From an optimization exercise on the open Yosys and OpenROAD flow, aimed at small area, a short achievable clock period and few clock cycles; shortcuts taken in it are not production practice. Only simulation tests tie the RTL to the original design; equivalence was not proved. Not every run is shown, and edits may drop behaviour that the tests do not exercise. Power figures rest on the tool's default switching activity, not on a simulated workload.

## flow/run.sh

```bash
#!/bin/bash
# synth_recipe.tcl (not shown) runs the flow's synth.tcl, then flattens the netlist and writes it again
# the make line also repeats each setting of config.mk as NAME=value (left out here)
make -C /OpenROAD-flow-scripts/flow DESIGN_CONFIG=/design/flow/config.mk WORK_HOME=/design/flow/orfs CLKGATE_MAP_FILE= SYNTH_SCRIPT=/design/flow/synth_recipe.tcl finish
```

## flow/config.mk

```make
export PLATFORM = sky130hd
export DESIGN_NAME = top
export DESIGN_NICKNAME = top
export VERILOG_FILES = /design/flow/design.v
export SDC_FILE = /design/flow/constraint.sdc
export NUM_CORES = 4
export LEC_CHECK = 0
export CAP_MARGIN = 20
export CORE_MARGIN = 2
export CORE_UTILIZATION = 40
export PLACE_DENSITY = 0.6
export SLEW_MARGIN = 20
```

## flow/constraint.sdc

```tcl
create_clock -name core_clock -period 10.0 [get_ports {clk}]
set_input_delay 2.0000 -clock core_clock [delete_from_list [all_inputs] [get_ports {clk}]]
set_output_delay 2.0000 -clock core_clock [all_outputs]
set_load 0.01 [all_outputs]
```

## flow/design.v

```verilog
module decoder (
    input  logic [31:0] instruction,
    output logic [31:0] imm,        
    output logic [31:0] bj_imm,     
    output logic        is_lui,
    output logic        is_auipc,
    output logic        is_jal,
    output logic        is_jalr,
    output logic        is_branch,
    output logic        is_load,
    output logic        is_store,
    output logic        is_op,      
    output logic        is_opimm,   
    output logic        uses_rs1,
    output logic        uses_rs2,
    output logic        writes_rd
);
    logic [6:0] opcode;
    assign opcode    = instruction[6:0];
    assign is_lui    = (opcode == 7'b0110111);
    assign is_auipc  = (opcode == 7'b0010111);
    assign is_jal    = (opcode == 7'b1101111);
    assign is_jalr   = (opcode == 7'b1100111);
    assign is_branch = (opcode == 7'b1100011);
    assign is_load   = (opcode == 7'b0000011);
    assign is_store  = (opcode == 7'b0100011);
    assign is_op     = (opcode == 7'b0110011);
    assign is_opimm  = (opcode == 7'b0010011);
    assign uses_rs1  = ~(is_lui | is_auipc | is_jal);
    assign uses_rs2  = is_op | is_store | is_branch;
    assign writes_rd = (is_lui | is_auipc | is_jal | is_jalr | is_load | is_op | is_opimm)
                       && instruction[11:7] != 5'd0;
    always_comb begin
        if (is_store)
            imm = {{20{instruction[31]}}, instruction[31:25], instruction[11:7]};
        else if (is_lui | is_auipc)
            imm = {instruction[31:12], 12'b0};
        else
            imm = {{20{instruction[31]}}, instruction[31:20]};
        if (is_jal)
            bj_imm = {{11{instruction[31]}}, instruction[31], instruction[19:12],
                      instruction[20], instruction[30:21], 1'b0};
        else
            bj_imm = {{19{instruction[31]}}, instruction[31], instruction[7],
                      instruction[30:25], instruction[11:8], 1'b0};
    end
endmodule
module ALU (
    input  logic [31:0] A,
    input  logic [31:0] B,
    input  logic [2:0]  funct3,
    input  logic        alt,
    input  logic        lt,
    input  logic        ltu,
    output logic [31:0] Result
);
    logic [31:0] sum;
    logic [31:0] shin, shr, shl;
    logic        left;
    assign sum = alt ? A - B : A + B;
    assign left = ~funct3[2];
    always_comb begin
        for (int i = 0; i < 32; i++) shin[i] = left ? A[31 - i] : A[i];
    end
    assign shr = 32'($signed({alt & funct3[2] & A[31], shin}) >>> B[4:0]);
    always_comb begin
        for (int i = 0; i < 32; i++) shl[i] = shr[31 - i];
    end
    always_comb begin
        case (funct3)
            3'b000: Result = sum;
            3'b001: Result = shl;
            3'b010: Result = {31'd0, lt};
            3'b011: Result = {31'd0, ltu};
            3'b100: Result = A ^ B;
            3'b101: Result = shr;
            3'b110: Result = A | B;
            default: Result = A & B;
        endcase
    end
endmodule
module registers (
    input  logic        clk,
    input  logic [4:0]  read_addr1,
    input  logic [4:0]  read_addr2,
    input  logic        write_enable,
    input  logic [4:0]  write_addr,
    input  logic [31:0] write_data,
    output logic [31:0] read_data1,
    output logic [31:0] read_data2
);
    logic [31:0] regs [1:31];
    always_ff @(posedge clk) begin
        if (write_enable && write_addr != 5'd0)
            regs[write_addr] <= write_data;
    end
    assign read_data1 = (read_addr1 == 5'd0) ? 32'd0 : regs[read_addr1];
    assign read_data2 = (read_addr2 == 5'd0) ? 32'd0 : regs[read_addr2];
endmodule
module compare (
    input  logic [31:0] A,
    input  logic [31:0] B,
    input  logic [2:0]  funct3,    
    output logic        lt,
    output logic        ltu,
    output logic        flag       
);
    logic eq;
    assign eq  = (A == B);
    assign ltu = (A < B);
    assign lt  = ($signed(A) < $signed(B));
    always_comb begin
        case (funct3[2:1])
            2'b00:   flag = eq;
            2'b10:   flag = lt;
            2'b11:   flag = ltu;
            default: flag = 1'b0;
        endcase
        flag = flag ^ funct3[0];
    end
endmodule
module top (
    input logic clk,
    input logic rst,               
    output logic i_req,
    output logic [31:0] i_addr,
    input logic i_ready,
    input logic [31:0] i_rdata,
    output logic d_req,
    output logic d_we,
    output logic [31:0] d_addr,
    output logic [3:0] d_wstrb,
    output logic [31:0] d_wdata,
    input logic d_ready,
    input logic [31:0] d_rdata
);
logic [31:2] pc_f;
logic        d_valid;
logic [31:2] pc_d;
logic        e_valid;
logic [31:2] e_pc;
logic [31:0] e_a, e_b, e_imm;
logic [2:0]  e_f3, e_alu_f3;
logic        e_alt;
logic [4:0]  e_rd;
logic        e_wr, e_load, e_store, e_branch, e_jalr, e_link, e_pred;
logic [31:2] e_alt_pc;
logic        w_valid;
logic [4:0]  w_rd;
logic [31:0] w_result;
logic        w_load;
logic [2:0]  w_f3;
logic [1:0]  w_off;
logic [31:0] ins;
assign ins = i_rdata;
logic [31:0] imm, bj_imm;
logic is_lui, is_auipc, is_jal, is_jalr, is_branch, is_load, is_store;
logic is_op, is_opimm, uses_rs1, uses_rs2, writes_rd;
decoder dec (
    .instruction(ins), .imm(imm), .bj_imm(bj_imm),
    .is_lui(is_lui), .is_auipc(is_auipc), .is_jal(is_jal), .is_jalr(is_jalr),
    .is_branch(is_branch), .is_load(is_load), .is_store(is_store),
    .is_op(is_op), .is_opimm(is_opimm), .uses_rs1(uses_rs1), .uses_rs2(uses_rs2),
    .writes_rd(writes_rd)
);
logic [4:0] rs1, rs2;
assign rs1 = ins[19:15];
assign rs2 = ins[24:20];
logic        w_we;
logic [31:0] w_data;
logic [31:0] rf1, rf2;
registers regfile (
    .clk(clk),
    .read_addr1(rs1), .read_addr2(rs2),
    .write_enable(w_we), .write_addr(w_rd), .write_data(w_data),
    .read_data1(rf1), .read_data2(rf2)
);
logic [31:0] e_result;
logic        e_fwd;
assign e_fwd = e_valid & e_wr & ~e_load;
logic [31:0] fw1, fw2;
always_comb begin
    if (e_fwd && e_rd == rs1)        fw1 = e_result;
    else if (w_we && w_rd == rs1)    fw1 = w_data;
    else                             fw1 = rf1;
    if (e_fwd && e_rd == rs2)        fw2 = e_result;
    else if (w_we && w_rd == rs2)    fw2 = w_data;
    else                             fw2 = rf2;
end
logic hazard;
assign hazard = e_valid & e_load & e_wr &
                ((uses_rs1 && e_rd == rs1) || (uses_rs2 && e_rd == rs2));
logic [31:2] d_tgt, d_pc4;
assign d_tgt = pc_d + bj_imm[31:2];
assign d_pc4 = pc_d + 30'd1;
logic d_pred;    
assign d_pred = is_jal | (is_branch & ins[31]);
logic lt, ltu, taken;
compare cmp (.A(e_a), .B(e_b), .funct3(e_f3), .lt(lt), .ltu(ltu), .flag(taken));
logic [31:0] alu_out;
ALU alu (.A(e_a), .B(e_b), .funct3(e_alu_f3), .alt(e_alt), .lt(lt), .ltu(ltu),
         .Result(alu_out));
logic [31:2] e_pc4;
assign e_pc4 = e_pc + 30'd1;
assign e_result = e_link ? {e_pc4, 2'b00} : alu_out;
logic [31:0] agu;
assign agu = e_a + e_imm;
logic e_mem, e_stall, e_redirect;
logic [31:2] e_target;
assign e_mem = e_load | e_store;
assign e_stall = e_valid & e_mem & ~d_ready;
assign e_redirect = e_valid & (e_jalr | (e_branch & (taken ^ e_pred)));
assign e_target = e_jalr ? agu[31:2] : e_alt_pc;
assign d_req = e_valid & e_mem;
assign d_we = e_store;
assign d_addr = {agu[31:2], 2'b00};
always_comb begin
    if (e_f3[1]) begin
        d_wstrb = 4'b1111;
        d_wdata = e_b;
    end
    else if (e_f3[0]) begin
        d_wstrb = agu[1] ? 4'b1100 : 4'b0011;
        d_wdata = {2{e_b[15:0]}};
    end
    else begin
        d_wstrb = 4'b0001 << agu[1:0];
        d_wdata = {4{e_b[7:0]}};
    end
end
logic [7:0]  load_byte;
logic [15:0] load_half;
logic [31:0] load_data;
always_comb begin
    case (w_off)
        2'b00: load_byte = d_rdata[7:0];
        2'b01: load_byte = d_rdata[15:8];
        2'b10: load_byte = d_rdata[23:16];
        default: load_byte = d_rdata[31:24];
    endcase
    load_half = w_off[1] ? d_rdata[31:16] : d_rdata[15:0];
    if (w_f3[1])
        load_data = d_rdata;
    else if (w_f3[0])
        load_data = w_f3[2] ? {16'd0, load_half} : {{16{load_half[15]}}, load_half};
    else
        load_data = w_f3[2] ? {24'd0, load_byte} : {{24{load_byte[7]}}, load_byte};
end
assign w_we = w_valid;
assign w_data = w_load ? load_data : w_result;
logic d_replay, d_go, fetch_ok;
assign fetch_ok = i_ready;
assign d_replay = d_valid & (hazard | e_stall);
assign d_go = d_valid & ~d_replay & ~e_redirect;
assign i_req = 1'b1;
assign i_addr = {pc_f, 2'b00};
always_ff @(posedge clk) begin
    if (rst) begin
        pc_f <= 30'd0;
        d_valid <= 1'b0;
        e_valid <= 1'b0;
        w_valid <= 1'b0;
    end
    else begin
        if (e_redirect)              pc_f <= e_target;
        else if (d_replay)           pc_f <= pc_d;
        else if (d_valid && d_pred)  pc_f <= d_tgt;
        else if (fetch_ok)           pc_f <= pc_f + 30'd1;
        d_valid <= fetch_ok & ~e_redirect & ~d_replay & ~(d_valid & d_pred);
        if (!e_stall) e_valid <= d_go;
        w_valid <= e_valid & e_wr & ~e_stall;
    end
end
always_ff @(posedge clk) begin
    if (fetch_ok) pc_d <= pc_f;
    if (!e_stall) begin
        e_pc <= pc_d;
        e_a <= is_lui ? 32'd0 : is_auipc ? {pc_d, 2'b00} : fw1;
        e_b <= (is_opimm | is_lui | is_auipc) ? imm : fw2;
        e_imm <= imm;
        e_f3 <= ins[14:12];
        e_alu_f3 <= (is_op | is_opimm) ? ins[14:12] : 3'd0;
        e_alt <= ins[30] & (is_op | (is_opimm & ins[14:12] == 3'd5));
        e_rd <= ins[11:7];
        e_wr <= writes_rd;
        e_load <= is_load;
        e_store <= is_store;
        e_branch <= is_branch;
        e_jalr <= is_jalr;
        e_link <= is_jal | is_jalr;
        e_pred <= ins[31];
        e_alt_pc <= ins[31] ? d_pc4 : d_tgt;
    end
    w_rd <= e_rd;
    w_result <= e_result;
    w_load <= e_load;
    w_f3 <= e_f3;
    w_off <= agu[1:0];
end
endmodule
```

**Run 1: wiring by layer**

Two of the layers only.
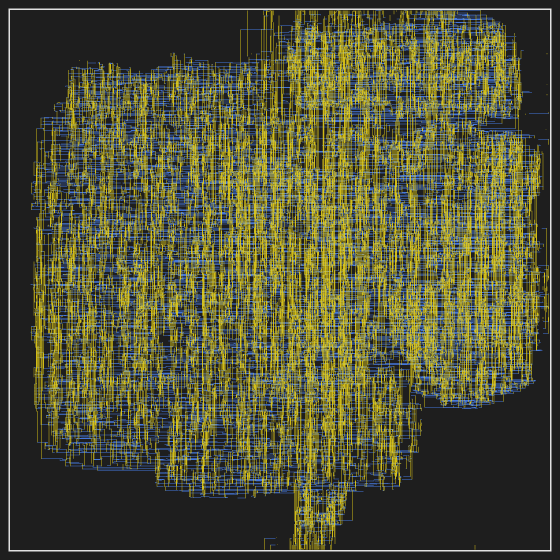
legend:
  metal 2:
    color: yellow
    wire_length: 124 mm
  metal 1:
    color: blue
    wire_length: 104 mm
WL final: 276.6 mm
vias after detailed routing: 53,520
DR WL/cell: 34.25 microns
gr usage total: 0.2933

**Run 1: nets reached from selected ports**

The bar under the picture is 100 microns long.
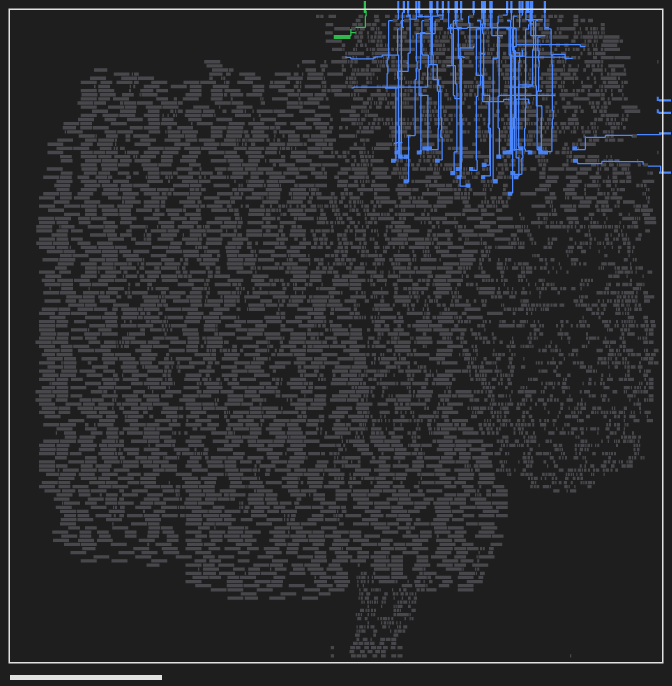
legend:
  `d_addr`:
    color: blue
    direction: output
    edge: 28 top, 4 right
    end_cells: 32
    buffers: 30
    wire: 3,630 microns
  `d_we`:
    color: green
    direction: output
    edge: top
    end_cells: 1
    buffers: 1
    wire: 27.2 microns
PortBufs: 165
I/O pins: 171

**Run 1: the metal 4 layer**

Supply wires on this layer in gray.
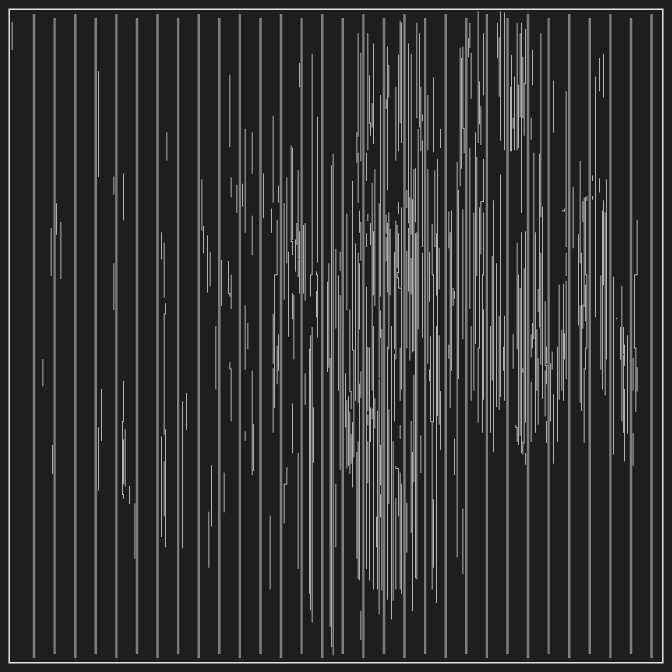
main direction: vertical
nets with wire on the layer: 246
longest straight run: 331 microns
wire length on this layer: 21.2 mm

==> flow_metrics.tcl, run 1 <==
set metrics [dict create \
    yosysTopAreaCell "edfxtp_1" \
    fin_util 0.4508 \
    final_hold_viol_count 0 \
    finalCritPeriodShare 0.6933 \
    clock.fmax_ghz 0.1442 \
    cp-startpoint "e_a[4]$_SDFFCE_PP0N_" \
    buffers 327 \
    drive_above_1_share 0.1855 \
    die_h_microns 429.9 \
    syn-instance-count 5548 \
    multi_input_cells 3670 \
    netlist_top_cells_area "edfxtp_1 50%, mux4_2 16%, mux2i_1 3.1%, ha_1 2.7%, a21oi_1 2.4%" \
    dp_slack_ps 3402 \
    start_kind "register" \
    met3WireLength_mm 27.55 \
    synth_most_common_cell "edfxtp_1" \
    critPathMaxFanout 8 \
    final_max_slew_viol_count 0 \
    dp_cells 7810 \
    wl_met2_mm 124.1 \
    seq_cells 1272 \
    min_from "e_rd[4]$_DFFE_PN_" \
    stdcell_count 8076 \
    post_synth.cell_area_avg_sq_um 13.08 \
    root_buffer "clkbuf_16" \
    grt_max_degree 101 \
    fillers 15940 \
    placed_cell_area_sq_mm 0.07681 \
    cts_resized 0 \
    max-vdd-ir-drop_mv 0.1763 \
    fin_ws_ps 3067 \
    ys_seq_area_frac 0.5160 \
    cap_viol_max_count 0 \
    drt-initial-drc-count 7908 \
    cts.hold.buffers_added 0 \
    synth_edf_count 1196 \
    hpwl_mm 179.9 \
    dieWidth_microns 429.9 \
    setup_tns_ps 0 \
    cellPowerDensity_mw_per_mm2 191.4 \
    clockBufferCount 172 \
    grt_pass1_wl_mm 387.2 \
    antenna_found_initial 12 \
    first_global_vias 51160 \
    cts_buffer_depth 3 \
    worstSetupEndpoint "d_addr[29]" \
    met2_usage 0.4492 \
    reg2reg_to "pc_f[28]$_SDFFE_PP0P_" \
    ys_warn_count 5 \
    inverters 172 \
    htreeDepth 4 \
    synth_commonest_cells "1,196 x edfxtp_1, 528 x mux4_2, 417 x nor2_1, 387 x nand2_1, 347 x a21oi_1" \
    multi_input_area_sq_mm 0.03283 \
    numCtsBuffers 140 \
    netlist_area_sq_mm 0.07255 \
    rows 156 \
    critical_path_class "register to primary output" \
    area_delta_synth_final_pct 12.18 \
    finalSetupViolations 0 \
    buf_share 0.03644 \
    path_clk_slew_ps 60 \
    vias_per_cell 6.628 \
    r2r_cells 14 \
    worst_skew_pair.late_latency_ps 800 \
    tightest_slew_ps 1253 \
    reg2reg_from "e_b[3]$_DFFE_PN_" \
    end_kind "primary output" \
    tritoncts "done" \
    worstHoldPathCells 0 \
    tap_cells 2370 \
    post-route-min-period_ps 6933 \
    seqCellArea_sq_mm 0.03744 \
    start_util 0.4018 \
    largest_cell_class "registers" \
    synth-seq-cells 1272 \
    grt_util_met3 0.06128 \
    finClkSkew_ps 51.07 \
    hold_path_class "register to register" \
    grt-ovfl-total 0 \
    design_area_sq_mm 0.08138 \
    grt_setup_unrepaired "no" \
    clkCellAreaFrac 0.05541 \
    crit_required_ps 8000 \
    layout_common_cells "1,196 x edfxtp_1, 528 x mux4_2, 392 x nor2_1" \
    synthArstFlopShare 0 \
    hold_ws_ps 453.3 \
    report.power.total_uw 15580 \
    remaining_drc_errors 0 \
    final_common_cell "edfxtp_1" \
    dr.pass1.iters 6 \
    multi_input_area_share 0.4034 \
    dieArea_sq_mm 0.1848 \
    synth_ff_type "edfxtp_1" \
    ff2ff_setup_slack_ps 3890 \
    ant_nets 0 \
    yosysUniqueCellTypes 103 \
    cts_setup_buffers 0 \
    fin_nets 5814 \
    diodes 9 \
    globalRouteMet1Util 0.3790 \
    critPathArrivalTime_ps 4930 \
    min_to "w_rd[4]$_DFF_P_" \
    routed.top_layer "met5" \
    power.leakage_uw 0.02783 \
    max-slew-margin-rel 0.1641 \
    status "no timing/DRC/antenna violations" \
    synth_top_area_share 0.4951 \
    wl_met1_mm 103.7 \
    sh_seq_area 0.4600 \
    core_region_area_sq_mm 0.1805 \
    top_usage_layer "met2" \
    globalplace.congestion 1.045 \
    clock-sinks 1272 \
]
Testbench counts for the RTL of run 1, summed over its fixed seeds: cycles 45,510.
==> run 1: logic make-up after synthesis <==
kind of cell	count (synthesis)	share of synthesized area
AOI/OAI and AO/OA	1269	0.1160
xor gates and xnor gates	165	0.01992
adders and majority gates	163	0.02853
buffers and inverters	609	0.03675
DFF	1272	0.5160
muxes	806	0.2038
other	2	0.0001035
and+or+nand+nor	1262	0.07887
==> run 1: sequential cells by signal, summed over array words and instances, names as in the netlist, 5 cells and up <==
| register | cells |
|---|---|
| w_rd | 5 |
| pc_f | 30 |
| e_b | 32 |
| pc_d | 30 |
| regfile.regs | 992 |
| e_a | 32 |
| e_imm | 32 |
| e_pc | 30 |
| w_result | 32 |
| e_alt_pc | 30 |
| e_rd | 5 |
==> run 1: critical path: stages (launching register included) <==
cell and delay [ps]:
edfxtp_1 710, ha_1 520, nand2_1 70, a2111o_1 430
a211oi_1 370, nor2_1 120, o21ai_0 440, a21oi_1 270
o21bai_1 230, xor2_1 380, clkdlybuf4s50_1 630
==> run 1: power breakdown <==
group          switching (uW)  internal [uW]  total, uW  leakage (uW)
logic                    2520           1200       3720        0.0139
registers                 191           6550       6740        0.0118
clock network            2280           2840       5120       0.00219
total                    4990          10600      15600        0.0278
==> run 1 -> run 2 <==
--- a/flow/design.v
+++ b/flow/design.v
@@ -94,8 +94,14 @@
         if (write_enable && write_addr != 5'd0)
             regs[write_addr] <= write_data;
     end
-    assign read_data1 = (read_addr1 == 5'd0) ? 32'd0 : regs[read_addr1];
-    assign read_data2 = (read_addr2 == 5'd0) ? 32'd0 : regs[read_addr2];
+    always_comb begin
+        read_data1 = 32'd0;
+        read_data2 = 32'd0;
+        for (int i = 1; i < 32; i++) begin
+            read_data1 = read_data1 | (regs[i] & {32{read_addr1 == 5'(i)}});
+            read_data2 = read_data2 | (regs[i] & {32{read_addr2 == 5'(i)}});
+        end
+    end
 endmodule
 module compare (
     input  logic [31:0] A,
@@ -205,12 +211,12 @@
 assign e_result = e_link ? {e_pc4, 2'b00} : alu_out;
 logic [31:0] agu;
 assign agu = e_a + e_imm;
-logic e_mem, e_stall, e_redirect;
+logic e_mem, e_wait, e_redirect;
 logic [31:2] e_target;
 assign e_mem = e_load | e_store;
-assign e_stall = e_valid & e_mem & ~d_ready;
-assign e_redirect = e_valid & (e_jalr | (e_branch & (taken ^ e_pred)));
-assign e_target = e_jalr ? agu[31:2] : e_alt_pc;
+assign e_wait = e_mem & ~d_ready;
+assign e_redirect = e_valid & (e_wait | e_jalr | (e_branch & (taken ^ e_pred)));
+assign e_target = e_mem ? e_pc : e_jalr ? agu[31:2] : e_alt_pc;
 assign d_req = e_valid & e_mem;
 assign d_we = e_store;
 assign d_addr = {agu[31:2], 2'b00};
@@ -250,7 +256,7 @@
 assign w_data = w_load ? load_data : w_result;
 logic d_replay, d_go, fetch_ok;
 assign fetch_ok = i_ready;
-assign d_replay = d_valid & (hazard | e_stall);
+assign d_replay = d_valid & hazard;
 assign d_go = d_valid & ~d_replay & ~e_redirect;
 assign i_req = 1'b1;
 assign i_addr = {pc_f, 2'b00};
@@ -267,13 +273,13 @@
         else if (d_valid && d_pred)  pc_f <= d_tgt;
         else if (fetch_ok)           pc_f <= pc_f + 30'd1;
         d_valid <= fetch_ok & ~e_redirect & ~d_replay & ~(d_valid & d_pred);
-        if (!e_stall) e_valid <= d_go;
-        w_valid <= e_valid & e_wr & ~e_stall;
+        e_valid <= d_go;
+        w_valid <= e_valid & e_wr & ~e_wait;
     end
 end
 always_ff @(posedge clk) begin
-    if (fetch_ok) pc_d <= pc_f;
-    if (!e_stall) begin
+    pc_d <= pc_f;
+    begin
         e_pc <= pc_d;
         e_a <= is_lui ? 32'd0 : is_auipc ? {pc_d, 2'b00} : fw1;
         e_b <= (is_opimm | is_lui | is_auipc) ? imm : fw2;
--- a/flow/config.mk
+++ b/flow/config.mk
@@ -9,4 +9,5 @@
 export CORE_MARGIN = 2
 export CORE_UTILIZATION = 40
 export PLACE_DENSITY = 0.6
+export SETUP_SLACK_MARGIN = 5
 export SLEW_MARGIN = 20
**Run 2: cell outlines without signal wires**

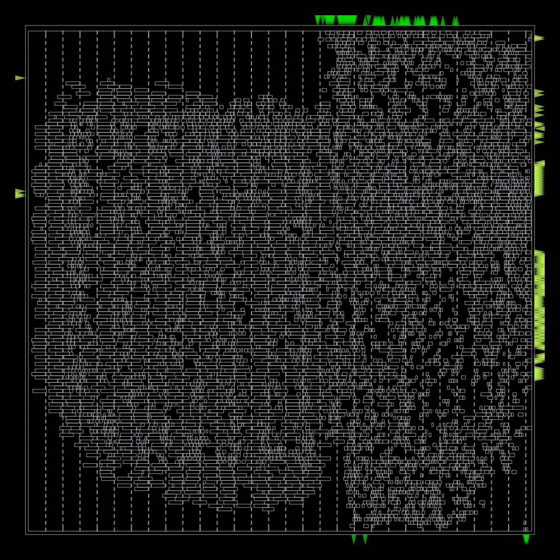
Core Box Area: 0.1631 sq mm
Fill cells: 14,620

**Run 2: nets reached from selected ports**

The bar under the picture is 100 microns long.
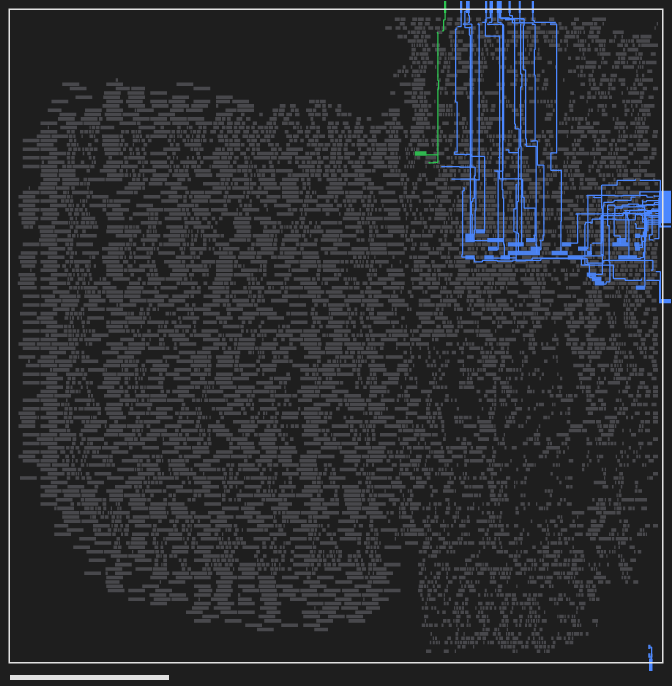
legend:
  `d_we`:
    color: green
    direction: output
    edge: top
    end_cells: 1
    buffers: 1
    wire: 111 microns
  `d_addr`:
    color: blue
    direction: output
    edge: 18 right, 12 top, 2 bottom
    end_cells: 32
    buffers: 33
    wire: 3,510 microns

==> run 2 against run 1 <==
Effect of this change:
- first-iteration DRC count grew 71%
- sequential power decreased by 1%
- clock power grew 2%
- power grew 4.8%
- clock skew grew 1.0 ps
- via count rose by 18%
- cell count rose by 6.9%
- worst setup slack improved by 1500 ps
- combinational power is about 20% higher
- count of clock-buffer cells in the layout stayed put
- routed wire length is 31% higher
- critical endpoint is now pc_f[31]$_SDFFE_PP0P_
- highest routed layer unchanged
==> flow_metrics.tcl, run 2 <==
set metrics [dict create \
    placed_cell_area_sq_mm 0.07095 \
    dr.pass1.iters 14 \
    cap_viol_max_count 0 \
    clock.fmax_ghz 0.1839 \
    seq_cells 1272 \
    hpwl_mm 222.9 \
    largest_reg_flops 992 \
    globalRouteMet1Util 0.4933 \
    wl_met1_mm 120.6 \
    finClkSkew_ps 52.08 \
    power.leakage_uw 0.02782 \
    finalCritPeriodShare 0.5437 \
    intPower_uw 10750 \
    multi_input_cells 4219 \
    final_hold_viol_count 0 \
    start_util 0.4037 \
    reg2reg_from "e_a[22]$_SDFF_PP0_" \
    drt-initial-drc-count 13560 \
    remaining_drc_errors 0 \
    netlist_area_sq_mm 0.06586 \
    max-slew-margin-rel 0.1228 \
    final_max_slew_viol_count 0 \
    path_clk_slew_ps 60 \
    worstSetupEndpoint "pc_f[31]$_SDFFE_PP0P_" \
    inverters 155 \
    antenna_found_initial 31 \
    synth-seq-cells 1272 \
    worst_skew_pair.late_latency_ps 830 \
    synth_commonest_cells "992 x edfxtp_1, 867 x a22oi_1, 568 x nand2_1, 428 x nor2_1, 368 x clkbuf_1" \
    synth_edf_count 992 \
    seqCellArea_sq_mm 0.03546 \
    status "no timing/DRC/antenna violations" \
    ff2ff_setup_slack_ps 4560 \
    cellPowerDensity_mw_per_mm2 208.1 \
    synthArstFlopShare 0 \
    setup_tns_ps 0 \
    area_delta_synth_final_pct 19.12 \
    tap_cells 2175 \
    grt-ovfl-total 0 \
    post_synth.cell_area_avg_sq_um 10.77 \
    first_global_vias 58400 \
    globalplace.congestion 1.069 \
    synth_top_area_share 0.4523 \
    multi_input_area_sq_mm 0.03021 \
    hold_ws_ps 386.0 \
    dieArea_sq_mm 0.1679 \
    clock_power_share 0.319 \
    top_usage_layer "met2" \
    path_buf_inv 24 \
    buf_share 0.06227 \
    routed.top_layer "met5" \
    p_seq_frac 0.408 \
    fin_ws_ps 4563 \
    ys_warn_count 5 \
    crit_path_top_delay_cell "a2111o_1" \
    track_usage 0.4168 \
    ys_seq_area_frac 0.5374 \
    met2_usage 0.6023 \
    root_buffer "clkbuf_16" \
    path_depth 35 \
    io_buffers 165 \
    r2r_cells 35 \
    clkCellAreaFrac 0.05803 \
    wl_met2_mm 148.7 \
    design_area_sq_mm 0.07846 \
    largest_register "regfile.regs" \
    clock-sinks 1272 \
    reg2reg_to "pc_f[31]$_SDFFE_PP0P_" \
    ant_nets 0 \
    critPathMostFrequentCell "buf_6" \
    tritoncts "done" \
    wl_mm 363.7 \
    drive_above_1_share 0.1642 \
    synth_most_common_cell "edfxtp_1" \
    total_switching_power_uw 5577 \
    clockBufferCount 172 \
    yosysUniqueCellTypes 87 \
    pin_count 171 \
    post_drt_wl_per_cell_microns 42.11 \
    final_common_cell "edfxtp_1" \
    slowest_delay_ps 430 \
    synth_ff_type "edfxtp_1" \
    crit_required_ps 10700 \
    numCtsBuffers 136 \
    critical_path_class "register to register" \
    p_comb_frac 0.273 \
    vias_per_cell 7.335 \
    grt_setup_unrepaired "yes" \
    grt_util_met3 0.1627 \
    layout_common_cells "992 x edfxtp_1, 867 x a22oi_1, 561 x nand2_1" \
    buffers 548 \
    multi_input_area_share 0.3850 \
    hold_path_class "register to register" \
    largest_cell_class "registers" \
    syn-instance-count 6113 \
    cts.hold.buffers_added 0 \
    sh_seq_area 0.4519 \
    cts_buffer_depth 3 \
    min_to "pc_d[31]$_DFF_P_" \
    post-route-min-period_ps 5437 \
    crit_family "buffers and inverters" \
    critPathMaxFanout 3 \
    grt_pass1_wl_mm 485.5 \
    finalSetupViolations 0 \
    met3WireLength_mm 56.27 \
    tightest_slew_ps 1306 \
    end_kind "register" \
    grt_max_degree 70 \
    p_sw_frac 0.3417 \
    fin_nets 6563 \
    htreeDepth 4 \
    netlist_top_cells_area "edfxtp_1 45%, a22oi_1 9.9%, dfxtp_1 8.5%, nand2_1 3.2%, ha_1 3.0%" \
    cp-startpoint "e_a[22]$_SDFF_PP0_" \
    rows 148 \
    critPathArrivalTime_ps 6140 \
    worstHoldPathCells 0 \
]
Testbench counts for the RTL of run 2, summed over its fixed seeds: cycles 45,510.
**Run 2: PDN straps and rails**

Pins as bars on the die edge.
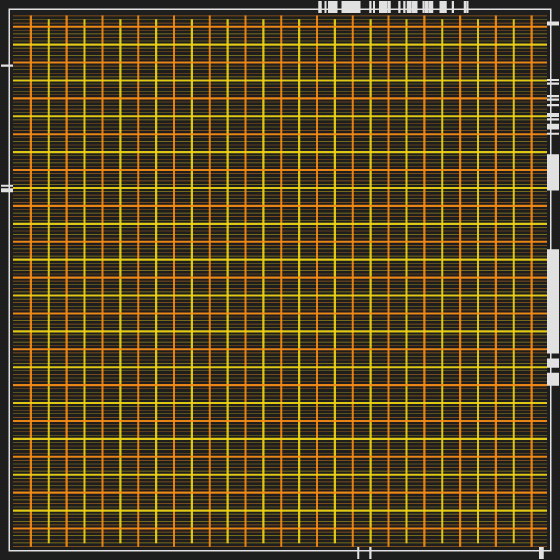
legend:
  VSS:
    color: orange
  VDD:
    color: yellow
signal pins: 171
met1 rails: 149
Max VDD drop: 0.1909 mV
die width: 409.8 microns
die height: 409.8 microns

## run 2: kinds of logic (layout without fill, tap and decap cells)
family / count (synthesis) / in the layout / synth area share
simple gates: 1685 / 1685 / 0.1178
compound gates: 2028 / 2028 / 0.2195
buf+inv: 625 / 952 / 0.03875
flops: 1272 / 1272 / 0.5374
xor+xnor: 178 / 178 / 0.02367
mux: 160 / 160 / 0.03136
other cells: 2 / 23 / 0.0001140
fa+ha+maj: 163 / 163 / 0.03142
## run 2: through the flow
step | utilization | instances | power (uW)
2_1_floorplan | - | 6116 | 8809
3_3_place_gp | 0.4345 | 8198 | 10540
3_5_place_dp | 0.4349 | 8202 | 10570
4_1_cts | 0.4761 | 8586 | 15920
5_1_grt | 0.4807 | 8620 | 16630
6_report | 0.4809 | 8636 | 16320
## run 2: power by group through the flow
stage                     Sequential [uW]  Clock (uW)  Combinational (uW)
after global placement               6760           0                3770
after CTS                            6650        5190                4080
after detailed placement             6760           0                3810
final                                6670        5210                4450
after floorplan                      6680           0                2130
after global routing                 6660        5410                4550
## run 2: timing repair
item	in CTS	in global routing
gates cloned	0	0
setup buffers	135	31
endpoints found under the setup margin	161	96
resized for setup	353	116
endpoints found under the hold margin	0	0
pin swaps	101	42
## Run 3: files that changed since run 2, shown whole
removed: flow/run.sh
==> flow/design.v <==
module decoder (
    input  logic [31:0] instruction,
    output logic [31:0] imm,        
    output logic [31:0] bj_imm,     
    output logic        is_lui,
    output logic        is_auipc,
    output logic        is_jal,
    output logic        is_jalr,
    output logic        is_branch,
    output logic        is_load,
    output logic        is_store,
    output logic        is_op,      
    output logic        is_opimm,   
    output logic        uses_rs1,
    output logic        uses_rs2,
    output logic        writes_rd
);
    logic [6:0] opcode;
    assign opcode    = instruction[6:0];
    assign is_lui    = (opcode == 7'b0110111);
    assign is_auipc  = (opcode == 7'b0010111);
    assign is_jal    = (opcode == 7'b1101111);
    assign is_jalr   = (opcode == 7'b1100111);
    assign is_branch = (opcode == 7'b1100011);
    assign is_load   = (opcode == 7'b0000011);
    assign is_store  = (opcode == 7'b0100011);
    assign is_op     = (opcode == 7'b0110011);
    assign is_opimm  = (opcode == 7'b0010011);
    assign uses_rs1  = ~(is_lui | is_auipc | is_jal);
    assign uses_rs2  = is_op | is_store | is_branch;
    assign writes_rd = (is_lui | is_auipc | is_jal | is_jalr | is_load | is_op | is_opimm)
                       && instruction[11:7] != 5'd0;
    always_comb begin
        if (is_store)
            imm = {{20{instruction[31]}}, instruction[31:25], instruction[11:7]};
        else if (is_lui | is_auipc)
            imm = {instruction[31:12], 12'b0};
        else
            imm = {{20{instruction[31]}}, instruction[31:20]};
        if (instruction[3])
            bj_imm = {{11{instruction[31]}}, instruction[31], instruction[19:12],
                      instruction[20], instruction[30:21], 1'b0};
        else
            bj_imm = {{19{instruction[31]}}, instruction[31], instruction[7],
                      instruction[30:25], instruction[11:8], 1'b0};
    end
endmodule
module ALU (
    input  logic [31:0] A,
    input  logic [31:0] B,
    input  logic [2:0]  funct3,
    input  logic        alt,
    output logic [31:0] Result,
    output logic        lt,        
    output logic        ltu        
);
    logic [32:0] sum;
    logic [31:0] shin, shr, shl;
    logic        left;
    assign sum = {1'b0, A} + {1'b0, alt ? ~B : B} + {32'd0, alt};
    assign ltu = ~sum[32];
    assign lt  = (A[31] ^ B[31]) ? A[31] : ltu;
    assign left = ~funct3[2];
    always_comb begin
        for (int i = 0; i < 32; i++) shin[i] = left ? A[31 - i] : A[i];
    end
    assign shr = 32'($signed({alt & funct3[2] & A[31], shin}) >>> B[4:0]);
    always_comb begin
        for (int i = 0; i < 32; i++) shl[i] = shr[31 - i];
    end
    always_comb begin
        case (funct3)
            3'b000: Result = sum[31:0];
            3'b001: Result = shl;
            3'b010: Result = {31'd0, lt};
            3'b011: Result = {31'd0, ltu};
            3'b100: Result = A ^ B;
            3'b101: Result = shr;
            3'b110: Result = A | B;
            default: Result = A & B;
        endcase
    end
endmodule
module registers (
    input  logic        clk,
    input  logic [4:0]  read_addr1,
    input  logic [4:0]  read_addr2,
    input  logic        write_enable,
    input  logic [4:0]  write_addr,
    input  logic [31:0] write_data,
    output logic [31:0] read_data1,
    output logic [31:0] read_data2
);
    logic [31:0] regs [1:31];
    always_ff @(posedge clk) begin
        if (write_enable && write_addr != 5'd0)
            regs[write_addr] <= write_data;
    end
    always_comb begin
        read_data1 = 32'd0;
        read_data2 = 32'd0;
        for (int i = 1; i < 32; i++) begin
            read_data1 = read_data1 | (regs[i] & {32{read_addr1 == 5'(i)}});
            read_data2 = read_data2 | (regs[i] & {32{read_addr2 == 5'(i)}});
        end
    end
endmodule
module compare (
    input  logic [31:0] A,
    input  logic [31:0] B,
    input  logic [2:0]  funct3,    
    input  logic        lt,
    input  logic        ltu,
    output logic        flag       
);
    logic eq;
    assign eq = (A == B);
    always_comb begin
        case (funct3[2:1])
            2'b00:   flag = eq;
            2'b10:   flag = lt;
            2'b11:   flag = ltu;
            default: flag = 1'b0;
        endcase
        flag = flag ^ funct3[0];
    end
endmodule
module top (
    input logic clk,
    input logic rst,               
    output logic i_req,
    output logic [31:0] i_addr,
    input logic i_ready,
    input logic [31:0] i_rdata,
    output logic d_req,
    output logic d_we,
    output logic [31:0] d_addr,
    output logic [3:0] d_wstrb,
    output logic [31:0] d_wdata,
    input logic d_ready,
    input logic [31:0] d_rdata
);
logic [31:2] pc_f;
logic        i_valid;
logic [31:2] pc_i;
logic        d_valid;
logic [31:2] pc_d;
logic [31:0] ir;
logic        e_valid;
logic [31:2] e_pc;
logic [31:0] e_a, e_b;
logic [11:0] e_imm;      
logic        e_useimm;   
logic [2:0]  e_f3, e_alu_f3;
logic        e_alt;
logic [4:0]  e_rd;
logic        e_wr, e_load, e_store, e_branch, e_jalr, e_link, e_pred;
logic        m_valid;
logic [31:2] m_pc;
logic [31:0] m_res, m_sdata;
logic [3:0]  m_wstrb;
logic [4:0]  m_rd;
logic        m_wr, m_load, m_store;
logic [2:0]  m_f3;
logic        w_valid;
logic [4:0]  w_rd;
logic [31:0] w_res;
logic        w_load;
logic [2:0]  w_f3;
logic [31:0] fi;
assign fi = i_rdata;
logic i_pred;
assign i_pred = (fi[6:0] == 7'b1101111) | ((fi[6:0] == 7'b1100011) & fi[31]);
logic [31:2] i_off, i_tgt;
assign i_off = fi[3] ? {{12{fi[31]}}, fi[19:12], fi[20], fi[30:22]}
                     : {{20{fi[31]}}, fi[7], fi[30:25], fi[11:9]};
assign i_tgt = pc_i + i_off;
logic [31:0] imm, bj_imm;
logic is_lui, is_auipc, is_jal, is_jalr, is_branch, is_load, is_store;
logic is_op, is_opimm, uses_rs1, uses_rs2, writes_rd;
decoder dec (
    .instruction(ir), .imm(imm), .bj_imm(bj_imm),
    .is_lui(is_lui), .is_auipc(is_auipc), .is_jal(is_jal), .is_jalr(is_jalr),
    .is_branch(is_branch), .is_load(is_load), .is_store(is_store),
    .is_op(is_op), .is_opimm(is_opimm), .uses_rs1(uses_rs1), .uses_rs2(uses_rs2),
    .writes_rd(writes_rd)
);
logic [4:0] rs1, rs2;
assign rs1 = ir[19:15];
assign rs2 = ir[24:20];
logic        w_we;
logic [31:0] w_data;
logic [31:0] rf1, rf2;
registers regfile (
    .clk(clk),
    .read_addr1(rs1), .read_addr2(rs2),
    .write_enable(w_we), .write_addr(w_rd), .write_data(w_data),
    .read_data1(rf1), .read_data2(rf2)
);
logic [31:0] e_result;
logic e_fwd, m_fwd;
assign e_fwd = e_valid & e_wr & ~e_load;
assign m_fwd = m_valid & m_wr & ~m_load;
logic [31:0] fw1, fw2;
always_comb begin
    if (e_fwd && e_rd == rs1)        fw1 = e_result;
    else if (m_fwd && m_rd == rs1)   fw1 = m_res;
    else if (w_we && w_rd == rs1)    fw1 = w_data;
    else                             fw1 = rf1;
    if (e_fwd && e_rd == rs2)        fw2 = e_result;
    else if (m_fwd && m_rd == rs2)   fw2 = m_res;
    else if (w_we && w_rd == rs2)    fw2 = w_data;
    else                             fw2 = rf2;
end
logic hazard;
assign hazard = (e_valid & e_load & e_wr &
                 ((uses_rs1 && e_rd == rs1) || (uses_rs2 && e_rd == rs2))) |
                (m_valid & m_load & m_wr &
                 ((uses_rs1 && m_rd == rs1) || (uses_rs2 && m_rd == rs2)));
logic useimm;    
assign useimm = is_opimm | is_load | is_store | is_jalr;
logic [31:0] op_a, op_b, alu_b;
assign op_a = e_a;
assign op_b = e_b;      
assign alu_b = e_useimm ? {{20{e_imm[11]}}, e_imm} : op_b;
logic lt, ltu, taken;
logic [31:0] alu_out;
ALU alu (.A(op_a), .B(alu_b), .funct3(e_alu_f3), .alt(e_alt),
         .Result(alu_out), .lt(lt), .ltu(ltu));
compare cmp (.A(op_a), .B(op_b), .funct3(e_f3), .lt(lt), .ltu(ltu), .flag(taken));
logic [31:2] e_tgt;    
assign e_tgt = e_pc + {{19{e_imm[11]}}, e_imm[11:1]};
assign e_result = e_link ? {pc_d, 2'b00} : alu_out;
logic e_redirect;
logic [31:2] e_target;
assign e_redirect = e_valid & (e_jalr | (e_branch & (taken ^ e_pred)));
assign e_target = e_jalr ? alu_out[31:2] : e_pred ? pc_d : e_tgt;
logic [3:0]  e_wstrb;
logic [31:0] e_wdata;
always_comb begin
    if (e_f3[1]) begin
        e_wstrb = 4'b1111;
        e_wdata = op_b;
    end
    else if (e_f3[0]) begin
        e_wstrb = alu_out[1] ? 4'b1100 : 4'b0011;
        e_wdata = {2{op_b[15:0]}};
    end
    else begin
        e_wstrb = 4'b0001 << alu_out[1:0];
        e_wdata = {4{op_b[7:0]}};
    end
end
logic m_wait;
assign m_wait = m_valid & (m_load | m_store) & ~d_ready;
assign d_req = m_valid & (m_load | m_store);
assign d_we = m_store;
assign d_addr = {m_res[31:2], 2'b00};
assign d_wstrb = m_wstrb;
assign d_wdata = m_sdata;
logic [7:0]  load_byte;
logic [15:0] load_half;
logic [31:0] load_data;
always_comb begin
    case (w_res[1:0])
        2'b00: load_byte = d_rdata[7:0];
        2'b01: load_byte = d_rdata[15:8];
        2'b10: load_byte = d_rdata[23:16];
        default: load_byte = d_rdata[31:24];
    endcase
    load_half = w_res[1] ? d_rdata[31:16] : d_rdata[15:0];
    if (w_f3[1])
        load_data = d_rdata;
    else if (w_f3[0])
        load_data = w_f3[2] ? {16'd0, load_half} : {{16{load_half[15]}}, load_half};
    else
        load_data = w_f3[2] ? {24'd0, load_byte} : {{24{load_byte[7]}}, load_byte};
end
assign w_we = w_valid;
assign w_data = w_load ? load_data : w_res;
logic d_replay, kill_i, i_go, i_take, d_go, fetch_ok;
assign fetch_ok = i_ready;
assign d_replay = d_valid & hazard;
assign kill_i = m_wait | e_redirect | d_replay;
assign i_go = i_valid & ~kill_i;
assign i_take = i_go & i_pred;    
assign d_go = d_valid & ~hazard & ~e_redirect & ~m_wait;
assign i_req = 1'b1;
assign i_addr = {pc_f, 2'b00};
always_ff @(posedge clk) begin
    if (rst) begin
        pc_f <= 30'd0;
        i_valid <= 1'b0;
        d_valid <= 1'b0;
        e_valid <= 1'b0;
        m_valid <= 1'b0;
        w_valid <= 1'b0;
    end
    else begin
        if (i_take)                  pc_f <= i_tgt;
        else if (m_wait)             pc_f <= m_pc;
        else if (e_redirect)         pc_f <= e_target;
        else if (d_replay)           pc_f <= pc_d;
        else if (fetch_ok)           pc_f <= pc_f + 30'd1;
        i_valid <= fetch_ok & ~kill_i & ~i_take;
        d_valid <= i_go;
        e_valid <= d_go;
        m_valid <= e_valid & ~m_wait;
        w_valid <= m_valid & m_wr & ~m_wait;
    end
end
always_ff @(posedge clk) begin
    pc_i <= pc_f;
    pc_d <= pc_i;
    ir <= fi;
    e_pc <= pc_d;
    e_a <= is_lui ? 32'd0 : is_auipc ? {pc_d, 2'b00} : fw1;
    e_b <= (is_lui | is_auipc) ? imm : fw2;
    e_imm <= is_store  ? {ir[31:25], ir[11:7]} :
             is_branch ? {ir[31], ir[7], ir[30:25], ir[11:8]} : ir[31:20];
    e_useimm <= useimm;
    e_f3 <= ir[14:12];
    e_alu_f3 <= (is_op | is_opimm) ? ir[14:12] : 3'd0;
    e_alt <= (ir[30] & (is_op | (is_opimm & ir[14:12] == 3'd5))) | is_branch |
             ((is_op | is_opimm) & ir[14:13] == 2'b01);
    e_rd <= ir[11:7];
    e_wr <= writes_rd;
    e_load <= is_load;
    e_store <= is_store;
    e_branch <= is_branch;
    e_jalr <= is_jalr;
    e_link <= is_jal | is_jalr;
    e_pred <= ir[31];
    m_pc <= e_pc;
    m_res <= e_result;
    m_sdata <= e_wdata;
    m_wstrb <= e_wstrb;
    m_rd <= e_rd;
    m_wr <= e_wr;
    m_load <= e_load;
    m_store <= e_store;
    m_f3 <= e_f3;
    w_rd <= m_rd;
    w_res <= m_res;
    w_load <= m_load;
    w_f3 <= m_f3;
end
endmodule
==> flow/flow/run.sh <==
#!/bin/bash
# The standard layout (standard.sh), with repair_timing asked for a
# larger setup margin so that it keeps improving paths below the clock period.
# The make output (every tool's log) goes to flow_make.log here; ORFS's own
# per-step logs are under orfs/logs.
set -euo pipefail
bash standard.sh SETUP_SLACK_MARGIN=5.8 finish > flow_make.log 2>&1
==> flow/standard.sh <==
#!/bin/bash
# synth_recipe.tcl (not shown) runs the flow's synth.tcl, then flattens the netlist and writes it again
# the make line also repeats each setting of config.mk as NAME=value (left out here)
make -C /OpenROAD-flow-scripts/flow DESIGN_CONFIG=/design/flow/config.mk WORK_HOME=/design/flow/orfs CLKGATE_MAP_FILE= SYNTH_SCRIPT=/design/flow/synth_recipe.tcl "${@:-finish}"
==> flow/config.mk <==
export PLATFORM = sky130hd
export DESIGN_NAME = top
export DESIGN_NICKNAME = top
export VERILOG_FILES = /design/flow/design.v
export SDC_FILE = /design/flow/constraint.sdc
export NUM_CORES = 4
export LEC_CHECK = 0
export CAP_MARGIN = 20
export CORE_MARGIN = 2
export CORE_UTILIZATION = 35
export PLACE_DENSITY = 0.45
export SLEW_MARGIN = 20
**Run 3: PDN straps and rails**

Pins as bars on the die edge.
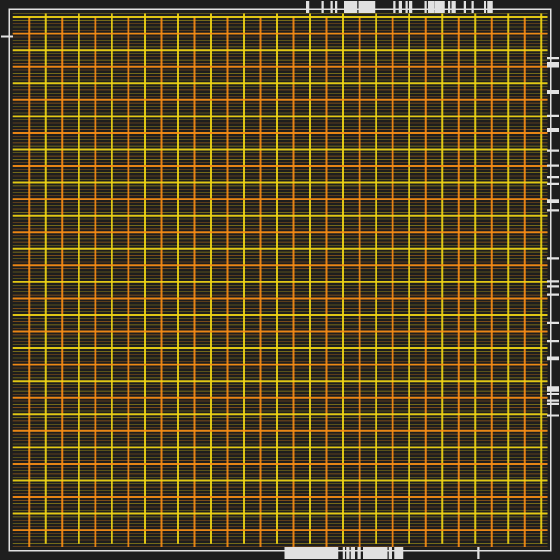
legend:
  VDD:
    color: yellow
  VSS:
    color: orange
met4 straps: 32
signal pins: 171
Max VDD drop: 0.1904 mV
die height: 443.7 microns
die width: 443.7 microns

**Run 3: cell outlines without signal wires**

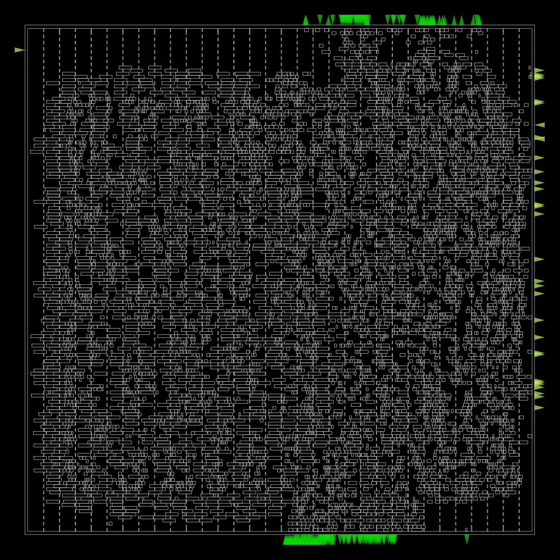
FF+latch count: 1,394
Tapcells: 2,526

**Run 3: wiring by layer**

Two of the layers only.
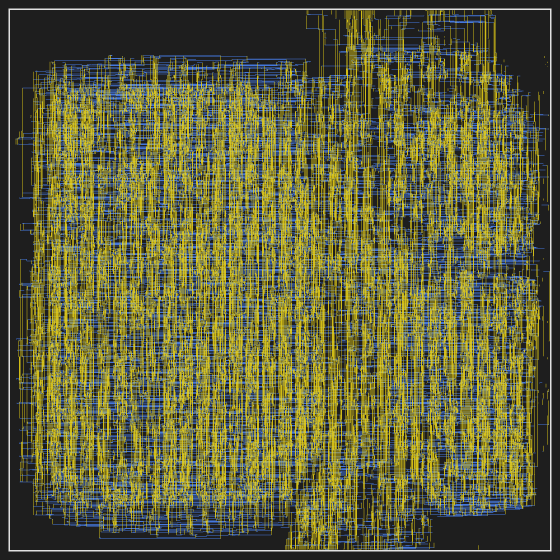
legend:
  metal 1:
    color: blue
    wire_length: 139 mm
  metal 2:
    color: yellow
    wire_length: 169 mm
vias after detailed routing: 61,970
WL final: 387.4 mm
DR WL/cell: 42.75 microns
gr usage total: 0.3805

==> run 3 against run 2 <==
Effect of this change:
- combinational power decreased by 7.0%
- register-to-register slack gained 950 ps
- global-route usage shrank 3.6 points
==> flow_metrics.tcl, run 3 <==
set metrics [dict create \
    synth_edf_count 992 \
    grt_max_degree 74 \
    worst_skew_pair.late_latency_ps 850 \
    status "no timing/DRC/antenna violations" \
    drt-initial-drc-count 10990 \
    synthMuxAreaShare 0.03145 \
    cts_setup_buffers 114 \
    cts_resized 348 \
    clock.fmax_ghz 0.2229 \
    globalRouteMet1Util 0.4613 \
    top_usage_layer "met2" \
    dieArea_sq_mm 0.1969 \
    finClkSkew_ps 57.50 \
    clkCellAreaFrac 0.06268 \
    largest_cell_class "registers" \
    tritoncts "done" \
    fin_nets 6626 \
    setup_tns_ps 0 \
    ys_seq_area_frac 0.5591 \
    post_synth.cell_area_avg_sq_um 11.01 \
    numCtsBuffers 156 \
    hold_path_class "register to register" \
    clockBufferCount 205 \
    rows 161 \
    multi_input_area_share 0.3664 \
    crit_path_top_delay_cell "dfxtp_1" \
    max-slew-margin-rel 0.1870 \
    netlist_area_sq_mm 0.06768 \
    ys_warn_count 5 \
    synth-simple-area-share 0.1078 \
    pin_count 171 \
    multi_input_area_sq_mm 0.02999 \
    reg2reg_from "e_a[0]$_SDFF_PN0_" \
    ff2ff_setup_slack_ps 5510 \
    synth-compound-area-share 0.2114 \
    buffers 523 \
    critPathMostFrequentCell "buf_12" \
    buf_share 0.06027 \
    core_region_area_sq_mm 0.1924 \
    synth_top_family_by_area "compound AO/OA/AOI/OAI gates" \
    post-route-min-period_ps 4487 \
    path_buf_inv 4 \
    seqCellArea_sq_mm 0.03787 \
    largest_reg_flops 992 \
    final_common_cell "edfxtp_1" \
    grt_pass1_wl_mm 515.0 \
    met2_usage 0.5841 \
    power.leakage_uw 0.02888 \
    crit_family "compound AO/OA/AOI/OAI gates" \
    globalplace.congestion 0.9465 \
    wl_met2_mm 169.1 \
    grt-ovfl-total 0 \
    synth_ff_type "edfxtp_1" \
    grt_setup_unrepaired "yes" \
    wl_met1_mm 138.7 \
    htreeDepth 4 \
    synthArstFlopShare 0 \
    synth_top_area_share 0.4402 \
    worstHoldPathCells 0 \
    antenna_found_initial 25 \
    inverters 169 \
    ant_nets 0 \
    cap_viol_max_count 0 \
    finalSetupViolations 0 \
    routed.top_layer "met5" \
    final_max_slew_viol_count 0 \
    critical_path_class "register to register" \
    crit_required_ps 10690 \
    final_hold_viol_count 0 \
    drive_above_1_share 0.1715 \
    diodes 13 \
    largest_register "regfile.regs" \
    first_global_vias 58190 \
    report.power.total_uw 17530 \
    synthAdderAreaFrac 0.02936 \
    tightest_slew_ps 1219 \
    root_buffer "clkbuf_16" \
    worstPathCellList "inv_1 -> nor2_4 -> a21oi_2 -> fa_2 -> nand2b_4 -> a21o_4 -> a211oi_4 -> o21ai_2 -> a2111o_1 -> a311oi_4 -> nor3_4 -> buf_12 -> buf_8 -> and3_4 -> buf_12 -> a311oi_2 -> a211oi_1" \
    remaining_drc_errors 0 \
]
Testbench counts for the RTL of run 3, summed over its fixed seeds: cycles 48,607.
## run 3: worst max path at each step
stage	from	end	slack, ps	depth (start not counted)
global route	e_useimm$_DFF_P_	pc_f[24]$_SDFFE_PP0P_	5420	19
floorplan	i_rdata[3]	pc_f[28]$_SDFFE_PP0P_	5390	15
CTS	e_useimm$_DFF_P_	pc_f[27]$_SDFFE_PP0P_	5630	20
global placement	e_useimm$_DFF_P_	pc_f[21]$_SDFFE_PP0P_	3470	16
finish	e_a[0]$_SDFF_PN0_	pc_f[3]$_SDFFE_PP0P_	5510	17
detailed placement	e_useimm$_DFF_P_	pc_f[21]$_SDFFE_PP0P_	3470	16
## run 3: per-stage QoR
step	utilization	setup WS (ps)	cell area [sq um]	std cells	hold slack, ps
after detailed placement	0.3808	3473	73260	8601	313.8
after global routing	0.4254	5419	81830	9050	346.8
final	0.4255	5513	81860	9062	331.8
after global placement	0.3807	3465	73240	8601	313.5
after CTS	0.4212	5632	81030	9021	333.3
after floorplan	-	5388	68000	6152	309.6
## run 3: where the power goes
group	leakage (uW)	internal (uW)	switching, uW
combinational	0.0141	1350	2790
sequential	0.0123	7030	504
clock	0.00251	3300	2560
total	0.0289	11700	5860
**Run 3: nets reached from selected ports**

The bar under the picture is 100 microns long.
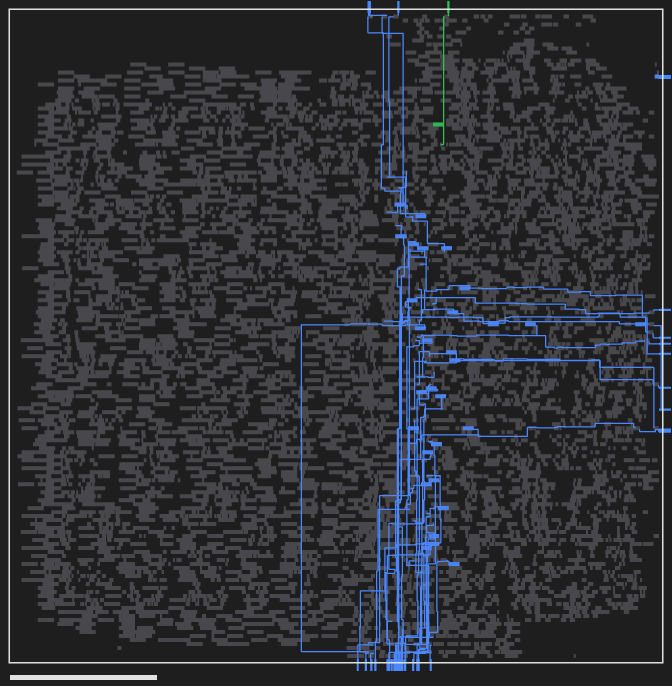

==> run 3 -> run 4 <==
--- a/flow/design.v
+++ b/flow/design.v
@@ -109,12 +109,12 @@
     input  logic [31:0] A,
     input  logic [31:0] B,
     input  logic [2:0]  funct3,    
-    input  logic        lt,
-    input  logic        ltu,
     output logic        flag       
 );
-    logic eq;
-    assign eq = (A == B);
+    logic eq, lt, ltu;
+    assign eq  = (A == B);
+    assign ltu = (A < B);
+    assign lt  = (A[31] ^ B[31]) ? A[31] : ltu;
     always_comb begin
         case (funct3[2:1])
             2'b00:   flag = eq;
@@ -141,11 +141,8 @@
     input logic [31:0] d_rdata
 );
 logic [31:2] pc_f;
-logic        i_valid;
-logic [31:2] pc_i;
 logic        d_valid;
 logic [31:2] pc_d;
-logic [31:0] ir;
 logic        e_valid;
 logic [31:2] e_pc;
 logic [31:0] e_a, e_b;
@@ -167,14 +164,14 @@
 logic [31:0] w_res;
 logic        w_load;
 logic [2:0]  w_f3;
-logic [31:0] fi;
-assign fi = i_rdata;
-logic i_pred;
-assign i_pred = (fi[6:0] == 7'b1101111) | ((fi[6:0] == 7'b1100011) & fi[31]);
-logic [31:2] i_off, i_tgt;
-assign i_off = fi[3] ? {{12{fi[31]}}, fi[19:12], fi[20], fi[30:22]}
-                     : {{20{fi[31]}}, fi[7], fi[30:25], fi[11:9]};
-assign i_tgt = pc_i + i_off;
+logic [31:0] ir;
+assign ir = i_rdata;
+logic d_pred;
+assign d_pred = (ir[6:0] == 7'b1101111) | ((ir[6:0] == 7'b1100011) & ir[31]);
+logic [31:2] d_off, d_tgt;
+assign d_off = ir[3] ? {{12{ir[31]}}, ir[19:12], ir[20], ir[30:22]}
+                     : {{20{ir[31]}}, ir[7], ir[30:25], ir[11:9]};
+assign d_tgt = pc_d + d_off;
 logic [31:0] imm, bj_imm;
 logic is_lui, is_auipc, is_jal, is_jalr, is_branch, is_load, is_store;
 logic is_op, is_opimm, uses_rs1, uses_rs2, writes_rd;
@@ -227,7 +224,7 @@
 logic [31:0] alu_out;
 ALU alu (.A(op_a), .B(alu_b), .funct3(e_alu_f3), .alt(e_alt),
          .Result(alu_out), .lt(lt), .ltu(ltu));
-compare cmp (.A(op_a), .B(op_b), .funct3(e_f3), .lt(lt), .ltu(ltu), .flag(taken));
+compare cmp (.A(op_a), .B(op_b), .funct3(e_f3), .flag(taken));
 logic [31:2] e_tgt;    
 assign e_tgt = e_pc + {{19{e_imm[11]}}, e_imm[11:1]};
 assign e_result = e_link ? {pc_d, 2'b00} : alu_out;
@@ -278,41 +275,35 @@
 end
 assign w_we = w_valid;
 assign w_data = w_load ? load_data : w_res;
-logic d_replay, kill_i, i_go, i_take, d_go, fetch_ok;
+logic d_replay, d_take, d_go, fetch_ok;
 assign fetch_ok = i_ready;
 assign d_replay = d_valid & hazard;
-assign kill_i = m_wait | e_redirect | d_replay;
-assign i_go = i_valid & ~kill_i;
-assign i_take = i_go & i_pred;    
 assign d_go = d_valid & ~hazard & ~e_redirect & ~m_wait;
+assign d_take = d_go & d_pred;    
 assign i_req = 1'b1;
 assign i_addr = {pc_f, 2'b00};
 always_ff @(posedge clk) begin
     if (rst) begin
         pc_f <= 30'd0;
-        i_valid <= 1'b0;
         d_valid <= 1'b0;
         e_valid <= 1'b0;
         m_valid <= 1'b0;
         w_valid <= 1'b0;
     end
     else begin
-        if (i_take)                  pc_f <= i_tgt;
+        if (d_take)                  pc_f <= d_tgt;
         else if (m_wait)             pc_f <= m_pc;
         else if (e_redirect)         pc_f <= e_target;
         else if (d_replay)           pc_f <= pc_d;
         else if (fetch_ok)           pc_f <= pc_f + 30'd1;
-        i_valid <= fetch_ok & ~kill_i & ~i_take;
-        d_valid <= i_go;
+        d_valid <= fetch_ok & ~m_wait & ~e_redirect & ~d_replay & ~d_take;
         e_valid <= d_go;
         m_valid <= e_valid & ~m_wait;
         w_valid <= m_valid & m_wr & ~m_wait;
     end
 end
 always_ff @(posedge clk) begin
-    pc_i <= pc_f;
-    pc_d <= pc_i;
-    ir <= fi;
+    pc_d <= pc_f;
     e_pc <= pc_d;
     e_a <= is_lui ? 32'd0 : is_auipc ? {pc_d, 2'b00} : fw1;
     e_b <= (is_lui | is_auipc) ? imm : fw2;
@@ -321,7 +312,7 @@
     e_useimm <= useimm;
     e_f3 <= ir[14:12];
     e_alu_f3 <= (is_op | is_opimm) ? ir[14:12] : 3'd0;
-    e_alt <= (ir[30] & (is_op | (is_opimm & ir[14:12] == 3'd5))) | is_branch |
+    e_alt <= (ir[30] & (is_op | (is_opimm & ir[14:12] == 3'd5))) |
              ((is_op | is_opimm) & ir[14:13] == 2'b01);
     e_rd <= ir[11:7];
     e_wr <= writes_rd;
==> flow/flow/run.sh (replaced) <==
#!/bin/bash
# The standard layout (standard.sh), with repair_timing asked for a
# larger setup margin so that it keeps improving paths below the clock period,
# and the ports buffered with buf_2 rather than the delay buffer the resizer
# picks by default. The make output (every tool's log) goes to flow_make.log
# here; ORFS's own per-step logs are under orfs/logs.
set -euo pipefail
bash standard.sh SETUP_SLACK_MARGIN=6.0 "BUFFER_PORTS_ARGS=-buffer_cell sky130_fd_sc_hd__buf_2" finish > flow_make.log 2>&1
--- a/flow/config.mk
+++ b/flow/config.mk
@@ -8,5 +8,6 @@
 export CAP_MARGIN = 20
 export CORE_MARGIN = 2
 export CORE_UTILIZATION = 35
+export CTS_BUF_LIST = sky130_fd_sc_hd__clkbuf_8
 export PLACE_DENSITY = 0.45
 export SLEW_MARGIN = 20
**Run 4: nets reached from selected ports**

The bar under the picture is 100 microns long.
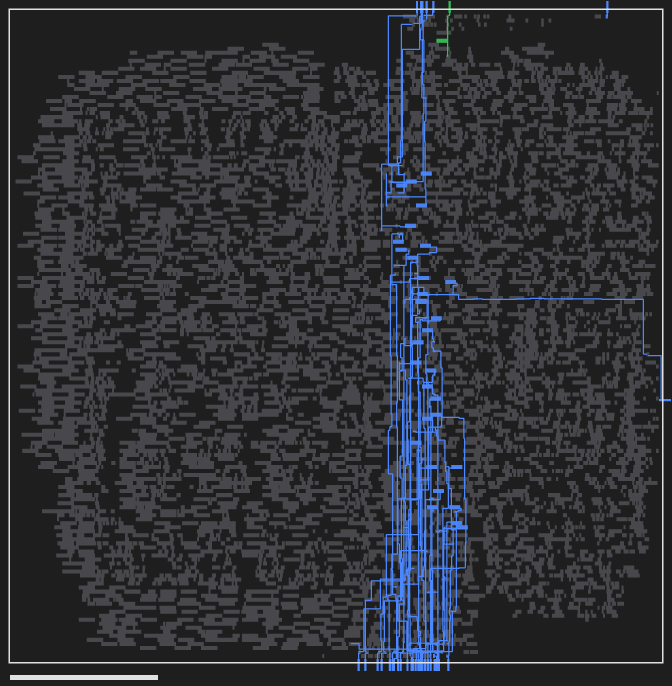
legend:
  `d_we`:
    color: green
    direction: output
    edge: top
    end_cells: 1
    buffers: 1
    wire: 32.4 microns
  `d_addr`:
    color: blue
    direction: output
    edge: 25 bottom, 6 top, 1 right
    end_cells: 32
    buffers: 34
    wire: 6,640 microns

**Run 4: wiring by layer**

Two of the layers only.
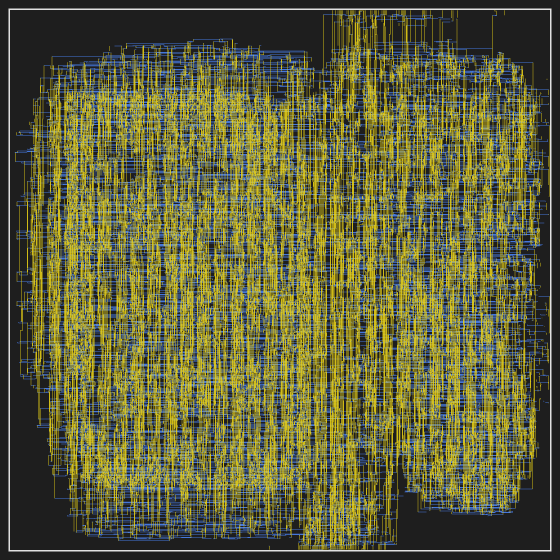
legend:
  metal 1:
    color: blue
    wire_length: 136 mm
  metal 2:
    color: yellow
    wire_length: 166 mm
WL final: 381.7 mm
gr usage total: 0.3788

**Run 4: PDN straps and rails**

Pins as bars on the die edge.
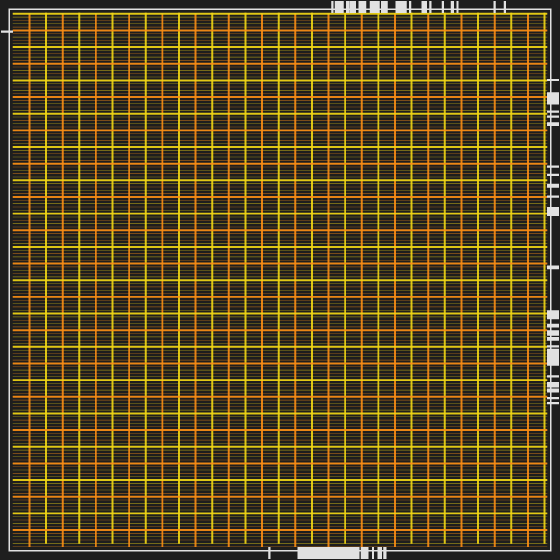
legend:
  VDD:
    color: yellow
  VSS:
    color: orange
signal pins: 171
met5 straps: 32
met1 rails: 161
rows: 160
met4 straps: 32
die height: 441.0 microns
die width: 441.0 microns
Max VDD drop: 0.1289 mV
Core Box Area: 0.1900 sq mm

==> run 4 against run 3 <==
Effect of this change:
- clock skew rose by 24 ps
- sequential share of layout area fell by 0.23 points
- cell count rose by 1.2%
- area after synthesis fell by 1.2%
- first-iteration DRC count rose by 3.5%
- critical path type is now primary input to register
==> flow_metrics.tcl, run 4 <==
set metrics [dict create \
    status "no timing/DRC/antenna violations" \
    synth_top_family_by_area "compound AO/OA/AOI/OAI gates" \
    crit_required_ps 10910 \
    multi_input_area_share 0.3813 \
    total_switching_power_uw 5594 \
    largest_register "regfile.regs" \
    cts_setup_buffers 88 \
    root_buffer "clkbuf_8" \
    clock_power_share 0.308 \
    post-route-min-period_ps 4058 \
    ys_seq_area_frac 0.5472 \
    critPathMaxFanout 35 \
    yosysUniqueCellTypes 93 \
    fin_ws_ps 5942 \
    grt_util_met3 0.1174 \
    cts_resized 270 \
    stdcell_count 9169 \
    netlist_area_sq_mm 0.06684 \
    drt-initial-drc-count 11380 \
    crit_path_top_delay_cell "buf_6" \
    clock-sinks 1331 \
    largest_reg_flops 992 \
    grt_setup_unrepaired "yes" \
    netlist_top_cells_area "edfxtp_1 45%, dfxtp_1 10%, a22oi_1 9.6%, nand2_1 3.6%, ha_1 3.5%" \
    synth-seq-cells 1331 \
    io_buffers 165 \
    top_usage_layer "met2" \
    tritoncts "done" \
    dp_cells 8592 \
    slowest_delay_ps 440 \
    clkCellAreaFrac 0.05561 \
    vias_per_cell 6.778 \
    inverters 172 \
    tap_cells 2511 \
    synth_edf_count 992 \
    fillers 18270 \
    pin_count 171 \
    hold_ws_ps 326.3 \
    power.leakage_uw 0.02908 \
    p_comb_frac 0.244 \
    setup_tns_ps 0 \
    final_hold_viol_count 0 \
    grt-ovfl-total 0 \
    cts.hold.buffers_added 0 \
    globalplace.congestion 0.9642 \
    hold_path_class "register to register" \
    design_area_sq_mm 0.07958 \
    synthAdderAreaFrac 0.03571 \
    synth_top_area_share 0.4456 \
    critPathArrivalTime_ps 4960 \
    clockBufferCount 243 \
    rows 160 \
    p_seq_frac 0.447 \
    r2r_cells 13 \
    reg2reg_to "e_b[16]$_DFF_P_" \
    synth_most_common_cell "edfxtp_1" \
    end_kind "register" \
    num_vias 62150 \
    critPathMostFrequentCell "buf_6" \
    synth_ff_type "edfxtp_1" \
    dr.pass1.iters 9 \
    intPower_uw 10420 \
    max-slew-margin-rel 0.1889 \
    finalCritPeriodShare 0.4058 \
    antenna_found_initial 20 \
    final_max_slew_viol_count 0 \
    buffers 525 \
    synth-compound-area-share 0.2119 \
    synth_xor_area_frac 0.02110 \
    p_comb_uw 3920 \
    area_delta_synth_final_pct 19.06 \
    diodes 12 \
    multi_input_cells 4200 \
    p_sw_frac 0.3492 \
    start_util 0.3518 \
    hpwl_mm 231.3 \
    synth_commonest_cells "992 x edfxtp_1, 858 x a22oi_1, 638 x nand2_1, 360 x clkbuf_1, 348 x nor2_1" \
    clock.fmax_ghz 0.2465 \
    numCtsBuffers 227 \
    seq_cells 1331 \
    globalRouteMet1Util 0.4598 \
    final_common_cell "edfxtp_1" \
    syn-instance-count 6159 \
    cellPowerDensity_mw_per_mm2 201.3 \
    buf_share 0.05421 \
    p_clk_uw 4940 \
    grt_max_degree 71 \
    path_clk_slew_ps 60 \
    cap_viol_max_count 0 \
    finalSetupViolations 0 \
    largest_cell_class "registers" \
    finClkSkew_ps 81.61 \
    placed_cell_area_sq_mm 0.07165 \
    seqCellArea_sq_mm 0.03664 \
    fin_util 0.4189 \
    dp_slack_ps 4079 \
    ff2ff_setup_slack_ps 5970 \
    worst_skew_pair.late_latency_ps 1070 \
    report.power.total_uw 16020 \
    htreeDepth 4 \
    fin_nets 6714 \
    ant_nets 0 \
    synth-simple-area-share 0.1162 \
    worstHoldPathCells 0 \
    worstPathCellList "buf_6 -> xor2_1 -> nor4_2 -> nand3_4 -> buf_6 -> buf_6 -> nand3_1 -> nor4_1 -> nand3_1 -> o211ai_1 -> a21oi_1 -> a32o_1" \
    sh_seq_area 0.4604 \
    min_to "m_store$_DFF_P_" \
    reg2reg_from "e_useimm$_DFF_P_" \
    power_leader "registers" \
    cts_buffer_depth 3 \
    crit_family "buffers and inverters" \
    critical_path_class "primary input to register" \
    min_from "e_store$_DFF_P_" \
    ys_warn_count 5 \
    multi_input_area_sq_mm 0.03035 \
    grt_pass1_wl_mm 504.1 \
    met2_usage 0.5724 \
    path_buf_inv 3 \
]
Testbench counts for the RTL of run 4, summed over its fixed seeds: cycles 45,714.
## run 4: changes by cell type in the layout (fill, tap and decap cells not counted), sizes merged, moves of 32 or more
cell | previous run | this run
and2 | 15 | 49
buf | 352 | 520
a211oi | 91 | 50
ha | 154 | 186
clkdlybuf4s50 | 150 | 0
dfxtp | 402 | 339
inv | 151 | 243
mux2 | 58 | 23
nor2 | 400 | 348
nand2 | 586 | 638
clkbuf | 206 | 245
xor2 | 106 | 65
## run 4: worst max-delay path by stage
stage	start	endpoint	slack (ps)	cells after the start
global placement	i_rdata[16]	pc_f[13]$_SDFFE_PP0P_	4100	11
finish	i_rdata[15]	e_a[23]$_SDFF_PN0_	5940	12
detailed placement	i_rdata[3]	pc_f[13]$_SDFFE_PP0P_	4080	10
global route	e_useimm$_DFF_P_	e_b[6]$_DFF_P_	5950	14
floorplan	i_rdata[22]	pc_f[30]$_SDFFE_PP0P_	5240	16
CTS	e_b[1]$_DFF_P_	pc_f[17]$_SDFFE_PP0P_	5960	12
## run 4: metal layers
layer,part of all wire,vias up
met2,0.43,5339
met1,0.36,30680
met5,0.00035,-
met4,0.085,20
met3,0.12,1518
li1,-,24600
==> run 4 -> run 5 <==
==> flow/flow/run.sh (replaced) <==
#!/bin/bash
# The standard layout (standard.sh) with three changes to how it is made:
#  - repair_timing is asked for a larger setup margin, so that it keeps
#    improving paths below the clock period;
#  - the ports are buffered with buf_2 rather than the delay buffer the
#    resizer picks by default;
#  - the clock tree is built from clkbuf_8 with sink clusters of up to 12
#    flip-flops and without dummy loads.
# The make output (every tool's log) goes to flow_make.log here; ORFS's own
# per-step logs are under orfs/logs.
set -euo pipefail
bash standard.sh SETUP_SLACK_MARGIN=6.0 \
  "BUFFER_PORTS_ARGS=-buffer_cell sky130_fd_sc_hd__buf_2" \
  "CTS_ARGS=-sink_clustering_enable -repair_clock_nets -buf_list sky130_fd_sc_hd__clkbuf_8 -sink_clustering_size 12 -sink_clustering_max_diameter 70 -dont_use_dummy_load" \
  finish > flow_make.log 2>&1
--- a/flow/config.mk
+++ b/flow/config.mk
@@ -8,6 +8,5 @@
 export CAP_MARGIN = 20
 export CORE_MARGIN = 2
 export CORE_UTILIZATION = 35
-export CTS_BUF_LIST = sky130_fd_sc_hd__clkbuf_8
 export PLACE_DENSITY = 0.45
 export SLEW_MARGIN = 20
**Run 5: nets reached from selected ports**

The bar under the picture is 100 microns long.
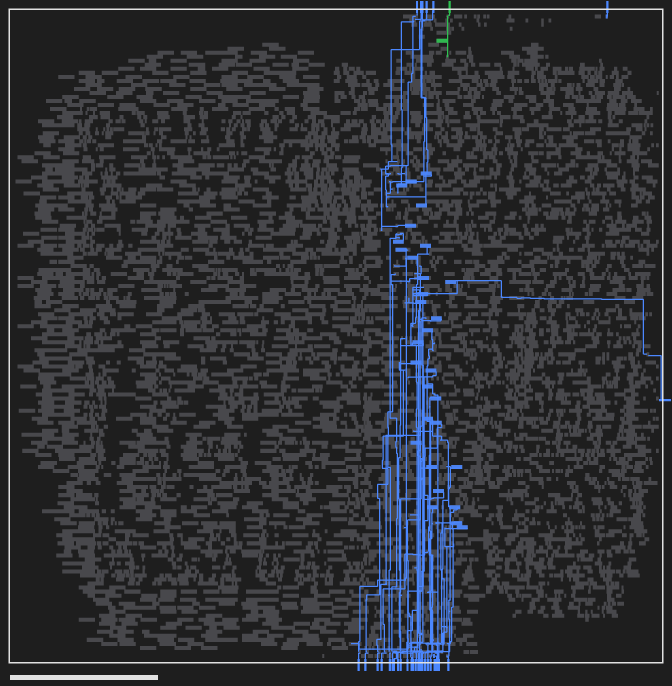
legend:
  `d_addr`:
    color: blue
    direction: output
    edge: 25 bottom, 6 top, 1 right
    end_cells: 32
    buffers: 34
    wire: 6,550 microns
  `d_we`:
    color: green
    direction: output
    edge: top
    end_cells: 1
    buffers: 1
    wire: 32.9 microns

**Run 5: wiring by layer**

Two of the layers only.
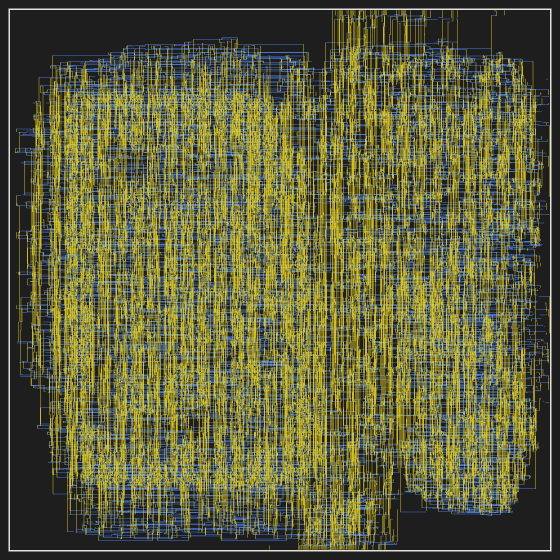
legend:
  metal 2:
    color: yellow
    wire_length: 165 mm
  metal 1:
    color: blue
    wire_length: 136 mm
vias after detailed routing: 61,650
gr usage total: 0.3768
DR WL/cell: 42.74 microns

**Run 5: cell outlines without signal wires**

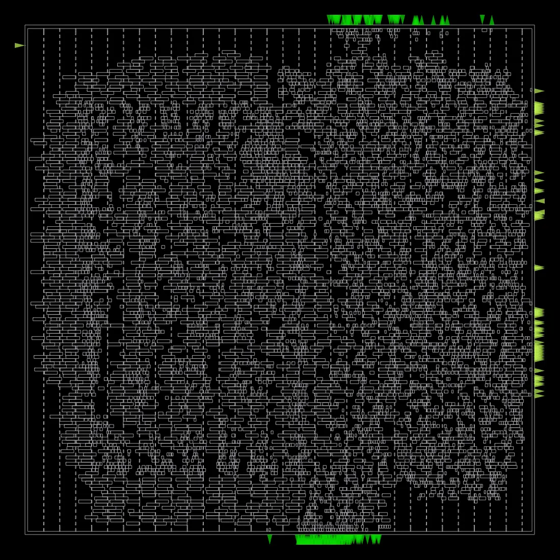
Tapcells: 2,511
Finished Layout Cells: 8,900

==> run 5 against run 4 <==
Effect of this change:
- still clean on timing, DRC and antenna
- die area unchanged
- first-iteration DRC count up 3.4%
- critical path depth stayed put
- core utilization decreased by 1.1 points
- worst setup slack got worse by 140 ps
- sequential power about the same
- flip-flop and latch count stayed put
- critical endpoint is now e_b[3]$_DFF_P_
- largest power group unchanged
==> flow_metrics.tcl, run 5 <==
set metrics [dict create \
    max-vdd-ir-drop_mv 0.09695 \
    wl_met2_mm 165.3 \
    tightest_slew_ps 1212 \
    dieArea_sq_mm 0.1945 \
    worst_skew_pair.late_latency_ps 970 \
    wl_mm 380.4 \
    fin_nets 6635 \
    ys_seq_area_frac 0.5472 \
    synth_ff_type "edfxtp_1" \
    core_region_area_sq_mm 0.1900 \
    globalRouteMet1Util 0.4567 \
    dp_slack_ps 4079 \
    post_synth.cell_area_avg_sq_um 10.85 \
    hold_path_class "register to register" \
    diodes 13 \
    clock_power_share 0.222 \
    critPathMaxFanout 25 \
    crit_required_ps 10780 \
    largest_cell_class "registers" \
    synth_most_common_cell "edfxtp_1" \
    syn-instance-count 6159 \
    multi_input_area_sq_mm 0.03050 \
    min_from "e_store$_DFF_P_" \
    seq_cells 1331 \
    design_area_sq_mm 0.07742 \
    max-slew-margin-rel 0.1920 \
    path_buf_inv 2 \
    multi_input_area_share 0.3940 \
    grt_setup_unrepaired "yes" \
    post-route-min-period_ps 4201 \
    routed.top_layer "met5" \
    critPathMostFrequentCell "o21ai_0" \
    final_max_slew_viol_count 0 \
    netlist_top_cells_area "edfxtp_1 45%, dfxtp_1 10%, a22oi_1 9.6%, nand2_1 3.6%, ha_1 3.5%" \
    power_leader "registers" \
    dr.pass1.iters 10 \
    ant_nets 0 \
    end_kind "register" \
    intPower_uw 9165 \
    start_util 0.3518 \
    min_to "m_store$_DFF_P_" \
    grt-ovfl-total 0 \
    finalCritPeriodShare 0.4201 \
    antenna_found_initial 25 \
    htreeDepth 4 \
    grt_pass1_wl_mm 500.9 \
    clkCellAreaFrac 0.02418 \
    synth_commonest_cells "992 x edfxtp_1, 858 x a22oi_1, 638 x nand2_1, 360 x clkbuf_1, 348 x nor2_1" \
    grt_util_met3 0.1131 \
    clockBufferCount 136 \
    buffers 537 \
    seq_power_uw 7150 \
    synth_top_area_share 0.4456 \
    sh_seq_area 0.4733 \
    met2_usage 0.5747 \
    wl_met1_mm 135.8 \
    final_common_cell "edfxtp_1" \
    crit_path_top_delay_cell "nor3_2" \
    worstSetupEndpoint "e_b[3]$_DFF_P_" \
    critPathArrivalTime_ps 4980 \
    slowest_delay_ps 550 \
    synth_edf_count 992 \
    reg2reg_to "e_b[16]$_DFF_P_" \
    cts_buffer_depth 3 \
    multi_input_cells 4199 \
    area_delta_synth_final_pct 15.82 \
    p_comb_frac 0.276 \
    first_global_vias 57690 \
    drt-initial-drc-count 11770 \
    clock-sinks 1331 \
    drive_above_1_share 0.1910 \
    synthArstFlopShare 0 \
    met3WireLength_mm 46.43 \
    remaining_drc_errors 0 \
    netlist_area_sq_mm 0.06684 \
    ys_warn_count 5 \
    dp_cells 8592 \
    worstPathCellList "buf_6 -> nor3_2 -> and2_4 -> buf_8 -> a222oi_1 -> nand3_1 -> nor2_1 -> nand3_1 -> o21ai_0 -> o21ai_0 -> o21ai_0 -> a21oi_1" \
    fin_util 0.4075 \
    crit_family "simple AND/OR/NAND/NOR gates" \
    hpwl_mm 231.3 \
    cap_viol_max_count 0 \
    fin_ws_ps 5799 \
    reg2reg_from "e_useimm$_DFF_P_" \
    inverters 173 \
    final_hold_viol_count 0 \
    clock.fmax_ghz 0.2381 \
    setup_tns_ps 0 \
    start_kind "primary input" \
    worstHoldPathCells 0 \
    pin_count 171 \
    critical_path_class "primary input to register" \
    ff2ff_setup_slack_ps 5940 \
    placed_cell_area_sq_mm 0.07165 \
    rows 160 \
    globalplace.congestion 0.9642 \
    largest_register "regfile.regs" \
    p_seq_frac 0.502 \
    cts.hold.buffers_added 0 \
    p_sw_frac 0.3562 \
    hold_ws_ps 328.8 \
    largest_reg_flops 992 \
    seqCellArea_sq_mm 0.03665 \
    dieWidth_microns 441.0 \
    finalSetupViolations 0 \
    r2r_cells 13 \
    vias_per_cell 6.927 \
    die_h_microns 441.0 \
    cellPowerDensity_mw_per_mm2 183.9 \
    p_clk_uw 3160 \
    layout_common_cells "992 x edfxtp_1, 848 x a22oi_1, 629 x nand2_1" \
    power.leakage_uw 0.02766 \
    numCtsBuffers 136 \
    yosysUniqueCellTypes 93 \
    yosysTopAreaCell "edfxtp_1" \
    finClkSkew_ps 137.0 \
    status "no timing/DRC/antenna violations" \
    report.power.total_uw 14240 \
    path_clk_slew_ps 80 \
    path_depth 12 \
    fillers 18290 \
    total_switching_power_uw 5072 \
    buf_share 0.05847 \
    p_comb_uw 3930 \
    cp-startpoint "i_rdata[23]" \
    synth-seq-cells 1331 \
    root_buffer "clkbuf_8" \
    top_usage_layer "met2" \
    io_buffers 165 \
    grt_max_degree 71 \
    tritoncts "done" \
]
## run 5: cell types whose count changed in the layout (fill, tap and decap cells not counted), sizes merged
cell	before	now
clkbuf	245	140
clkinv	89	5
inv	243	166
buf	520	531
bufinv	8	0
clkinvlp	7	2
a21oi	276	275
diode	12	13
dlymetal6s2s	1	0
## run 5: cell families (layout without fill, tap and decap cells)
logic type | count (synthesis) | in the layout | synth area share
AOI/OAI and AO/OA | 2000 | 2000 | 0.2119
and+or+nand+nor | 1677 | 1681 | 0.1162
DFF | 1331 | 1331 | 0.5472
buffers and inverters | 636 | 846 | 0.03826
adders and majority gates | 189 | 189 | 0.03571
muxes | 163 | 163 | 0.02957
xor gates and xnor gates | 161 | 161 | 0.02110
other | 2 | 18 | 0.0001124
## run 5: what timing repair did
| action | CTS | global route |
|---|---|---|
| gates resized for setup | 325 | 259 |
| cloned | 8 | 4 |
| setup endpoints to repair | 129 | 99 |
| pin swaps | 57 | 77 |
| setup buffers | 91 | 54 |
| endpoints found under the hold margin | 0 | 0 |

-- separate check: timing with driven ports --
No port has a modelled driver above. Below, the same layouts with a new extraction and two added sets of constraints.
Step 1 assumes that a clkbuf_16 drives the clock port and a buf_2 every other input.
Step 2, shift: input delay + t, output delay - t, t = (earliest + latest rising clock arrival at the registers) / 2. This alone moves slack from input paths to output paths.
Three values: ideal ports, drivers, drivers and shift; two values: the first two.
| run | shift t [ns] | setup WS [ns] | hold slack, ns | worst setup path at the end | worst register clock-pin slew, ns |
|---|---|---|---|---|---|
| run 1 | 0.849 | 3.067 / 2.989 / 3.214 | 0.453 / 0.453 / 0.453 | input to register | 0.06 / 0.06 |
| run 2 | 0.881 | 4.563 / 4.495 / 3.875 | 0.386 / 0.386 / 0.386 | input to register | 0.07 / 0.07 |
| run 3 | 0.910 | 5.513 / 5.513 / 4.787 | 0.332 / 0.332 / 0.332 | input to register | 0.07 / 0.07 |
| run 4 | 1.107 | 5.942 / 5.970 / 4.863 | 0.326 / 0.326 / 0.326 | input to register | 0.07 / 0.07 |
| run 5 | 0.983 | 5.799 / 5.850 / 4.867 | 0.329 / 0.329 / 0.329 | input to register | 0.10 / 0.10 |
After both steps every run listed still meets setup and hold. The setup slack of run 4, which loses most, moves by +0.028 ns with the drivers and by -1.079 ns with both steps.
